Background: an optimization exercise with open tools, aiming at small area. Do not read the settings as production practice.
The RTL was checked by simulation tests, not by an equivalence proof against the original design.
The series may have gaps, and a smaller design here may also do less where the tests do not look.
No activity file was given, so power comes from the tool's default toggle rates. The flow treats the clock pin as an ideal source, which a real chip does not have.

$ cat flow/run.sh
#!/bin/bash
# synth_recipe.tcl (not shown) runs the flow's synth.tcl, then flattens the netlist and writes it again
# the make line also repeats each setting of config.mk as NAME=value (left out here)
make -C /OpenROAD-flow-scripts/flow DESIGN_CONFIG=/design/flow/config.mk WORK_HOME=/design/flow/orfs CLKGATE_MAP_FILE= SYNTH_SCRIPT=/design/flow/synth_recipe.tcl finish
$ cat flow/config.mk
export PLATFORM = sky130hd
export DESIGN_NAME = reg_file
export DESIGN_NICKNAME = reg_file
export VERILOG_FILES = /design/flow/design.v
export SDC_FILE = /design/flow/constraint.sdc
export NUM_CORES = 4
export LEC_CHECK = 0
export CAP_MARGIN = 20
export CORE_MARGIN = 2
export CORE_UTILIZATION = 40
export SLEW_MARGIN = 20
$ cat flow/constraint.sdc
create_clock -name core_clock -period 5.0 [get_ports {clk}]
set_input_delay 1.0000 -clock core_clock [delete_from_list [all_inputs] [get_ports {clk}]]
set_output_delay 1.0000 -clock core_clock [all_outputs]
set_load 0.01 [all_outputs]
$ cat flow/design.v
module reg_file (
rst_n,
clk, 
debug_in,
debug_out,
ram_addr,
ram_we,
ram_datain,
ram_enable,
ram_dataout
);
input rst_n;
input clk; 
input   [255:0]   debug_in;
output  [255:0]   debug_out;
input [15:0]    ram_addr;
input           ram_we;
input [31:0]     ram_datain;
input           ram_enable;
output  [31:0]   ram_dataout;
reg [255:0] debug_out;
reg [31:0] ram_dataout;
reg [31:0] ram_dataout_sel;
reg   [255:0]   debug_in_reg1;
reg   [255:0]   debug_in_reg2;
wire wr_sel0 = ram_we && ram_enable && (ram_addr == (16'h8+16'h0));
wire wr_sel1 = ram_we && ram_enable && (ram_addr == (16'h8+16'h1));
wire wr_sel2 = ram_we && ram_enable && (ram_addr == (16'h8+16'h2));
wire wr_sel3 = ram_we && ram_enable && (ram_addr == (16'h8+16'h3));
wire wr_sel4 = ram_we && ram_enable && (ram_addr == (16'h8+16'h4));
wire wr_sel5 = ram_we && ram_enable && (ram_addr == (16'h8+16'h5));
wire wr_sel6 = ram_we && ram_enable && (ram_addr == (16'h8+16'h6));
wire wr_sel7 = ram_we && ram_enable && (ram_addr == (16'h8+16'h7));
always @ (posedge clk)
begin
  if (!rst_n)
    debug_out[32*0+31:32*0] <= 0;
  else if(wr_sel0)
    debug_out[32*0+31:32*0] <= ram_datain;
end
always @ (posedge clk)
begin
  if (!rst_n)
    debug_out[32*1+31:32*1] <= 0;
  else if(wr_sel1)
    debug_out[32*1+31:32*1] <= ram_datain;
end
always @ (posedge clk)
begin
  if (!rst_n)
    debug_out[32*2+31:32*2] <= 0;
  else if(wr_sel2)
    debug_out[32*2+31:32*2] <= ram_datain;
end
always @ (posedge clk)
begin
  if (!rst_n)
    debug_out[32*3+31:32*3] <= 0;
  else if(wr_sel3)
    debug_out[32*3+31:32*3] <= ram_datain;
end
always @ (posedge clk)
begin
  if (!rst_n)
    debug_out[32*4+31:32*4] <= 0;
  else if(wr_sel4)
    debug_out[32*4+31:32*4] <= ram_datain;
end
always @ (posedge clk)
begin
  if (!rst_n)
    debug_out[32*5+31:32*5] <= 0;
  else if(wr_sel5)
    debug_out[32*5+31:32*5] <= ram_datain;
end
always @ (posedge clk)
begin
  if (!rst_n)
    debug_out[32*6+31:32*6] <= 0;
  else if(wr_sel6)
    debug_out[32*6+31:32*6] <= ram_datain;
end
always @ (posedge clk)
begin
  if (!rst_n)
    debug_out[32*7+31:32*7] <= 32'h7;
  else if(wr_sel7)
    debug_out[32*7+31:32*7] <= ram_datain;
end
always @ (posedge clk)
begin
  if (!rst_n)
    debug_in_reg1 <= 0;
  else
    debug_in_reg1 <= debug_in;
end
always @ (posedge clk)
begin
  if (!rst_n)
    debug_in_reg2 <= 0;
  else 
    debug_in_reg2 <= debug_in_reg1;
end
always @ (*)
begin
  case (ram_addr)
    16'h0: ram_dataout_sel = debug_in_reg2[32*0+31:32*0];
    16'h1: ram_dataout_sel = debug_in_reg2[32*1+31:32*1];
    16'h2: ram_dataout_sel = debug_in_reg2[32*2+31:32*2];
    16'h3: ram_dataout_sel = debug_in_reg2[32*3+31:32*3];
    16'h4: ram_dataout_sel = debug_in_reg2[32*4+31:32*4];
    16'h5: ram_dataout_sel = debug_in_reg2[32*5+31:32*5];
    16'h6: ram_dataout_sel = debug_in_reg2[32*6+31:32*6];
    16'h7: ram_dataout_sel = debug_in_reg2[32*7+31:32*7];
    16'd8: ram_dataout_sel = debug_out[32*0+31:32*0];
    16'd9: ram_dataout_sel = debug_out[32*1+31:32*1];
    16'd10: ram_dataout_sel = debug_out[32*2+31:32*2];
    16'd11: ram_dataout_sel = debug_out[32*3+31:32*3];
    16'd12: ram_dataout_sel = debug_out[32*4+31:32*4];
    16'd13: ram_dataout_sel = debug_out[32*5+31:32*5];
    16'd14: ram_dataout_sel = debug_out[32*6+31:32*6];
    16'd15: ram_dataout_sel = debug_out[32*7+31:32*7];
	default: ram_dataout_sel = 32'h0;
	endcase	
end
always @ (posedge clk)
begin
  if (!rst_n)
    ram_dataout <= 0;
  else if(ram_enable)
    ram_dataout <= ram_dataout_sel;
end
endmodule
==> run_1/gates.png <==
Scale bar: 100 µm.
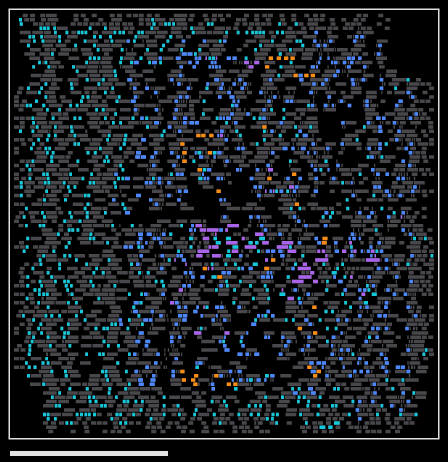
color	family	cells	most used
blue	aoi and oai cells	486	a21boi_0
orange	non-inverting ao/oa cells	41	a22o_1
cyan	and/or cells	580	and2_1
purple	nor cells	62	nor2_1

==> run_1/class_map.png <==
Scale bar: 100 µm.
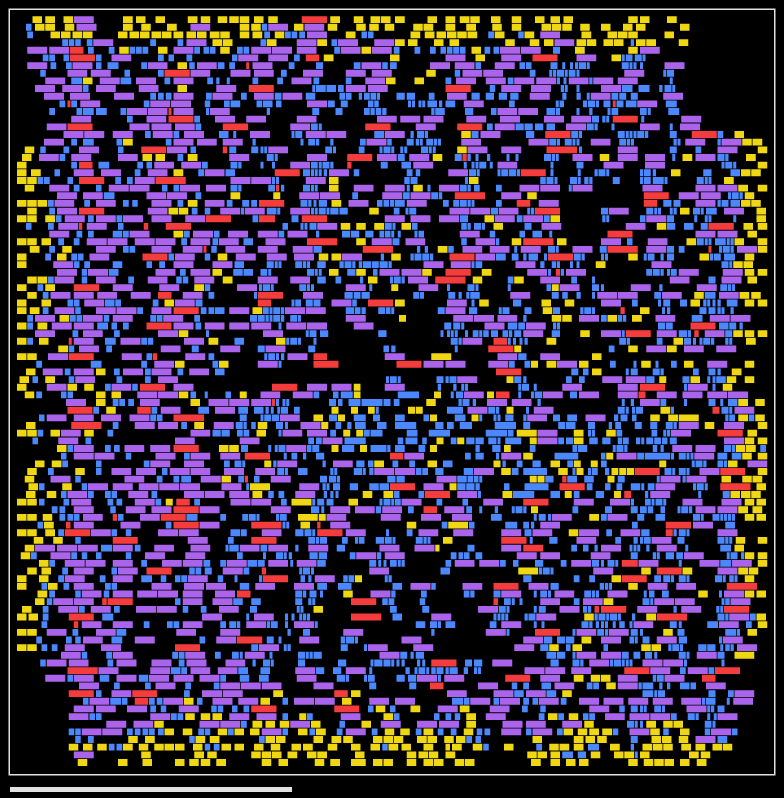
color	class	cells	share of their area
yellow	remaining buffers and delay cells	657	18%
purple	sequential cells	800	43%
blue	remaining logic cells	1840	31%
red	clock drivers and dummy loads	157	8.4%

==> run_1/ff_map.png <==
Scale bar: 100 µm.
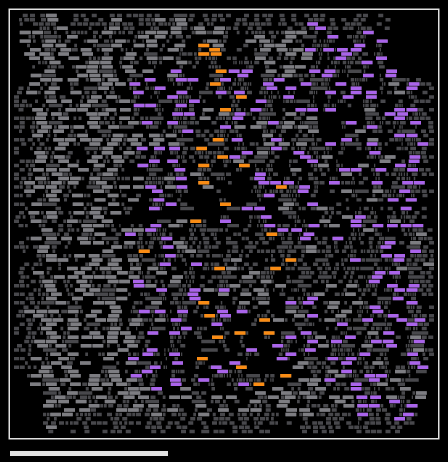
color	name in the netlist	flops
purple	debug_out	256
orange	ram_dataout	32

==> run summary, run 1 <==
outcome no timing/DRC/antenna violations; reported sequential group power roughly 6.6 mW; clk latency of the worst-skew pair 0.65 ns; post-DR vias/cell approximately 5.2; Design Area, Final 38300 µm²; r2r endpoint ram_dataout[21]$_SDFFE_PN0P_; Largest cell class sequential cells; Cell Area, Synth between 20000 and 30000 µm²; die area 73600 µm²; Sw Ratio 0.217; top layer in use met4; Storage cell area roughly 16000 µm²; Synth Area in Simple Gates 0.232; critical path class in2reg; Clock Skew 0.0248 ns; Seq cells 800; R2R Setup Slk between 3 and 4 ns; busiest layer in global routing met2; instance count on the critical path 8; Slew Limit Fails 0; synth-to-layout area growth 33.9%; mux share of post-synthesis cell area 0.0237; met2 usage in global routing 0.421; Post CTS Setup Buffer Count 0; Detail Route Antenna Nets 0; Clk. pwr slightly below 7 mW; final worst slack roughly 1.3 ns; CP startpoint kind input port; hold buffer count at CTS 0; port buffer count a little under 600; Post-synth ARST share 0; DRC 0; measured slew at the worst slew-check pin 1.06 ns; area occupied by multi-input gates 11400 µm²; biggest registers after layout debug_in_reg1 (256), debug_in_reg2 (256), debug_out (256); final core occ 0.538; Synth Area in Compound Gates 0.141; WP buf/inv 3; worst hold stages 1; Post-synth top cells dfxtp_1 (800), nand2_1 (584), and2_1 (522), a21boi_0 (168), clkbuf_1 (137); Pint about 11 mW; Root Driver clkbuf_16; Max power group the clock network; per-cell routed wire length approximately 25 µm; Required @ worst endpoint roughly 5.5 ns; Die W approximately 270 µm; maximum VDD drop ~0.00023 V; clk slew on worst S/H paths ~0.060 ns; Fillers around 6300; Critical Path AT around 4.3 ns; Seq area share 0.418; number of non-clock buffers between 600 and 700; Final clock-cell share 0.0817; Final Hold Slack 0.424 ns; number of clock buffers in the layout roughly 120; critical path's most frequent cell buf_4; dpl hpwl between 80000 and 90000 µm; total power approximately 14 mW; Worst Path Max Fanout 21; top cell type's share of synthesized area 0.560; fmax around 270 MHz; Clock Power Share 0.485; Setup TNS 0 ns; H-tree depth 3; TritonCTS buffer count 86; CP startpoint ram_addr[8]; routed wl met2 between 40000 and 50000 µm; dpl cells 4247; post-synth cell types 64; grt met3 use 0.0725; Crit-path slowest cell or4_2; Setup violations, final 0; initial core utilization 0.402; largest cells by area after synthesis dfxtp_1 (56%), and2_1 (11%), nand2_1 (7.7%); post-synthesis sequential area ratio 0.560; most common cell after layout, fill and taps aside dfxtp_1; xor and xnor fraction of the mapped netlist area 0; num rows between 90 and 100; 1st-iter DRT viols between 2000 and 2500; Critical Path Sink debug_out[121]$_SDFFE_PN0P_; syn_nets 3193; CTS resizes 0; Post-Synth Adder-Cell Area 0; fin cells approximately 4400; Power per Cell Area roughly 370 nW/µm²; Worst Hold Class reg2reg; Tmin final 3.72 ns; via count 23130; Top FF cell, synth dfxtp_1; # IOs about 600; number of global-route vias before repair between 20000 and 25000
==> run 2: changes to the inputs <==
==> flow/design.v (replaced) <==
module reg_file (
rst_n,
clk,
debug_in,
debug_out,
ram_addr,
ram_we,
ram_datain,
ram_enable,
ram_dataout
);
input rst_n;
input clk;
input   [255:0]   debug_in;
output  [255:0]   debug_out;
input [15:0]    ram_addr;
input           ram_we;
input [31:0]     ram_datain;
input           ram_enable;
output  [31:0]   ram_dataout;
reg [255:0] debug_out;
reg [31:0] ram_dataout;
reg   [255:0]   debug_in_reg1;
reg   [255:0]   debug_in_reg2;
reg clr1;
reg clr2;
wire hi_zero = ~|ram_addr[15:4];
wire [31:0] wdata0 = ram_datain & {32{rst_n}};
wire [31:0] wdata7 = {ram_datain[31:3] & {29{rst_n}}, ram_datain[2:0] | {3{~rst_n}}};
wire wr_any = ram_we & ram_enable & hi_zero & ram_addr[3];
genvar gi;
generate
  for (gi = 0; gi < 8; gi = gi + 1) begin : g_word
    wire wr_en = ~rst_n | (wr_any & (ram_addr[2:0] == gi));
    always @ (posedge clk)
      if (wr_en)
        debug_out[32*gi +: 32] <= (gi == 7) ? wdata7 : wdata0;
  end
endgenerate
always @ (posedge clk)
begin
  clr1 <= ~rst_n;
  clr2 <= ~rst_n | clr1;
  debug_in_reg1 <= debug_in;
  debug_in_reg2 <= debug_in_reg1;
end
wire rd_ok = rst_n & hi_zero;
wire [15:0] rsel;
generate
  for (gi = 0; gi < 16; gi = gi + 1) begin : g_rsel
    if (gi < 8) begin : g_lo
      assign rsel[gi] = rd_ok & ~clr2 & (ram_addr[3:0] == gi);
    end else begin : g_hi
      assign rsel[gi] = rd_ok & (ram_addr[3:0] == gi);
    end
  end
endgenerate
reg [31:0] rdata;
integer k;
always @ (*)
begin
  rdata = 32'h0;
  for (k = 0; k < 8; k = k + 1)
    rdata = rdata | ({32{rsel[k]}} & debug_in_reg2[32*k +: 32])
                  | ({32{rsel[k+8]}} & debug_out[32*k +: 32]);
end
wire rd_en = ram_enable | ~rst_n;
always @ (posedge clk)
  if (rd_en)
    ram_dataout <= rdata;
endmodule
==> flow/flow/run.sh (new file) <==
#!/bin/bash
set -euo pipefail
bash standard.sh \
  "BUFFER_PORTS_ARGS=-buffer_cell sky130_fd_sc_hd__buf_1" \
  "CTS_ARGS=-sink_clustering_enable -repair_clock_nets -dont_use_dummy_load" \
  finish > flow_make.log 2>&1
==> flow/standard.sh (new file) <==
#!/bin/bash
# synth_recipe.tcl (not shown) runs the flow's synth.tcl, then flattens the netlist and writes it again
# the make line also repeats each setting of config.mk as NAME=value (left out here)
make -C /OpenROAD-flow-scripts/flow DESIGN_CONFIG=/design/flow/config.mk WORK_HOME=/design/flow/orfs CLKGATE_MAP_FILE= SYNTH_SCRIPT=/design/flow/synth_recipe.tcl "${@:-finish}"
removed: flow/run.sh
==> run 2 against run 1 <==
Wire length shrank 40%. Highest routed layer is now met5. Critical path type unchanged. First-iteration DRC count fell by 63%. Largest power group is now sequential cells. Combinational power rose by 27%. Utilization down 4.3 points. Still clean.
==> run summary, run 2 <==
number of clock buffers in the layout 79 (-33%); Fillers 4944 (-22%); Design Area, Final 28600 µm² (-25%); post-synth cell types 27 (-58%); clk latency of the worst-skew pair 0.61 ns (-0.04 ns); Cell Area, Synth 23300 µm² (-18%); Worst Hold Class reg2reg; Post-synth top cells dfxtp_1 (514), edfxtp_1 (288), mux4_2 (122), mux2i_1 (64); Synth Area in Simple Gates 0.0145 (-0.218); Largest cell class sequential cells; Top FF cell, synth dfxtp_1; biggest registers after layout debug_in_reg1 (256), debug_in_reg2 (256), debug_out (256); hold buffer count at CTS 0 (unchanged); Power per Cell Area 461 nW/µm² (+24%); Critical Path AT 3.63 ns (-0.64 ns); worst hold stages 0 (-1); outcome no timing/DRC/antenna violations; CTS resizes 0 (unchanged); Required @ worst endpoint 5.27 ns (-0.27 ns); instance count on the critical path 7 (-1); post-synthesis sequential area ratio 0.811 (+0.251); Setup TNS 0 ns (unchanged); 1st-iter DRT viols 837 (-63%); TritonCTS buffer count 79 (-8.1%); mux share of post-synthesis cell area 0.152 (+0.128); die area 60300 µm² (-18%); Root Driver clkbuf_16; Setup violations, final 0 (unchanged); WP buf/inv 3 (unchanged); dpl hpwl 45900 µm (-45%); xor and xnor fraction of the mapped netlist area 0 (unchanged); Final Hold Slack 0.292 ns (-0.132 ns); final worst slack 1.64 ns (+0.367 ns); via count 12588 (-46%); top layer in use met5; Final clock-cell share 0.0691 (-0.0126); syn_nets 1443 (-55%); routed wl met2 32500 µm (-30%); CP startpoint ram_addr[11]; busiest layer in global routing met2; Clock Skew 0.0587 ns (+0.0340 ns); number of non-clock buffers 618 (-5.9%); met2 usage in global routing 0.362 (-0.0589); Seq cells 802 (+0.25%); Clock Power Share 0.375 (-0.110); Pint 10.3 mW (-7.1%); R2R Setup Slk 3.17 ns (+0.12 ns); critical path class in2reg; area occupied by multi-input gates 4220 µm² (-63%); dpl cells 2470 (-42%); Tmin final 3.36 ns (-0.367 ns); Post CTS Setup Buffer Count 0 (unchanged); Synth Area in Compound Gates 0.0103 (-0.130); Post-Synth Adder-Cell Area 0 (unchanged); fin cells 2549 (-42%); CP startpoint kind input port; Crit-path slowest cell o21ai_4; post-DR vias/cell 4.94 (-5.9%)
==> run_2/ff_map.png <==
Scale bar: 50 µm.
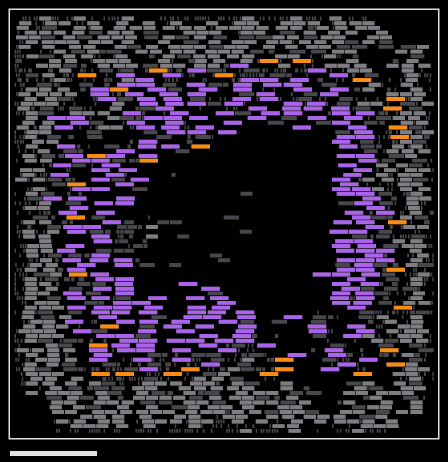
color	name in the netlist	flops
orange	ram_dataout	32
purple	debug_out	256
Storage cell area: 18900 µm²
reported sequential group power: 7.38 mW
Seq area share: 0.662
final core occ: 0.496

==> run_2/pinout.png <==
Scale bar: 50 µm. Pins as bars across the die edge, other pins in gray.
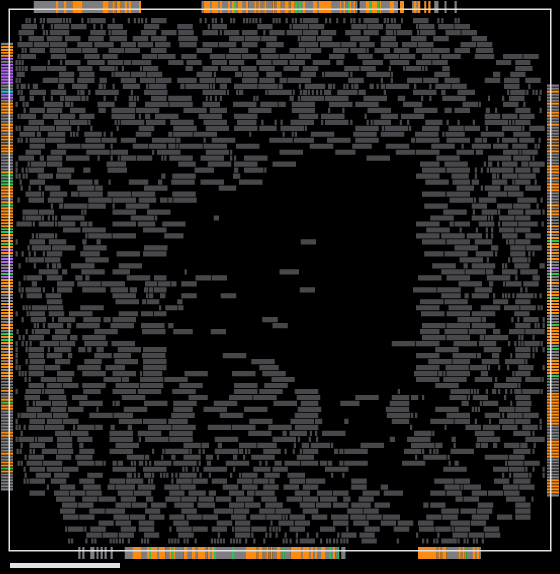
color	port	pins	direction	edge
orange	debug_out	256	output	66 east, 65 north, 63 south, 62 west
cyan	ram_enable	1	input	west
purple	ram_addr	16	input	15 west, 1 east
green	ram_datain	32	input	12 west, 8 south, 6 east, 6 north
all pins by edge	161 north, 150 west, 147 south, 138 east
Die W: 246 µm
Die Ht: 246 µm
port buffer count: 595

==> run_2/gates.png <==
Scale bar: 50 µm.
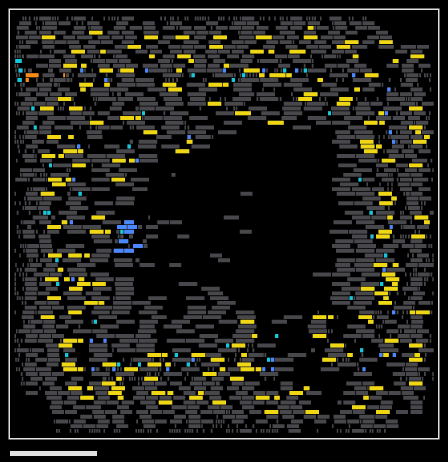
color	family	cells
cyan	and/or cells	36
yellow	mux cells	192
blue	aoi and oai cells	40
orange	nor cells	3

==> run 3: changes to the inputs <==
==> flow/run.sh (new file) <==
#!/bin/bash
# synth_recipe.tcl (not shown) runs the flow's synth.tcl, then flattens the netlist and writes it again
# the make line also repeats each setting of config.mk as NAME=value (left out here)
make -C /OpenROAD-flow-scripts/flow DESIGN_CONFIG=/design/flow/config.mk WORK_HOME=/design/flow/orfs CLKGATE_MAP_FILE= SYNTH_SCRIPT=/design/flow/synth_recipe.tcl finish
removed: flow/flow/run.sh
removed: flow/standard.sh
==> run 3 against run 2 <==
Still clean on timing, DRC and antenna. Combinational power increased by 44%. Sequential power about the same. Via count decreased by 0.63%. Power increased by 11%.
==> run summary, run 3 <==
Detail Route Antenna Nets 0; Die Ht 246 µm (unchanged); Power per Cell Area 444 nW/µm² (-3.7%); 1st-iter DRT viols 893 (+6.7%); Post CTS Setup Buffer Count 0 (unchanged); top layer in use met5; post-DR vias/cell 4.79 (-3.1%); met2 usage in global routing 0.382 (+0.0195); CP startpoint ram_addr[11]; instance count on the critical path 7 (unchanged); Die W 246 µm (unchanged); share of layout cells above drive strength 1 0.159; biggest registers after layout debug_in_reg1 (256), debug_in_reg2 (256), debug_out (256); Setup TNS 0 ns (unchanged); main combinational cell family by area after synthesis multiplexers; Required @ worst endpoint 5.29 ns (+0.02 ns); number of non-clock buffers 614 (-0.65%); fin cells 2614 (+2.6%); port buffer count 595 (unchanged); Seq cells 802 (unchanged); Synth Area in Compound Gates 0.0103 (unchanged); CTS resizes 0 (unchanged); syn_nets 1443 (unchanged); dpl cells 2466 (-0.16%); Root Driver clkbuf_16; WP buf/inv 3 (unchanged); post-synth cell types 27 (unchanged); Largest cell class sequential cells; mux share of post-synthesis cell area 0.152 (unchanged); Critical Path AT 3.39 ns (-0.24 ns); final WL approximately 66000 µm; TritonCTS buffer count 79 (unchanged); xor and xnor fraction of the mapped netlist area 0 (unchanged); area occupied by multi-input gates 4220 µm² (unchanged); Post-synth top cells dfxtp_1 (514), edfxtp_1 (288), mux4_2 (122), mux2i_1 (64); Tmin final 3.10 ns (-0.255 ns); Storage cell area 18900 µm² (unchanged); Max power group sequential cells; Setup violations, final 0 (unchanged); Worst Hold Class reg2reg; Crit-path slowest cell or4_4; busiest layer in global routing met2; largest net degree at the start of global routing between 60 and 70; routed wl met2 33900 µm (+4.5%); reported sequential group power 7.35 mW (about the same); critical path class in2reg; Cell Area, Synth 23300 µm² (unchanged); CP startpoint kind input port; Synth Area in Simple Gates 0.0145 (unchanged); Clock Power Share 0.414 (+0.039); Post-Synth Adder-Cell Area 0 (unchanged); hold buffer count at CTS 0 (unchanged); dpl hpwl 46400 µm (+1.0%); Pint 11.5 mW (+12%); Top FF cell, synth dfxtp_1; critical path's top delay family simple AND/OR/NAND/NOR gates; Final clock-cell share 0.0828 (+0.0137); post-synthesis sequential area ratio 0.811 (unchanged); R2R depth 3; number of clock buffers in the layout 112 (+42%); Final Hold Slack 0.315 ns (+0.0231 ns); worst hold stages 0 (unchanged); via count 12509 (-0.63%); outcome no timing/DRC/antenna violations; Clock Skew 0.0218 ns (-0.0369 ns)
==> run_3/pinout.png <==
Scale bar: 50 µm. Pins as bars across the die edge, other pins in gray.
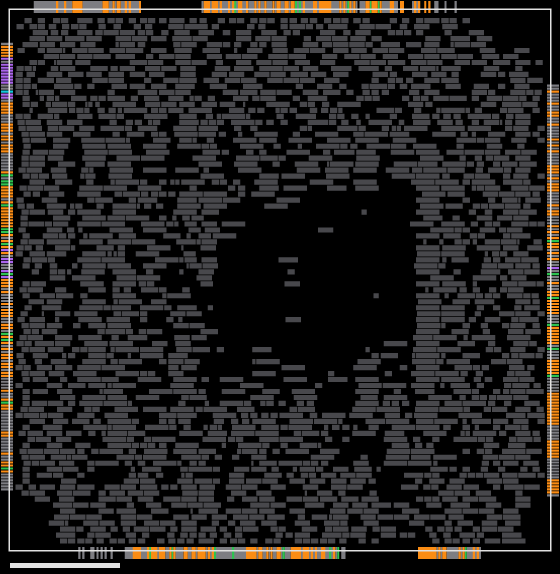
color	port	pins	direction	edge
cyan	ram_enable	1	input	west
orange	debug_out	256	output	66 east, 65 north, 63 south, 62 west
green	ram_datain	32	input	12 west, 8 south, 6 east, 6 north
purple	ram_addr	16	input	15 west, 1 east
all pins by edge	161 north, 150 west, 147 south, 138 east

==> run_3/class_map.png <==
Scale bar: 50 µm.
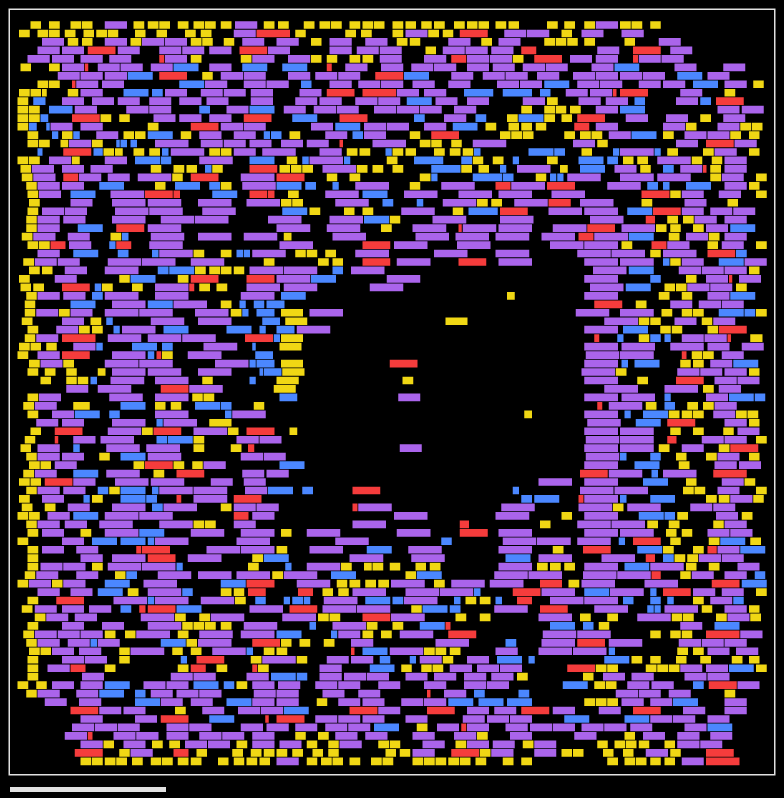
color	class	cells	share of their area
red	clock drivers and dummy loads	146	8.5%
yellow	remaining buffers and delay cells	614	19%
purple	sequential cells	802	59%
blue	remaining logic cells	285	13%
num rows: 88
final core occ: 0.573
Seq area share: 0.572
Design Area, Final: 33100 µm²
area of the core: 57700 µm²

==> run_3/congestion_map.png <==
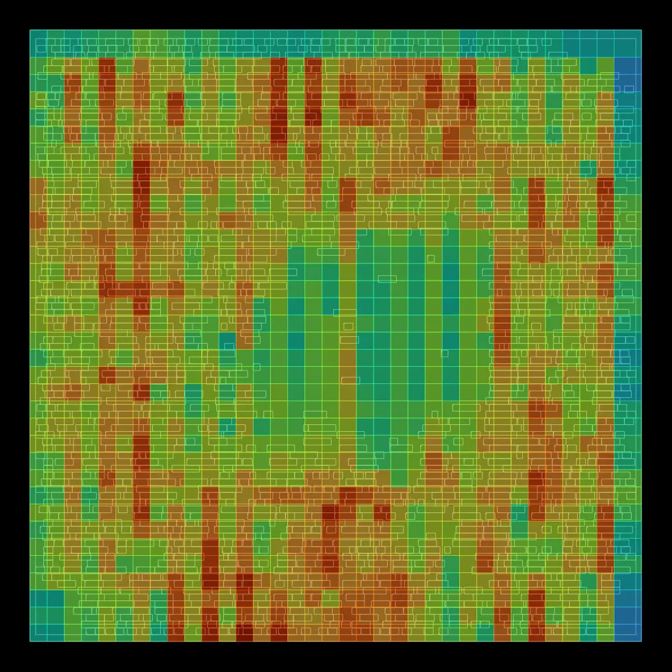
per-cell routed wire length: 25.1 µm
GR Layer Usage met1: 0.242

==> run 4: changes to the inputs <==
==> flow/flow/run.sh (new file) <==
#!/bin/bash
# The standard layout (standard.sh) with these changes:
#  - synthesis: the standard script, but abc uses an area-oriented ABC script
#    (flow/abc_area.script); registers are mapped exactly as in the standard run
#  - port buffers use the smallest buffer cell (buf_1)
#  - CTS clusters up to 30 sinks per leaf buffer and inserts no dummy loads
set -euo pipefail
here=$(pwd)
export MY_ABC_SCRIPT=$here/flow/abc_area.script
bash standard.sh \
  "SYNTH_SCRIPT=$here/flow/synth.tcl" \
  "BUFFER_PORTS_ARGS=-buffer_cell sky130_fd_sc_hd__buf_1" \
  "CTS_ARGS=-sink_clustering_enable -repair_clock_nets -dont_use_dummy_load -sink_clustering_size 30 -sink_clustering_max_diameter 200" \
  finish > flow_make.log 2>&1
==> flow/flow/abc_area.script (new file) <==
strash
&get -n
&st
&dch -f
&nf -p -R 1000
&put
==> flow/flow/synth.tcl (new file) <==
# synth_recipe.tcl (the standard synthesis) with one change: abc maps the
# logic with the ABC script in $::env(MY_ABC_SCRIPT). Registers are mapped
# by dfflibmap before abc, exactly as in the standard synthesis.
proc synth {args} { yosys synth -nofsm -noshare {*}$args }
proc abc {args} {
  set i [lsearch -exact $args -script]
  if { $i >= 0 } {
    set args [lreplace $args [expr {$i+1}] [expr {$i+1}] $::env(MY_ABC_SCRIPT)]
  }
  yosys abc {*}$args
}
source $::env(SCRIPTS_DIR)/synth.tcl
# left out here: clear keep_hierarchy, flatten, clean up, hide names made inside functions, write 1_2_yosys.v
==> flow/standard.sh (new file) <==
#!/bin/bash
# synth_recipe.tcl (not shown) runs the flow's synth.tcl, then flattens the netlist and writes it again
# the make line also repeats each setting of config.mk as NAME=value (left out here)
make -C /OpenROAD-flow-scripts/flow DESIGN_CONFIG=/design/flow/config.mk WORK_HOME=/design/flow/orfs CLKGATE_MAP_FILE= SYNTH_SCRIPT=/design/flow/synth_recipe.tcl "${@:-finish}"
--- a/flow/config.mk
+++ b/flow/config.mk
@@ -8,4 +8,4 @@
 export CAP_MARGIN = 20
 export CORE_MARGIN = 2
-export CORE_UTILIZATION = 40
+export CORE_UTILIZATION = 80
 export SLEW_MARGIN = 20
removed: flow/run.sh
==> run 4 against run 3 <==
The run now fails in global routing. Synthesized cell count is 5.8% higher. Area after synthesis is 6.7% lower.
==> run summary, run 4 <==
Post-synth top cells dfxtp_1 (514), edfxtp_1 (288), a22oi_1 (96), a221oi_1 (64); num rows 60 (-32%); port buffer count 595 (unchanged); error msg [ERROR GRT-0232] Routing congestion too high. Check the congestion heatmap in the GUI.; Top FF cell, synth dfxtp_1; Post-Synth Adder-Cell Area 0 (unchanged); outcome stopped before the end; # IOs 596; Synth Area in Compound Gates 0.0887 (+0.0784); post-synth cell types 23 (-15%); grt met3 use 0.645; GRT overflow 54; Yosys top cell by area dfxtp_1; dpl hpwl 53400 µm (+15%); count leader, synth dfxtp_1; Die Ht 169 µm (-31%); Post CTS Setup Buffer Count 0 (unchanged); Post-synth ARST share 0; busiest layer in global routing met2; H-tree depth 1; CTS sink count ~800; largest cells by area after synthesis dfxtp_1 (47%), edfxtp_1 (40%), a22oi_1 (3.3%); post-synthesis sequential area ratio 0.869 (+0.0578); Root Driver clkbuf_16; initial antenna violation count 33; Stopped at global routing; syn_nets 1509 (+4.6%); initial core utilization 0.811; synthesized instance count around 1200; met2 usage in global routing 0.943; mux share of post-synthesis cell area 0 (-0.152); top cell type's share of synthesized area 0.472; largest net degree at the start of global routing 47; TritonCTS buffer count 30 (-62%); dpl cells 2181 (-12%); xor and xnor fraction of the mapped netlist area 0 (unchanged); EDFF count, synth around 290; Clock Path Buffers 3; pre-CTS setup slack slightly above 0.7 ns; hold buffer count at CTS 0 (unchanged); Cell Area, Synth 21800 µm² (-6.7%); gr usage total 0.775; GPL Wtd Cong between 0.9 and 1; GR Layer Usage met1 0.757; Syn Area/Cell 18.1 µm²; Synth Area in Simple Gates 0.0418 (+0.0273); Synthesis Warnings 1; Die W 169 µm (-31%); main combinational cell family by area after synthesis compound AO/OA/AOI/OAI gates; #FFs+latches synth between 800 and 900; CTS resizes 0 (unchanged); DP Area about 25000 µm²
==> run 5: changes to the inputs <==
--- a/flow/config.mk
+++ b/flow/config.mk
@@ -8,4 +8,4 @@
 export CAP_MARGIN = 20
 export CORE_MARGIN = 2
-export CORE_UTILIZATION = 80
+export CORE_UTILIZATION = 70
 export SLEW_MARGIN = 20
==> run 5 against run 4 <==
Now clean on timing, DRC and antenna. Area after synthesis did not move. Synthesized cell count did not move.
==> run summary, run 5 <==
outcome no timing/DRC/antenna violations; syn_nets 1509 (unchanged); CTS sink count 802 (unchanged); Cell Area, Synth 21800 µm² (unchanged); count leader, synth dfxtp_1; Top FF cell, synth dfxtp_1; via count 14484; area occupied by multi-input gates around 3100 µm²; top cell type's share of synthesized area 0.472 (unchanged); crit path cell chain buf_1 > nor4_1 > and3_1 > nand2_1 > or2_0 > nor3_2 > buf_4 > a222oi_1 > nand4_1; post-DR vias/cell ~6.3; Setup violations, final 0; sequential share of power 0.686; mux share of post-synthesis cell area 0 (unchanged); H-tree depth 1 (unchanged); Post CTS Setup Buffer Count 0 (unchanged); CP startpoint kind input port; TritonCTS buffer count 30 (unchanged); nets 2182; worst hold stages 0; grt met3 use 0.117; Data buffer area share 0.100; largest net degree at the start of global routing 47; Pint approximately 8.4 mW; measured slew at the worst slew-check pin roughly 0.95 ns; Post-Synth Adder-Cell Area 0 (unchanged); area of the core ~31000 µm²; Post-synth ARST share 0 (unchanged); Clock Path Buffers 3 (unchanged); Setup crit end kind flip-flop; Post-synth top cells dfxtp_1 (514), edfxtp_1 (288), a22oi_1 (96), a221oi_1 (64); dpl cells 2238 (+2.6%); main combinational cell family by area after synthesis compound AO/OA/AOI/OAI gates; biggest registers after layout debug_in_reg1 (256), debug_in_reg2 (256), debug_out (256); DP Area 25100 µm² (+0.28%); Sw Ratio 0.217; Synth Area in Simple Gates 0.0418 (unchanged); P_leak just over 9 nW; pre-CTS setup slack 0.787 ns (+0.0667 ns); reported sequential group power between 7 and 8 mW; top layer in use met5; Detail Route Antenna Nets 0; initial antenna violation count 24; EDFF count, synth 288 (unchanged); GR Layer Usage met1 0.493; hold path start debug_in_reg1[136]$_DFF_P_; Tmin final approximately 3.7 ns; routed wl met2 around 33000 µm; diodes inserted 20; Syn Area/Cell 18.1 µm² (unchanged); CTS resizes 0 (unchanged); num rows 64 (+6.7%); post-synthesis sequential area ratio 0.869 (unchanged); post-synth cell types 23 (unchanged); first-pass GRT wire length ~96000 µm; DRC 0; inverters 1; Rel. slew slack 0.363; gr usage total 0.410; Storage cell area roughly 19000 µm²; Root Driver clkbuf_16; per-cell routed wire length ~30 µm; hold buffer count at CTS 0 (unchanged); xor and xnor fraction of the mapped netlist area 0 (unchanged); GPL Wtd Cong 0.900 (-6.8%); Worst Path Max Fanout 32; r2r startpoint clr2$_DFF_P_; Crit-path slowest cell or2_0; initial core utilization 0.712 (-0.0984); Seq area share 0.731; busiest layer in global routing met2; port buffer count 595 (unchanged); Yosys top cell by area dfxtp_1; final worst slack ~1.3 ns; #FFs+latches synth 802 (unchanged); R2R Setup Slk approximately 2.7 ns; dpl hpwl 48700 µm (-8.9%); Setup TNS 0 ns; largest cells by area after synthesis dfxtp_1 (47%), edfxtp_1 (40%), a22oi_1 (3.3%); n_taps 396; final WL 68500 µm; GRT overflow 0; # IOs 596 (unchanged); Synthesis Warnings 1 (unchanged); met2 usage in global routing 0.675; number of non-clock buffers between 600 and 700; Synth Area in Compound Gates 0.0887 (unchanged); synthesized instance count 1201 (unchanged); Clock Power Share 0.266; 1st-iter DRT viols roughly 2200; clk slew on worst S/H paths about 0.11 ns; instance count on the critical path 9
==> run_5/pinout.png <==
Scale bar: 50 µm. Pins as bars across the die edge, other pins in gray.
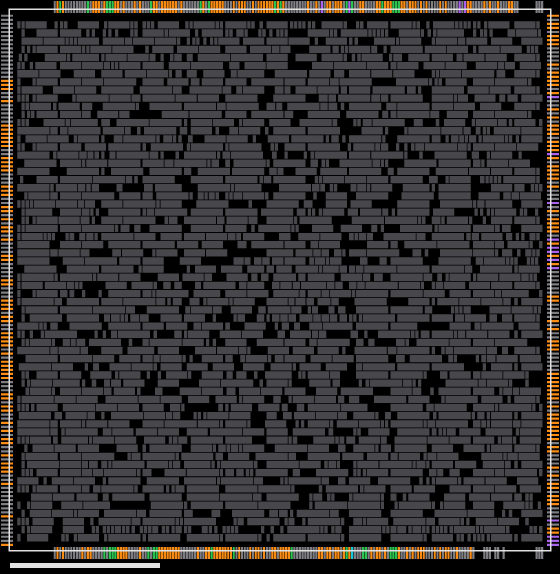
color	port	pins	direction	edge
orange	debug_out	256	output	69 north, 67 east, 63 south, 57 west
green	ram_datain	32	input	16 south, 16 north
cyan	ram_enable	1	input	south
purple	ram_addr	16	input	12 east, 4 north
Die Ht: 180 µm
Die W: 180 µm

==> run_5/gates.png <==
Scale bar: 50 µm.
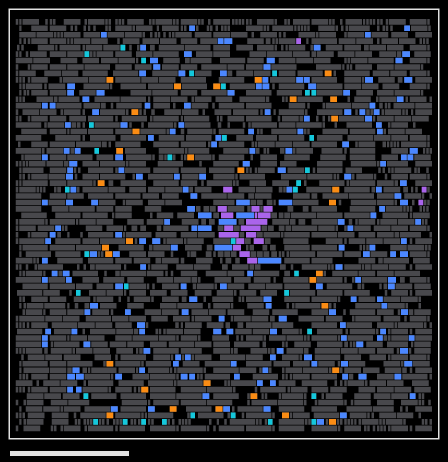
color	family	cells
purple	nor cells	20
cyan	and/or cells	34
orange	non-inverting ao/oa cells	32
blue	aoi and oai cells	200
most common cell after layout, fill and taps aside: buf_1
multi-input combinational area share: 0.119
fin cells: 2288

==> run_5/ff_map.png <==
Scale bar: 50 µm.
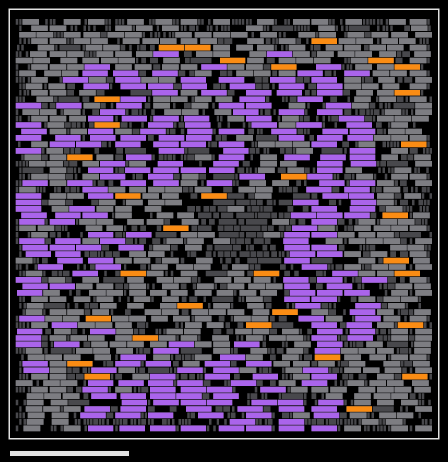
color	name in the netlist	flops	where
purple	debug_out	256	spread over the die
orange	ram_dataout	32	spread over the die
not colored	514

==> run 6: changes to the inputs <==
==> flow/flow/abc_area.script (replaced) <==
strash
&get -n
&st
&nf -p -R 1000
&put
--- a/flow/config.mk
+++ b/flow/config.mk
@@ -8,4 +8,4 @@
 export CAP_MARGIN = 20
 export CORE_MARGIN = 2
-export CORE_UTILIZATION = 70
+export CORE_UTILIZATION = 60
 export SLEW_MARGIN = 20
==> run 6 against run 5 <==
Critical path depth rose by 5. Sequential power barely moved. Wire length fell by 4.3%. Die area rose by 17%. Sequential share of layout area fell by 0.44 points. Worst hold slack got worse by 0.018 ns. Cell count rose by 2.4%. Non-clock buffer count rose by 3. Global-route usage fell by 7.7 points. Sequential cell count did not move. Highest routed layer unchanged.
==> run summary, run 6 <==
CP startpoint kind input port; grt met3 use 0.0853 (-0.0321); Cell Area, Synth 21900 µm² (+0.44%); met2 usage in global routing 0.578 (-0.0965); 1st-iter DRT viols 1379 (-37%); Setup violations, final 0 (unchanged); final WL 65500 µm (-4.3%); mux share of post-synthesis cell area 0 (unchanged); Post-Synth Adder-Cell Area 0 (unchanged); CTS sink count 802 (unchanged); busiest layer in global routing met2; Storage cell area 18900 µm² (unchanged); Pint 8.40 mW (about the same); count leader, synth dfxtp_1; routed wl met2 33100 µm (-1.2%); largest cells by area after synthesis dfxtp_1 (47%), edfxtp_1 (40%), a221o_1 (7.3%); r2r startpoint clr2$_DFF_P_; most common cell after layout, fill and taps aside buf_1; fin cells 2343 (+2.4%); #FFs+latches synth 802 (unchanged); Setup TNS 0 ns (unchanged); Setup crit end kind flip-flop; Detail Route Antenna Nets 0 (unchanged); Syn Area/Cell 18.3 µm² (+0.61%); outcome no timing/DRC/antenna violations; GRT overflow 0 (unchanged); worst hold stages 0 (unchanged); gr usage total 0.334 (-0.0769); largest net degree at the start of global routing 47 (unchanged); reported sequential group power 7.34 mW (about the same); GPL Wtd Cong 0.904 (+0.50%); area occupied by multi-input gates 3170 µm² (+2.9%); Post-synth ARST share 0 (unchanged); Yosys top cell by area dfxtp_1; CTS resizes 0 (unchanged); R2R Setup Slk 1.54 ns (-1.15 ns); pre-CTS setup slack 0.441 ns (-0.346 ns); # IOs 596 (unchanged); post-synth cell types 14 (-39%); Die W 195 µm (+8.1%); crit path cell chain buf_1 > nor4_1 > and3_1 > nand2_1 > or2_0 > nor4_4 > buf_4 > a222oi_1 > nand4_1 > a221o_1 > a221o_1 > a221o_1 > a221o_1 > a221o_1; hold path start debug_in_reg1[68]$_DFF_P_; Worst Path Max Fanout 28 (-13%); initial core utilization 0.612 (-0.100); P_leak 9.46 nW (+1.7%); TritonCTS buffer count 30 (unchanged); nets 2183 (+0.046%); dpl hpwl 47800 µm (-1.8%); number of non-clock buffers 644 (+0.47%); Rel. slew slack 0.249 (-0.113)
==> run_6/congestion_map.png <==
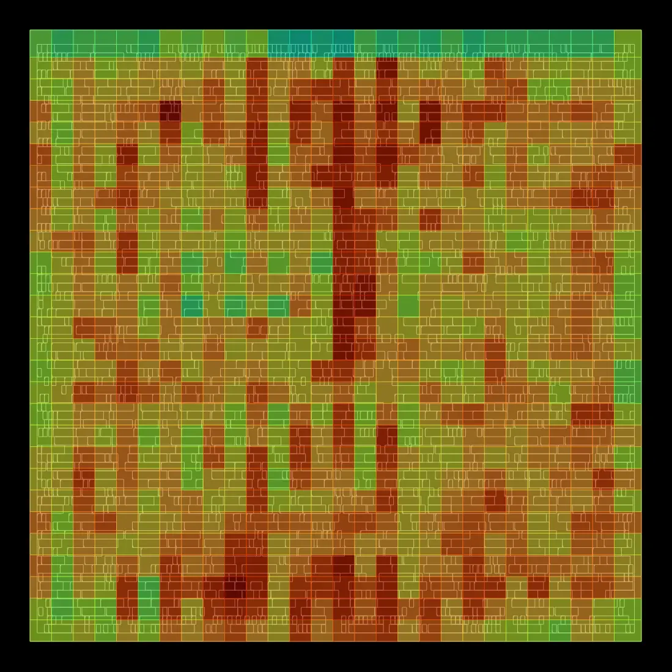
per-cell routed wire length: 28.0 µm
final core occ: 0.730

==> run_6/ff_map.png <==
Scale bar: 50 µm.
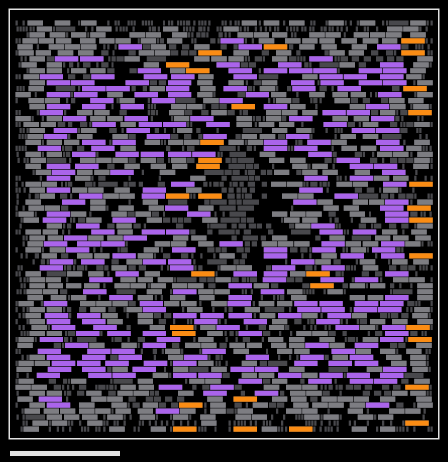
color	name in the netlist	flops
orange	ram_dataout	32
purple	debug_out	256

==> run_6/gates.png <==
Scale bar: 50 µm.
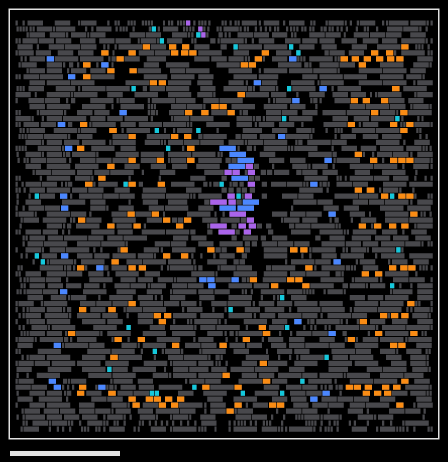
color	family	cells	most used
orange	non-inverting ao/oa cells	160	a221o_1
purple	nor cells	19	nor3_2
blue	aoi and oai cells	40	a222oi_1
cyan	and/or cells	35	and2_0

==> run 7: changes to the inputs <==
--- a/flow/design.v
+++ b/flow/design.v
@@ -45,5 +45,5 @@
   debug_in_reg2 <= debug_in_reg1;
 end
-wire rd_ok = rst_n & hi_zero;
+wire rd_ok = rst_n & ram_enable & hi_zero;
 wire [15:0] rsel;
 generate
@@ -56,16 +56,15 @@
   end
 endgenerate
+wire hold = rst_n & ~ram_enable;
 reg [31:0] rdata;
 integer k;
 always @ (*)
 begin
-  rdata = 32'h0;
+  rdata = {32{hold}} & ram_dataout;
   for (k = 0; k < 8; k = k + 1)
     rdata = rdata | ({32{rsel[k]}} & debug_in_reg2[32*k +: 32])
                   | ({32{rsel[k+8]}} & debug_out[32*k +: 32]);
 end
-wire rd_en = ram_enable | ~rst_n;
 always @ (posedge clk)
-  if (rd_en)
-    ram_dataout <= rdata;
+  ram_dataout <= rdata;
 endmodule
==> flow/flow/abc_area.script (replaced) <==
strash
&get -n
&st
&dch -f
&nf -p -R 1000
&put
==> run 7 against run 6 <==
Worst hold slack lost 0.00056 ns. Power down 0.88%. Count of clock-buffer cells in the layout did not move. Maximum frequency grew 12%. Final area shrank 1.2%. Critical path depth decreased by 3. Critical endpoint is now ram_dataout[23]$_DFF_P_. Largest cell class unchanged.
==> run summary, run 7 <==
hold path start debug_in_reg1[76]$_DFF_P_; reported sequential group power 7.29 mW (-0.7%); largest net degree at the start of global routing 46 (-2.1%); TritonCTS buffer count 30 (unchanged); GRT overflow 0 (unchanged); P_leak 9.18 nW (-3.0%); crit path cell chain buf_1 > nor4_1 > and3_1 > nand3_1 > buf_4 > or2_0 > nor4_2 > buf_4 > a222oi_1 > nand3_1 > or2_0; met2 usage in global routing 0.594 (+0.0151); area occupied by multi-input gates 3170 µm² (about the same); Post-Synth Adder-Cell Area 0 (unchanged); Worst Path Max Fanout 32 (+14%); Die W 194 µm (-0.68%); fin cells 2352 (+0.38%); Detail Route Antenna Nets 0 (unchanged); largest cells by area after synthesis dfxtp_1 (51%), edfxtp_1 (36%), a222oi_1 (4.5%); final core occ 0.726 (-0.00324); number of non-clock buffers 635 (-1.4%); count leader, synth dfxtp_1; outcome no timing/DRC/antenna violations; mux share of post-synthesis cell area 0 (unchanged); GPL Wtd Cong 0.904 (about the same); # IOs 596 (unchanged); busiest layer in global routing met2; Post-synth ARST share 0 (unchanged); Syn Area/Cell 17.9 µm² (-1.7%); final WL 68400 µm (+4.4%); grt met3 use 0.0880 (+0.00270); initial core utilization 0.608 (-0.00403); Cell Area, Synth 21600 µm² (-1.4%); R2R Setup Slk 2.75 ns (+1.21 ns); pre-CTS setup slack 0.924 ns (+0.484 ns); 1st-iter DRT viols 1749 (+27%); post-synth cell types 21 (+7); gr usage total 0.353 (+0.0195); #FFs+latches synth 802 (unchanged); Yosys top cell by area dfxtp_1; per-cell routed wire length 29.1 µm (+4.0%); routed wl met2 34000 µm (+2.9%); r2r startpoint clr2$_DFF_P_; nets 2178 (-0.23%); CP startpoint kind input port; worst hold stages 0 (unchanged); most common cell after layout, fill and taps aside buf_1
==> run_7/class_map.png <==
Scale bar: 50 µm.
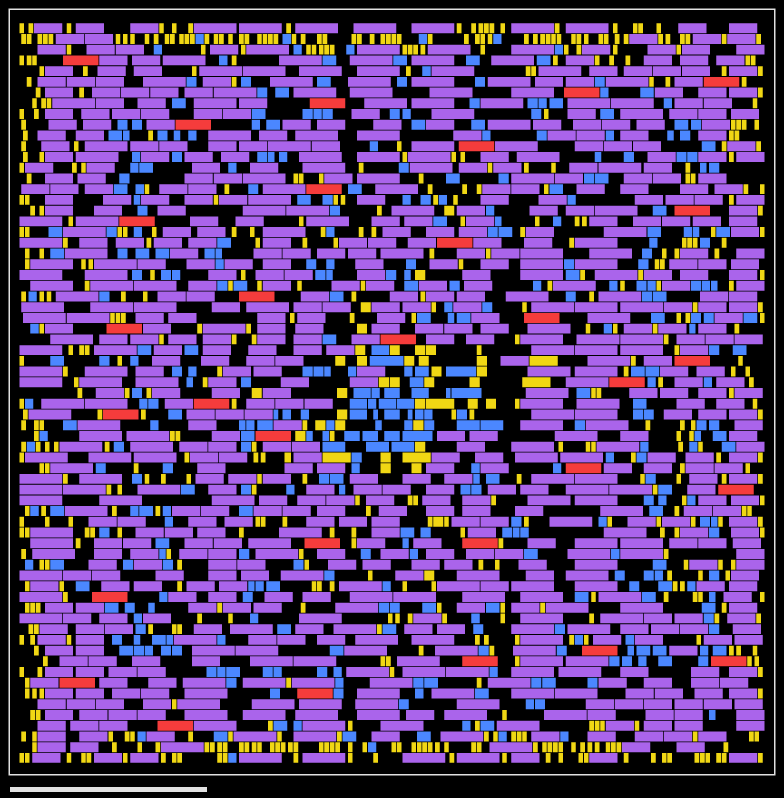
color	class	cells	share of their area
blue	remaining logic cells	401	13%
yellow	remaining buffers and delay cells	635	10%
purple	sequential cells	802	74%
red	clock-net drivers	30	3.0%

==> run_7/gates.png <==
Scale bar: 50 µm.
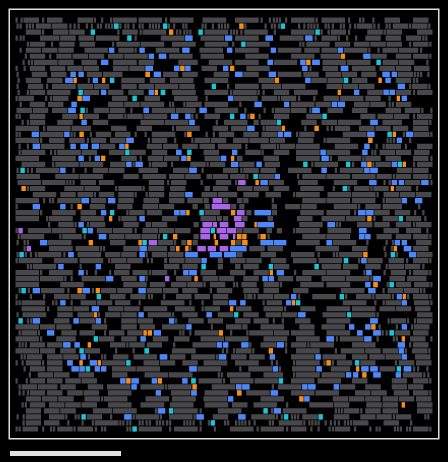
color	family	cells	most used	where
purple	nor cells	22	nor2_4	center
orange	nand cells	80	nand3_1	spread over the die
blue	aoi and oai cells	232	a22oi_1	spread over the die
cyan	and/or cells	66	or2_0	spread over the die

==> run_7/pinout.png <==
Scale bar: 50 µm. Pins as bars across the die edge, other pins in gray.
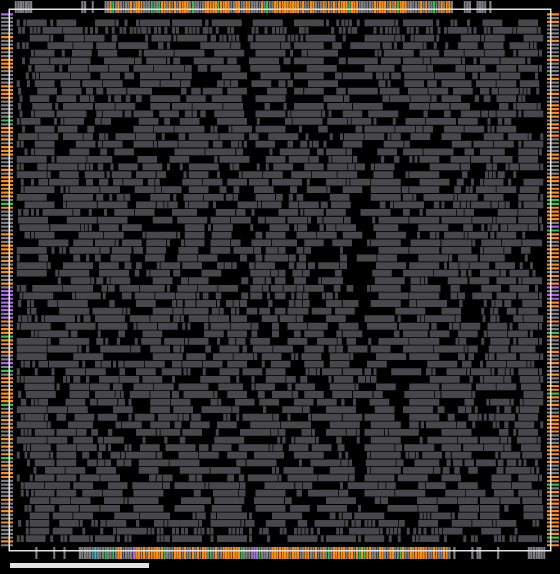
color	port	pins	direction	edge
cyan	ram_enable	1	input	south
green	ram_datain	32	input	10 south, 9 north, 7 east, 6 west
orange	debug_out	256	output	69 south, 66 north, 65 east, 56 west
purple	ram_addr	16	input	9 west, 4 east, 3 south
all pins by edge	160 south, 154 north, 141 west, 141 east

==> run 8: changes to the inputs <==
==> flow/flow/run.sh (replaced) <==
#!/bin/bash
# The standard layout (standard.sh) with these changes:
#  - synthesis: the standard script, but abc uses an area-oriented ABC script
#    (flow/abc_area.script); registers are mapped exactly as in the standard run
#  - port buffers use the smallest buffer cell (buf_1)
#  - CTS clusters up to 20 sinks within 60 um per clkbuf_8 leaf buffer and inserts no dummy loads
set -euo pipefail
here=$(pwd)
export MY_ABC_SCRIPT=$here/flow/abc_area.script
bash standard.sh \
  "SYNTH_SCRIPT=$here/flow/synth.tcl" \
  "BUFFER_PORTS_ARGS=-buffer_cell sky130_fd_sc_hd__buf_1" \
  "CTS_ARGS=-sink_clustering_enable -repair_clock_nets -dont_use_dummy_load -sink_clustering_size 20 -sink_clustering_max_diameter 60 -buf_list sky130_fd_sc_hd__clkbuf_8" \
  finish > flow_make.log 2>&1
==> run 8 against run 7 <==
Highest routed layer unchanged. Largest power group unchanged. Still clean. Largest cell class unchanged. Sequential power barely moved. Area after synthesis did not move. Sequential share of layout area rose by 0.30 points.
==> run summary, run 8 <==
routed wl met2 33500 µm (-1.4%); area occupied by multi-input gates 3170 µm² (unchanged); M1 WL 25100 µm; R2R Setup Slk 2.75 ns (about the same); Storage cell area between 15000 and 20000 µm²; share of layout cells above drive strength 1 0.0599; CP startpoint kind input port; Worst Path Max Fanout 32 (unchanged); mux share of post-synthesis cell area 0 (unchanged); number of non-clock buffers 635 (unchanged); outcome no timing/DRC/antenna violations; worst hold stages 0 (unchanged); met2 usage in global routing 0.589 (-0.00463); Setup crit end kind flip-flop; Post-Synth Adder-Cell Area 0 (unchanged); largest net degree at the start of global routing 46 (unchanged); per-cell routed wire length 29.0 µm (-0.24%); P_leak 9.15 nW (-0.35%); pre-CTS setup slack 0.924 ns (unchanged); Yosys top cell by area dfxtp_1; 1st-iter DRT viols 1653 (-5.5%); clk slew on worst S/H paths about 0.11 ns; r2r startpoint clr2$_DFF_P_; # IOs 596 (unchanged); comb_multi_in 400; count leader, synth dfxtp_1; nets 2195 (+0.78%); initial core utilization 0.608 (unchanged); Largest cell class sequential cells; Die W 194 µm (unchanged); post-synth cell types 21 (unchanged); crit path cell chain buf_1 > nor4_1 > and3_1 > nand3_1 > buf_4 > or2_0 > nor4_2 > buf_4 > a222oi_1 > nand3_1 > or2_0; #FFs+latches synth 802 (unchanged); Cell Area, Synth 21600 µm² (unchanged); TritonCTS buffer count 47 (+57%); hold path start debug_in_reg1[76]$_DFF_P_; GPL Wtd Cong 0.904 (unchanged); most common cell after layout, fill and taps aside buf_1; reported sequential group power 7.29 mW (about the same); Post-synth top cells dfxtp_1 (546), edfxtp_1 (256), a22oi_1 (128), a222oi_1 (96), nand3_1 (35); Detail Route Antenna Nets 0 (unchanged); Rel. slew slack 0.384; Synth Area in Simple Gates 0.0459; Post-synth ARST share 0 (unchanged)
==> run_8/congestion_map.png <==
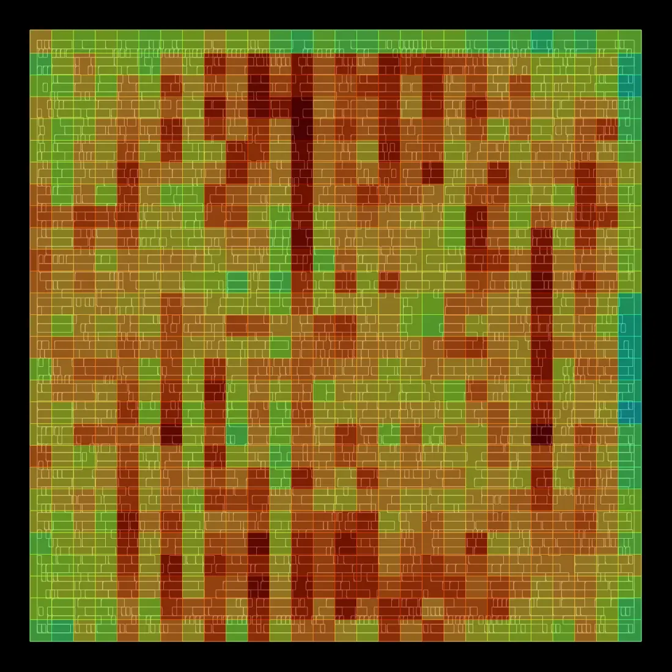
grt met3 use: 0.0948
final core occ: 0.723
gr usage total: 0.356
busiest layer in global routing: met2

==> run_8/pinout.png <==
Scale bar: 50 µm. Pins as bars across the die edge, other pins in gray.
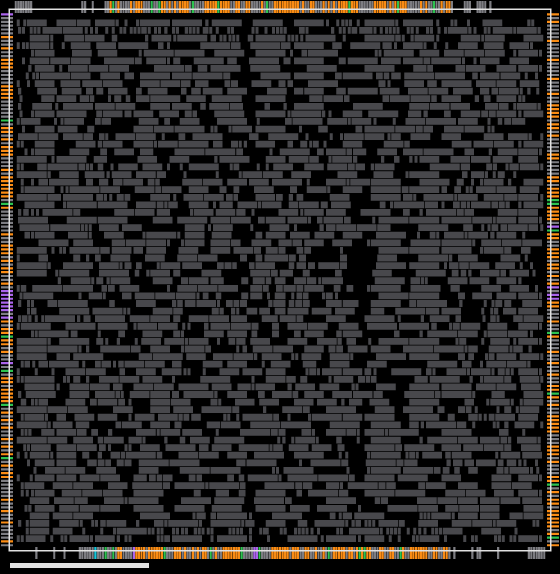
color	port	pins	direction	edge
green	ram_datain	32	input	10 south, 9 north, 7 east, 6 west
cyan	ram_enable	1	input	south
purple	ram_addr	16	input	9 west, 4 east, 3 south
orange	debug_out	256	output	69 south, 66 north, 65 east, 56 west
all pins by edge	160 south, 154 north, 141 west, 141 east

==> run_8/gates.png <==
Scale bar: 50 µm.
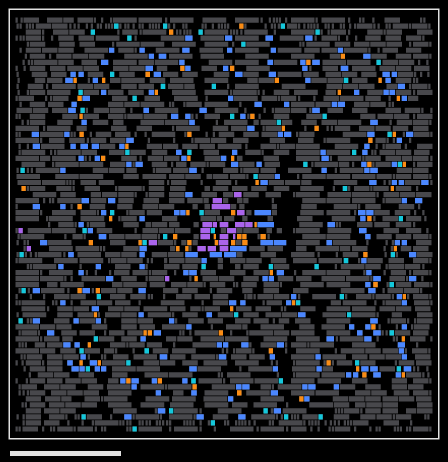
color	family	cells	most used	where
cyan	and/or cells	66	or2_0	spread over the die
blue	aoi and oai cells	232	a22oi_1	spread over the die
purple	nor cells	22	nor2_4	center
orange	nand cells	80	nand3_1	spread over the die
multi-input combinational area share: 0.124
fin cells: 2368

==> run 9: changes to the inputs <==
--- a/flow/design.v
+++ b/flow/design.v
@@ -57,13 +57,24 @@
 endgenerate
 wire hold = rst_n & ~ram_enable;
-reg [31:0] rdata;
-integer k;
-always @ (*)
-begin
-  rdata = {32{hold}} & ram_dataout;
-  for (k = 0; k < 8; k = k + 1)
-    rdata = rdata | ({32{rsel[k]}} & debug_in_reg2[32*k +: 32])
-                  | ({32{rsel[k+8]}} & debug_out[32*k +: 32]);
-end
+wire [31:0] tsel [0:16];
+wire [16:0] tgate = {hold, rsel};
+genvar gj;
+generate
+  for (gj = 0; gj < 8; gj = gj + 1) begin : g_terms
+    assign tsel[gj]   = debug_in_reg2[32*gj +: 32];
+    assign tsel[gj+8] = debug_out[32*gj +: 32];
+  end
+endgenerate
+assign tsel[16] = ram_dataout;
+wire [31:0] grp [0:5];
+generate
+  for (gj = 0; gj < 5; gj = gj + 1) begin : g_grp
+    assign grp[gj] = ~(({32{tgate[3*gj]}}   & tsel[3*gj])
+                     | ({32{tgate[3*gj+1]}} & tsel[3*gj+1])
+                     | ({32{tgate[3*gj+2]}} & tsel[3*gj+2]));
+  end
+endgenerate
+assign grp[5] = ~(({32{tgate[15]}} & tsel[15]) | ({32{tgate[16]}} & tsel[16]));
+wire [31:0] rdata = ~(grp[0] & grp[1] & grp[2]) | ~(grp[3] & grp[4] & grp[5]);
 always @ (posedge clk)
   ram_dataout <= rdata;
==> flow/flow/abc_area.script (replaced) <==
strash
&get -n
&st
&nf -p -R 1000
&put
==> run 9 against run 8 <==
Still clean on timing, DRC and antenna. Sequential power about the same. Wire length decreased by 1.1%. Critical path depth decreased by 2. Non-clock buffer count increased by 7. Register-to-register slack improved by 0.17 ns. Area after synthesis decreased by 1.4%. Critical path type unchanged. Largest cell class unchanged.
==> run summary, run 9 <==
final core occ 0.729 (+0.00555); Root Driver clkbuf_8; DRC 0; Setup violations, final 0; dpl hpwl 47600 µm; nets 2133 (-2.8%); Top FF cell, synth dfxtp_1; per-cell routed wire length 29.7 µm (+2.5%); CTS resizes 0; CP startpoint kind input port; largest cells by area after synthesis dfxtp_1 (51%), edfxtp_1 (36%), a222oi_1 (7.5%); Storage cell area 18600 µm² (unchanged); first-pass GRT wire length between 90000 and 100000 µm; r2r endpoint ram_dataout[7]$_DFF_P_; hold buffer count at CTS 0; most common cell after layout, fill and taps aside buf_1; Die W 192 µm (-0.68%); initial antenna violation count 9; Synth Area in Simple Gates 0.0335 (-0.0123); CTS sink count between 800 and 900; inverters 2; DP Area ~25000 µm²; Die Ht between 150 and 200 µm; Synth Area in Compound Gates 0.0913; worst hold stages 0 (unchanged); Largest cell class sequential cells; Setup crit end kind flip-flop; comb_multi_in 331 (-17%); #FFs+latches synth 802 (unchanged); main combinational cell family by area after synthesis compound AO/OA/AOI/OAI gates; gr usage total 0.359 (+0.00386); xor and xnor fraction of the mapped netlist area 0; Syn Area/Cell between 15 and 20 µm²; hold path start debug_in_reg1[111]$_DFF_P_; # IOs 596 (unchanged); instance count on the critical path 9; syn_nets around 1400; M1 WL 23100 µm (-7.9%); fmax slightly below 300 MHz; clk slew on worst S/H paths 0.11 ns (about the same); count leader, synth dfxtp_1; P_leak 9.15 nW (about the same); Worst Hold Class reg2reg; H-tree depth 2; GR Layer Usage met1 0.430; diodes inserted 8; mux share of post-synthesis cell area 0 (unchanged); largest net degree at the start of global routing 46 (unchanged); n_taps ~460; final WL ~68000 µm; dpl cells around 2200; initial core utilization 0.613 (+0.00483); final worst slack approximately 1.6 ns; post-synth cell types 16 (-24%); share of layout cells above drive strength 1 0.0653 (+0.00533); Power per Cell Area about 400 nW/µm²; sw power between 2 and 2.5 mW; sequential share of power 0.700; Post-synth ARST share 0 (unchanged); Rel. slew slack 0.348 (-0.0360); Clock Power Share 0.252; clk latency of the worst-skew pair 0.64 ns; Yosys top cell by area dfxtp_1; r2r startpoint clr2$_DFF_P_; CTS tree yes; TritonCTS buffer count 46 (-2.1%); R2R Setup Slk 2.92 ns (+0.17 ns); 1st-iter DRT viols 2023 (+22%); Crit-path slowest cell buf_1; Sw Ratio 0.223; Fillers around 2400; Post-synth top cells dfxtp_1 (546), edfxtp_1 (256), a222oi_1 (160), nand2_1 (35), nand4_1 (33); RSZ-0062 raised after global routing false; R2R depth 5; post-synthesis sequential area ratio 0.875; met2 usage in global routing 0.607 (+0.0181); number of non-clock buffers 642 (+1.1%); routed wl met2 33300 µm (-0.60%); grt met3 use 0.114 (+0.0192); crit path cell chain buf_1 > clkinv_1 > nand2_1 > nor3_2 > buf_4 > a222oi_1 > nand2_1 > a221oi_1 > nand4_1; Worst Path Max Fanout 20 (-38%); Seq cells 802; critical path's top delay family buffers and inverters; met3 routed WL ~8800 µm; Post-Synth Adder-Cell Area 0 (unchanged); busiest layer in global routing met2; total power ~10 mW; outcome no timing/DRC/antenna violations; critical path's most frequent cell nand2_1; GPL Wtd Cong 0.892 (-1.3%); Cell Area, Synth 21300 µm² (-1.4%); Combinational Power about 0.51 mW; area occupied by multi-input gates 2860 µm² (-9.9%); die area approximately 37000 µm²; Tmin final roughly 3.4 ns; Slew Limit Fails 0; top cell type's share of synthesized area 0.514; GRT overflow 0; area of the core 34700 µm²; Detail Route Antenna Nets 0 (unchanged); pre-CTS setup slack 0.976 ns (+0.0514 ns); Critical Path Sink ram_dataout[15]$_DFF_P_
==> run_9/pinout.png <==
Scale bar: 50 µm. Pins as bars across the die edge, other pins in gray.
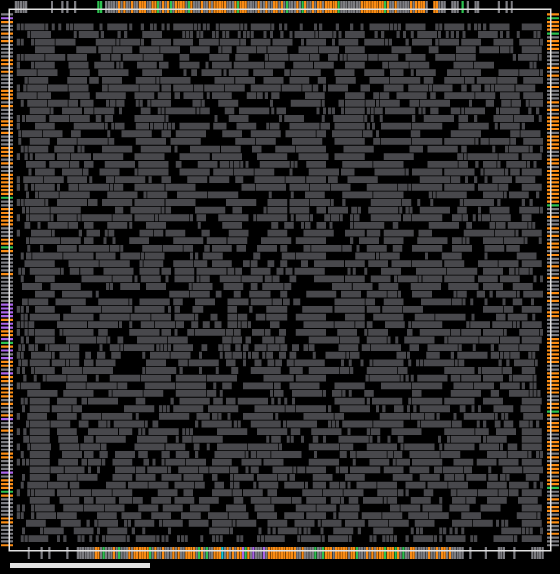
color	port	pins	direction	edge
purple	ram_addr	16	input	13 west, 3 south
cyan	ram_enable	1	input	south
green	ram_datain	32	input	12 south, 11 north, 5 east, 4 west
orange	debug_out	256	output	77 east, 65 south, 59 north, 55 west

==> run_9/ff_map.png <==
Scale bar: 50 µm.
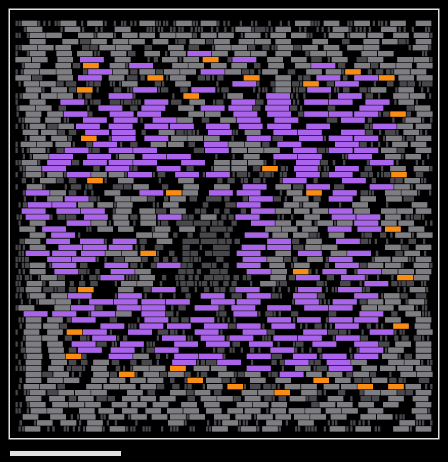
color	name in the netlist	flops
purple	debug_out	256
orange	ram_dataout	32
not colored	514
reported sequential group power: 7.29 mW
Seq area share: 0.736

==> run_9/gates.png <==
Scale bar: 50 µm.
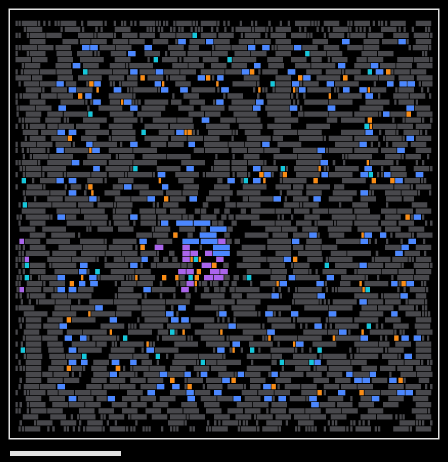
color	family	cells	most used
orange	nand cells	76	nand2_1
cyan	and/or cells	35	and2_0
purple	nor cells	20	nor3_2
blue	aoi and oai cells	200	a222oi_1
multi-input combinational area share: 0.113
fin cells: 2286

==> run 10: changes to the inputs <==
==> flow/flow/run.sh (replaced) <==
#!/bin/bash
# The standard layout (standard.sh) with these changes:
#  - synthesis: the standard script, but abc uses an area-oriented ABC script
#    (flow/abc_area.script); registers are mapped exactly as in the standard run
#  - port buffers use the smallest buffer cell (buf_1)
#  - CTS clusters up to 18 sinks within 50 um per clkbuf_8 leaf buffer and inserts no dummy loads
set -euo pipefail
here=$(pwd)
export MY_ABC_SCRIPT=$here/flow/abc_area.script
bash standard.sh \
  "SYNTH_SCRIPT=$here/flow/synth.tcl" \
  "BUFFER_PORTS_ARGS=-buffer_cell sky130_fd_sc_hd__buf_1" \
  "CTS_ARGS=-sink_clustering_enable -repair_clock_nets -dont_use_dummy_load -sink_clustering_size 18 -sink_clustering_max_diameter 50 -buf_list sky130_fd_sc_hd__clkbuf_8" \
  finish > flow_make.log 2>&1
==> run 10 against run 9 <==
Still clean. Worst hold slack better by 0.033 ns. Sequential cell count unchanged. Critical path depth did not move. Synthesized cell count unchanged. Global-route usage grew 0.074 points. Largest power group unchanged.
==> run summary, run 10 <==
outcome no timing/DRC/antenna violations; DRC 0 (unchanged); count leader, synth dfxtp_1; Crit-path slowest cell buf_1; sw power 2.36 mW (+1.3%); mux share of post-synthesis cell area 0 (unchanged); syn_nets 1443 (unchanged); n_taps 455 (unchanged); dpl hpwl 47600 µm (unchanged); Seq cells 802 (unchanged); Worst Hold Class reg2reg; reported sequential group power 7.29 mW (about the same); Largest cell class sequential cells; Worst Path Max Fanout 20 (unchanged); Sw Ratio 0.224 (about the same); TritonCTS buffer count 52 (+13%); CP startpoint kind input port; post-synth cell types 16 (unchanged); Storage cell area 18600 µm² (unchanged); Syn Area/Cell 18.7 µm² (unchanged); Cell Area, Synth 21300 µm² (unchanged); Setup crit end kind flip-flop; Die Ht 192 µm (unchanged); first-pass GRT wire length 92300 µm (+0.25%); hold path start debug_in_reg1[146]$_DFF_P_; Seq area share 0.733 (-0.00268); largest cells by area after synthesis dfxtp_1 (51%), edfxtp_1 (36%), a222oi_1 (7.5%); top cell type's share of synthesized area 0.514 (unchanged); Setup violations, final 0 (unchanged); 1st-iter DRT viols 1897 (-6.2%); initial core utilization 0.613 (unchanged); final WL 68100 µm (+0.21%); R2R depth 5 (unchanged); GPL Wtd Cong 0.892 (unchanged); grt met3 use 0.115 (+0.00109); sequential share of power 0.691 (-0.009); r2r startpoint clr2$_DFF_P_; Synth Area in Simple Gates 0.0335 (unchanged); final core occ 0.732 (+0.00267); CTS resizes 0 (unchanged); main combinational cell family by area after synthesis compound AO/OA/AOI/OAI gates; xor and xnor fraction of the mapped netlist area 0 (unchanged); pre-CTS setup slack 0.976 ns (unchanged); instance count on the critical path 9 (unchanged); met3 routed WL 9040 µm (+3.2%); Yosys top cell by area dfxtp_1; inverters 2 (unchanged); M1 WL 22900 µm (-1.1%); busiest layer in global routing met2; area of the core 34700 µm² (unchanged); critical path's top delay family buffers and inverters; CTS sink count 802 (unchanged); die area 37000 µm² (unchanged); diodes inserted 12 (+4); crit path cell chain buf_1 > clkinv_1 > nand2_1 > nor3_2 > buf_4 > a222oi_1 > nand2_1 > a221oi_1 > nand4_1; GR Layer Usage met1 0.429 (-0.00150)
==> run_10/ff_map.png <==
Scale bar: 50 µm.
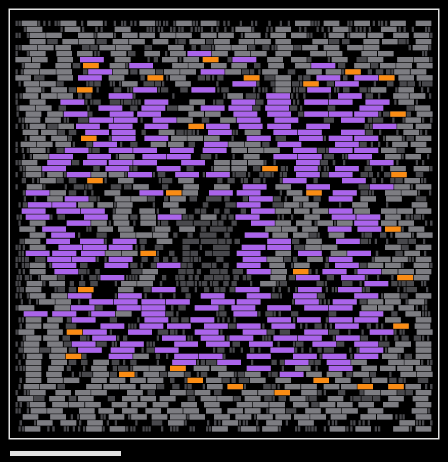
color	name in the netlist	flops
purple	debug_out	256
orange	ram_dataout	32
not colored	514

==> run_10/gates.png <==
Scale bar: 50 µm.
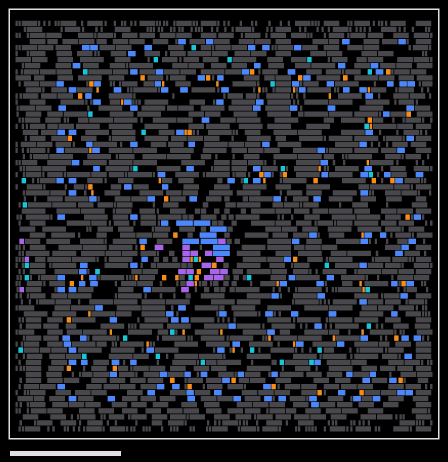
color	family	cells	most used
orange	nand cells	76	nand2_1
cyan	and/or cells	35	and2_0
blue	aoi and oai cells	200	a222oi_1
purple	nor cells	20	nor3_2
fin cells: 2296
multi-input combinational area share: 0.113

==> run_10/class_map.png <==
Scale bar: 50 µm.
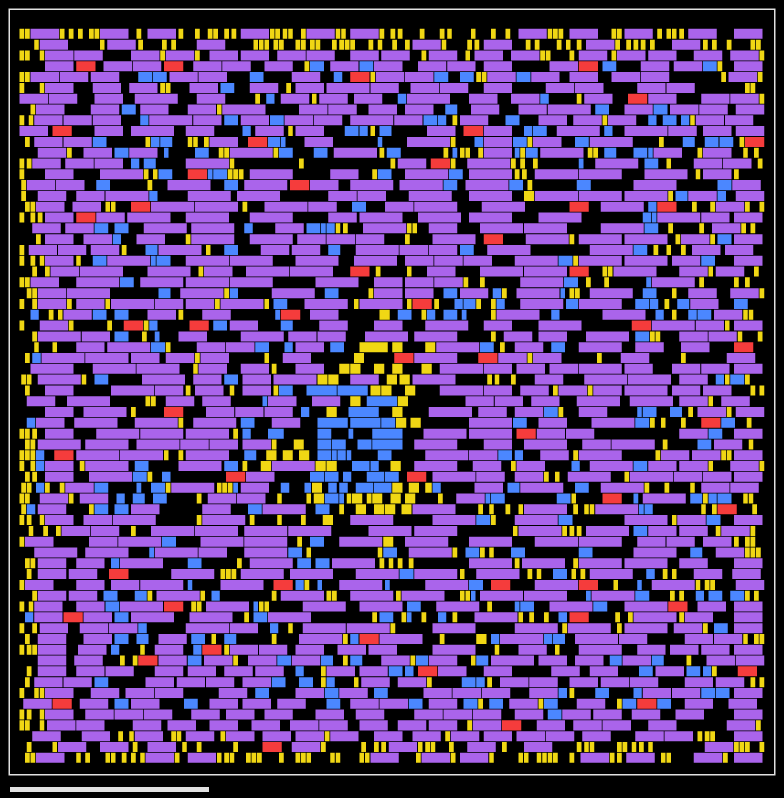
color	class	cells	share of their area
red	clock-net drivers	52	2.9%
purple	sequential cells	802	75%
yellow	remaining buffers and delay cells	642	10%
blue	remaining logic cells	333	12%


==> notes/layouts.md <==
Pictures saved along the way, in no particular order.

Track usage over the die.
shot_01.png
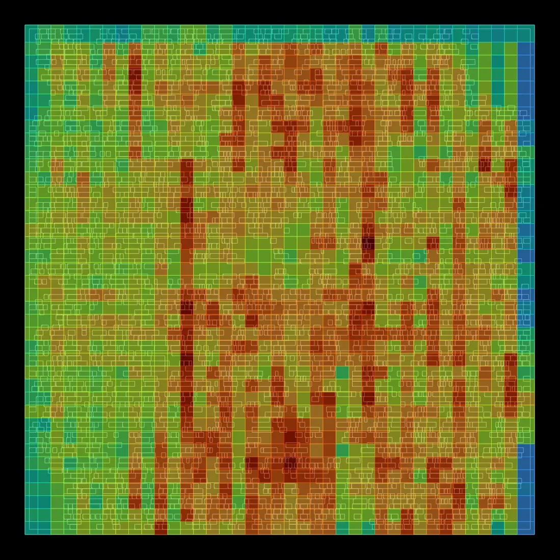
shot_02.png
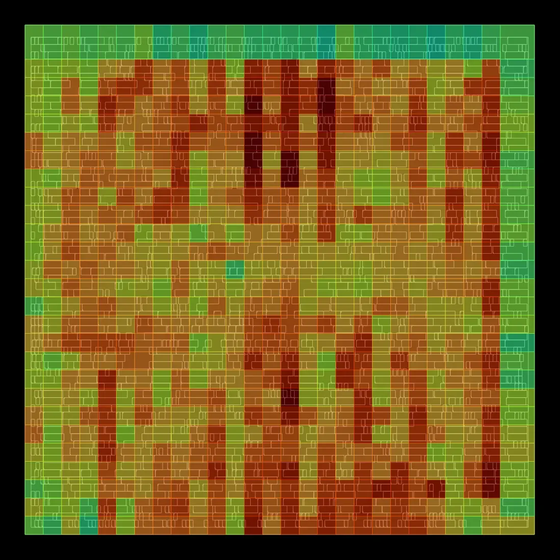
shot_03.png
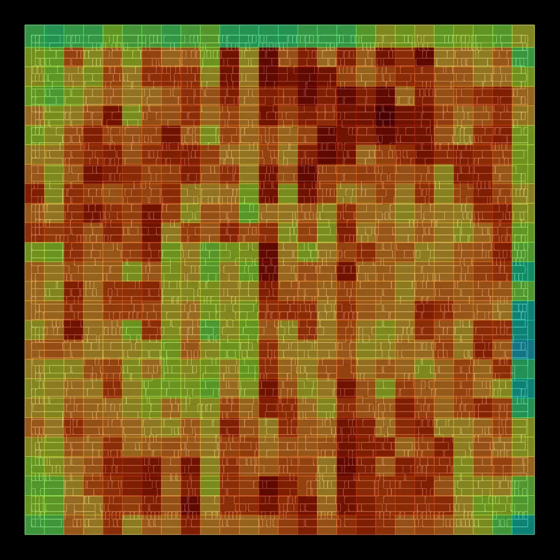
shot_04.png
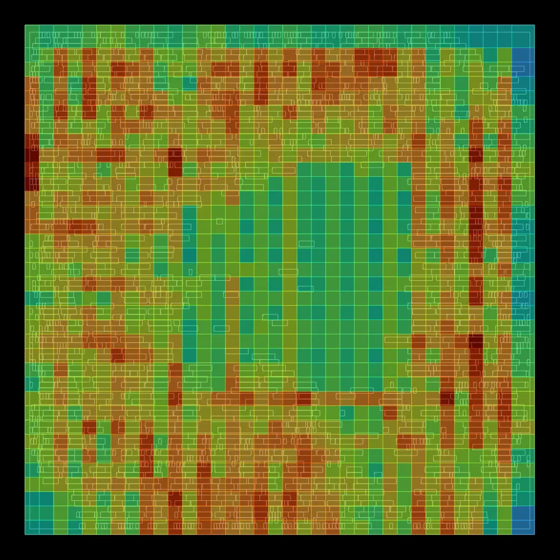
shot_05.png
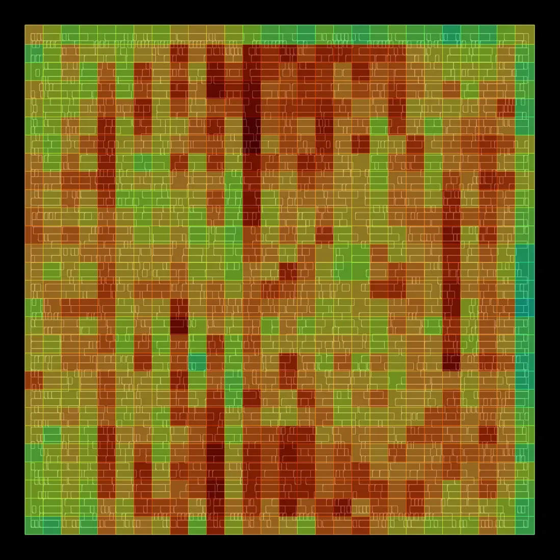
- run 7 = shot_05.png
- run 1 = shot_01.png
- run 5 = shot_03.png
- run 2 = shot_04.png
- run 9 = shot_02.png


==> screenshots <==
Register map, names as in the netlist.
Scale bar: 50 µm.
image #1
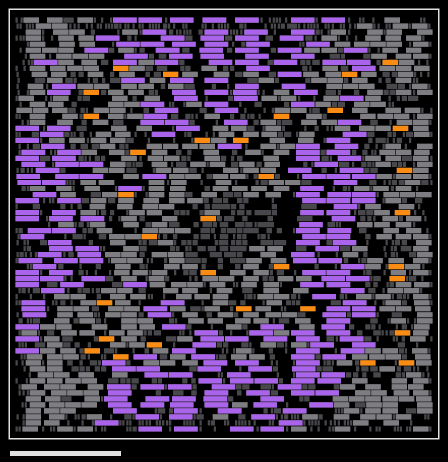
image #2
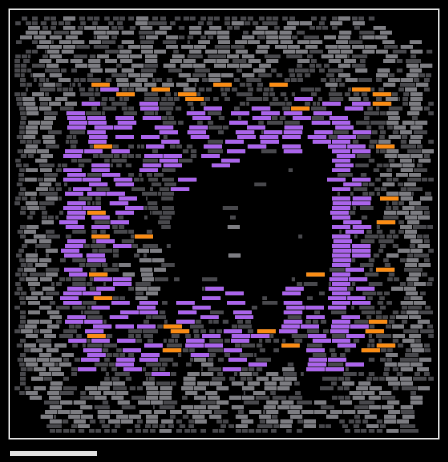
The one with the largest die is image #2.
| picture | from |
|---|---|
| image #2 | run 3 |
| image #1 | run 8 |

Key to image #2:
color	name in the netlist	flops
orange	ram_dataout	32
purple	debug_out	256

## what the ideal ports hide
How much do the figures lean on ideal ports? The routed layouts below were timed once more, with nothing changed but the port constraints.
Step 1 assumes that a clkbuf_16 drives the clock port and a buf_2 every other input.
Step 2 moves the port delays by t, midway between the first and last clock arrival at a register: inputs arrive t later, outputs are due t later. That takes back most of the time a late clock gives input paths.
a / b / c = ideal ports / drivers / drivers and shift; a / b = the first two.
run	t (ns)	slack for setup (ns)	hold WS [ns]	worst slew at a driven data input, ns
run 1	0.702	1.277 / 1.314 / 0.611	0.424 / 0.424 / 0.424	0.18
run 2	0.645	1.645 / 1.683 / 1.038	0.292 / 0.292 / 0.292	0.15
run 3	0.676	1.900 / 1.937 / 1.260	0.315 / 0.315 / 0.315	0.11
run 5	0.645	1.284 / 1.302 / 0.657	0.325 / 0.325 / 0.325	0.15
run 6	0.647	1.006 / 1.022 / 0.375	0.307 / 0.307 / 0.307	0.11
run 7	0.663	1.433 / 1.465 / 0.802	0.306 / 0.306 / 0.306	0.11
run 8	0.685	1.499 / 1.507 / 0.821	0.304 / 0.304 / 0.304	0.11
run 9	0.674	1.567 / 1.533 / 0.859	0.276 / 0.276 / 0.276	0.15
run 10	0.708	1.590 / 1.542 / 0.835	0.309 / 0.309 / 0.309	0.14
After both steps setup and hold are still met in every run listed. For run 10, which loses most, drivers alone change the setup slack by -0.048 ns; drivers and shift together by -0.755 ns.
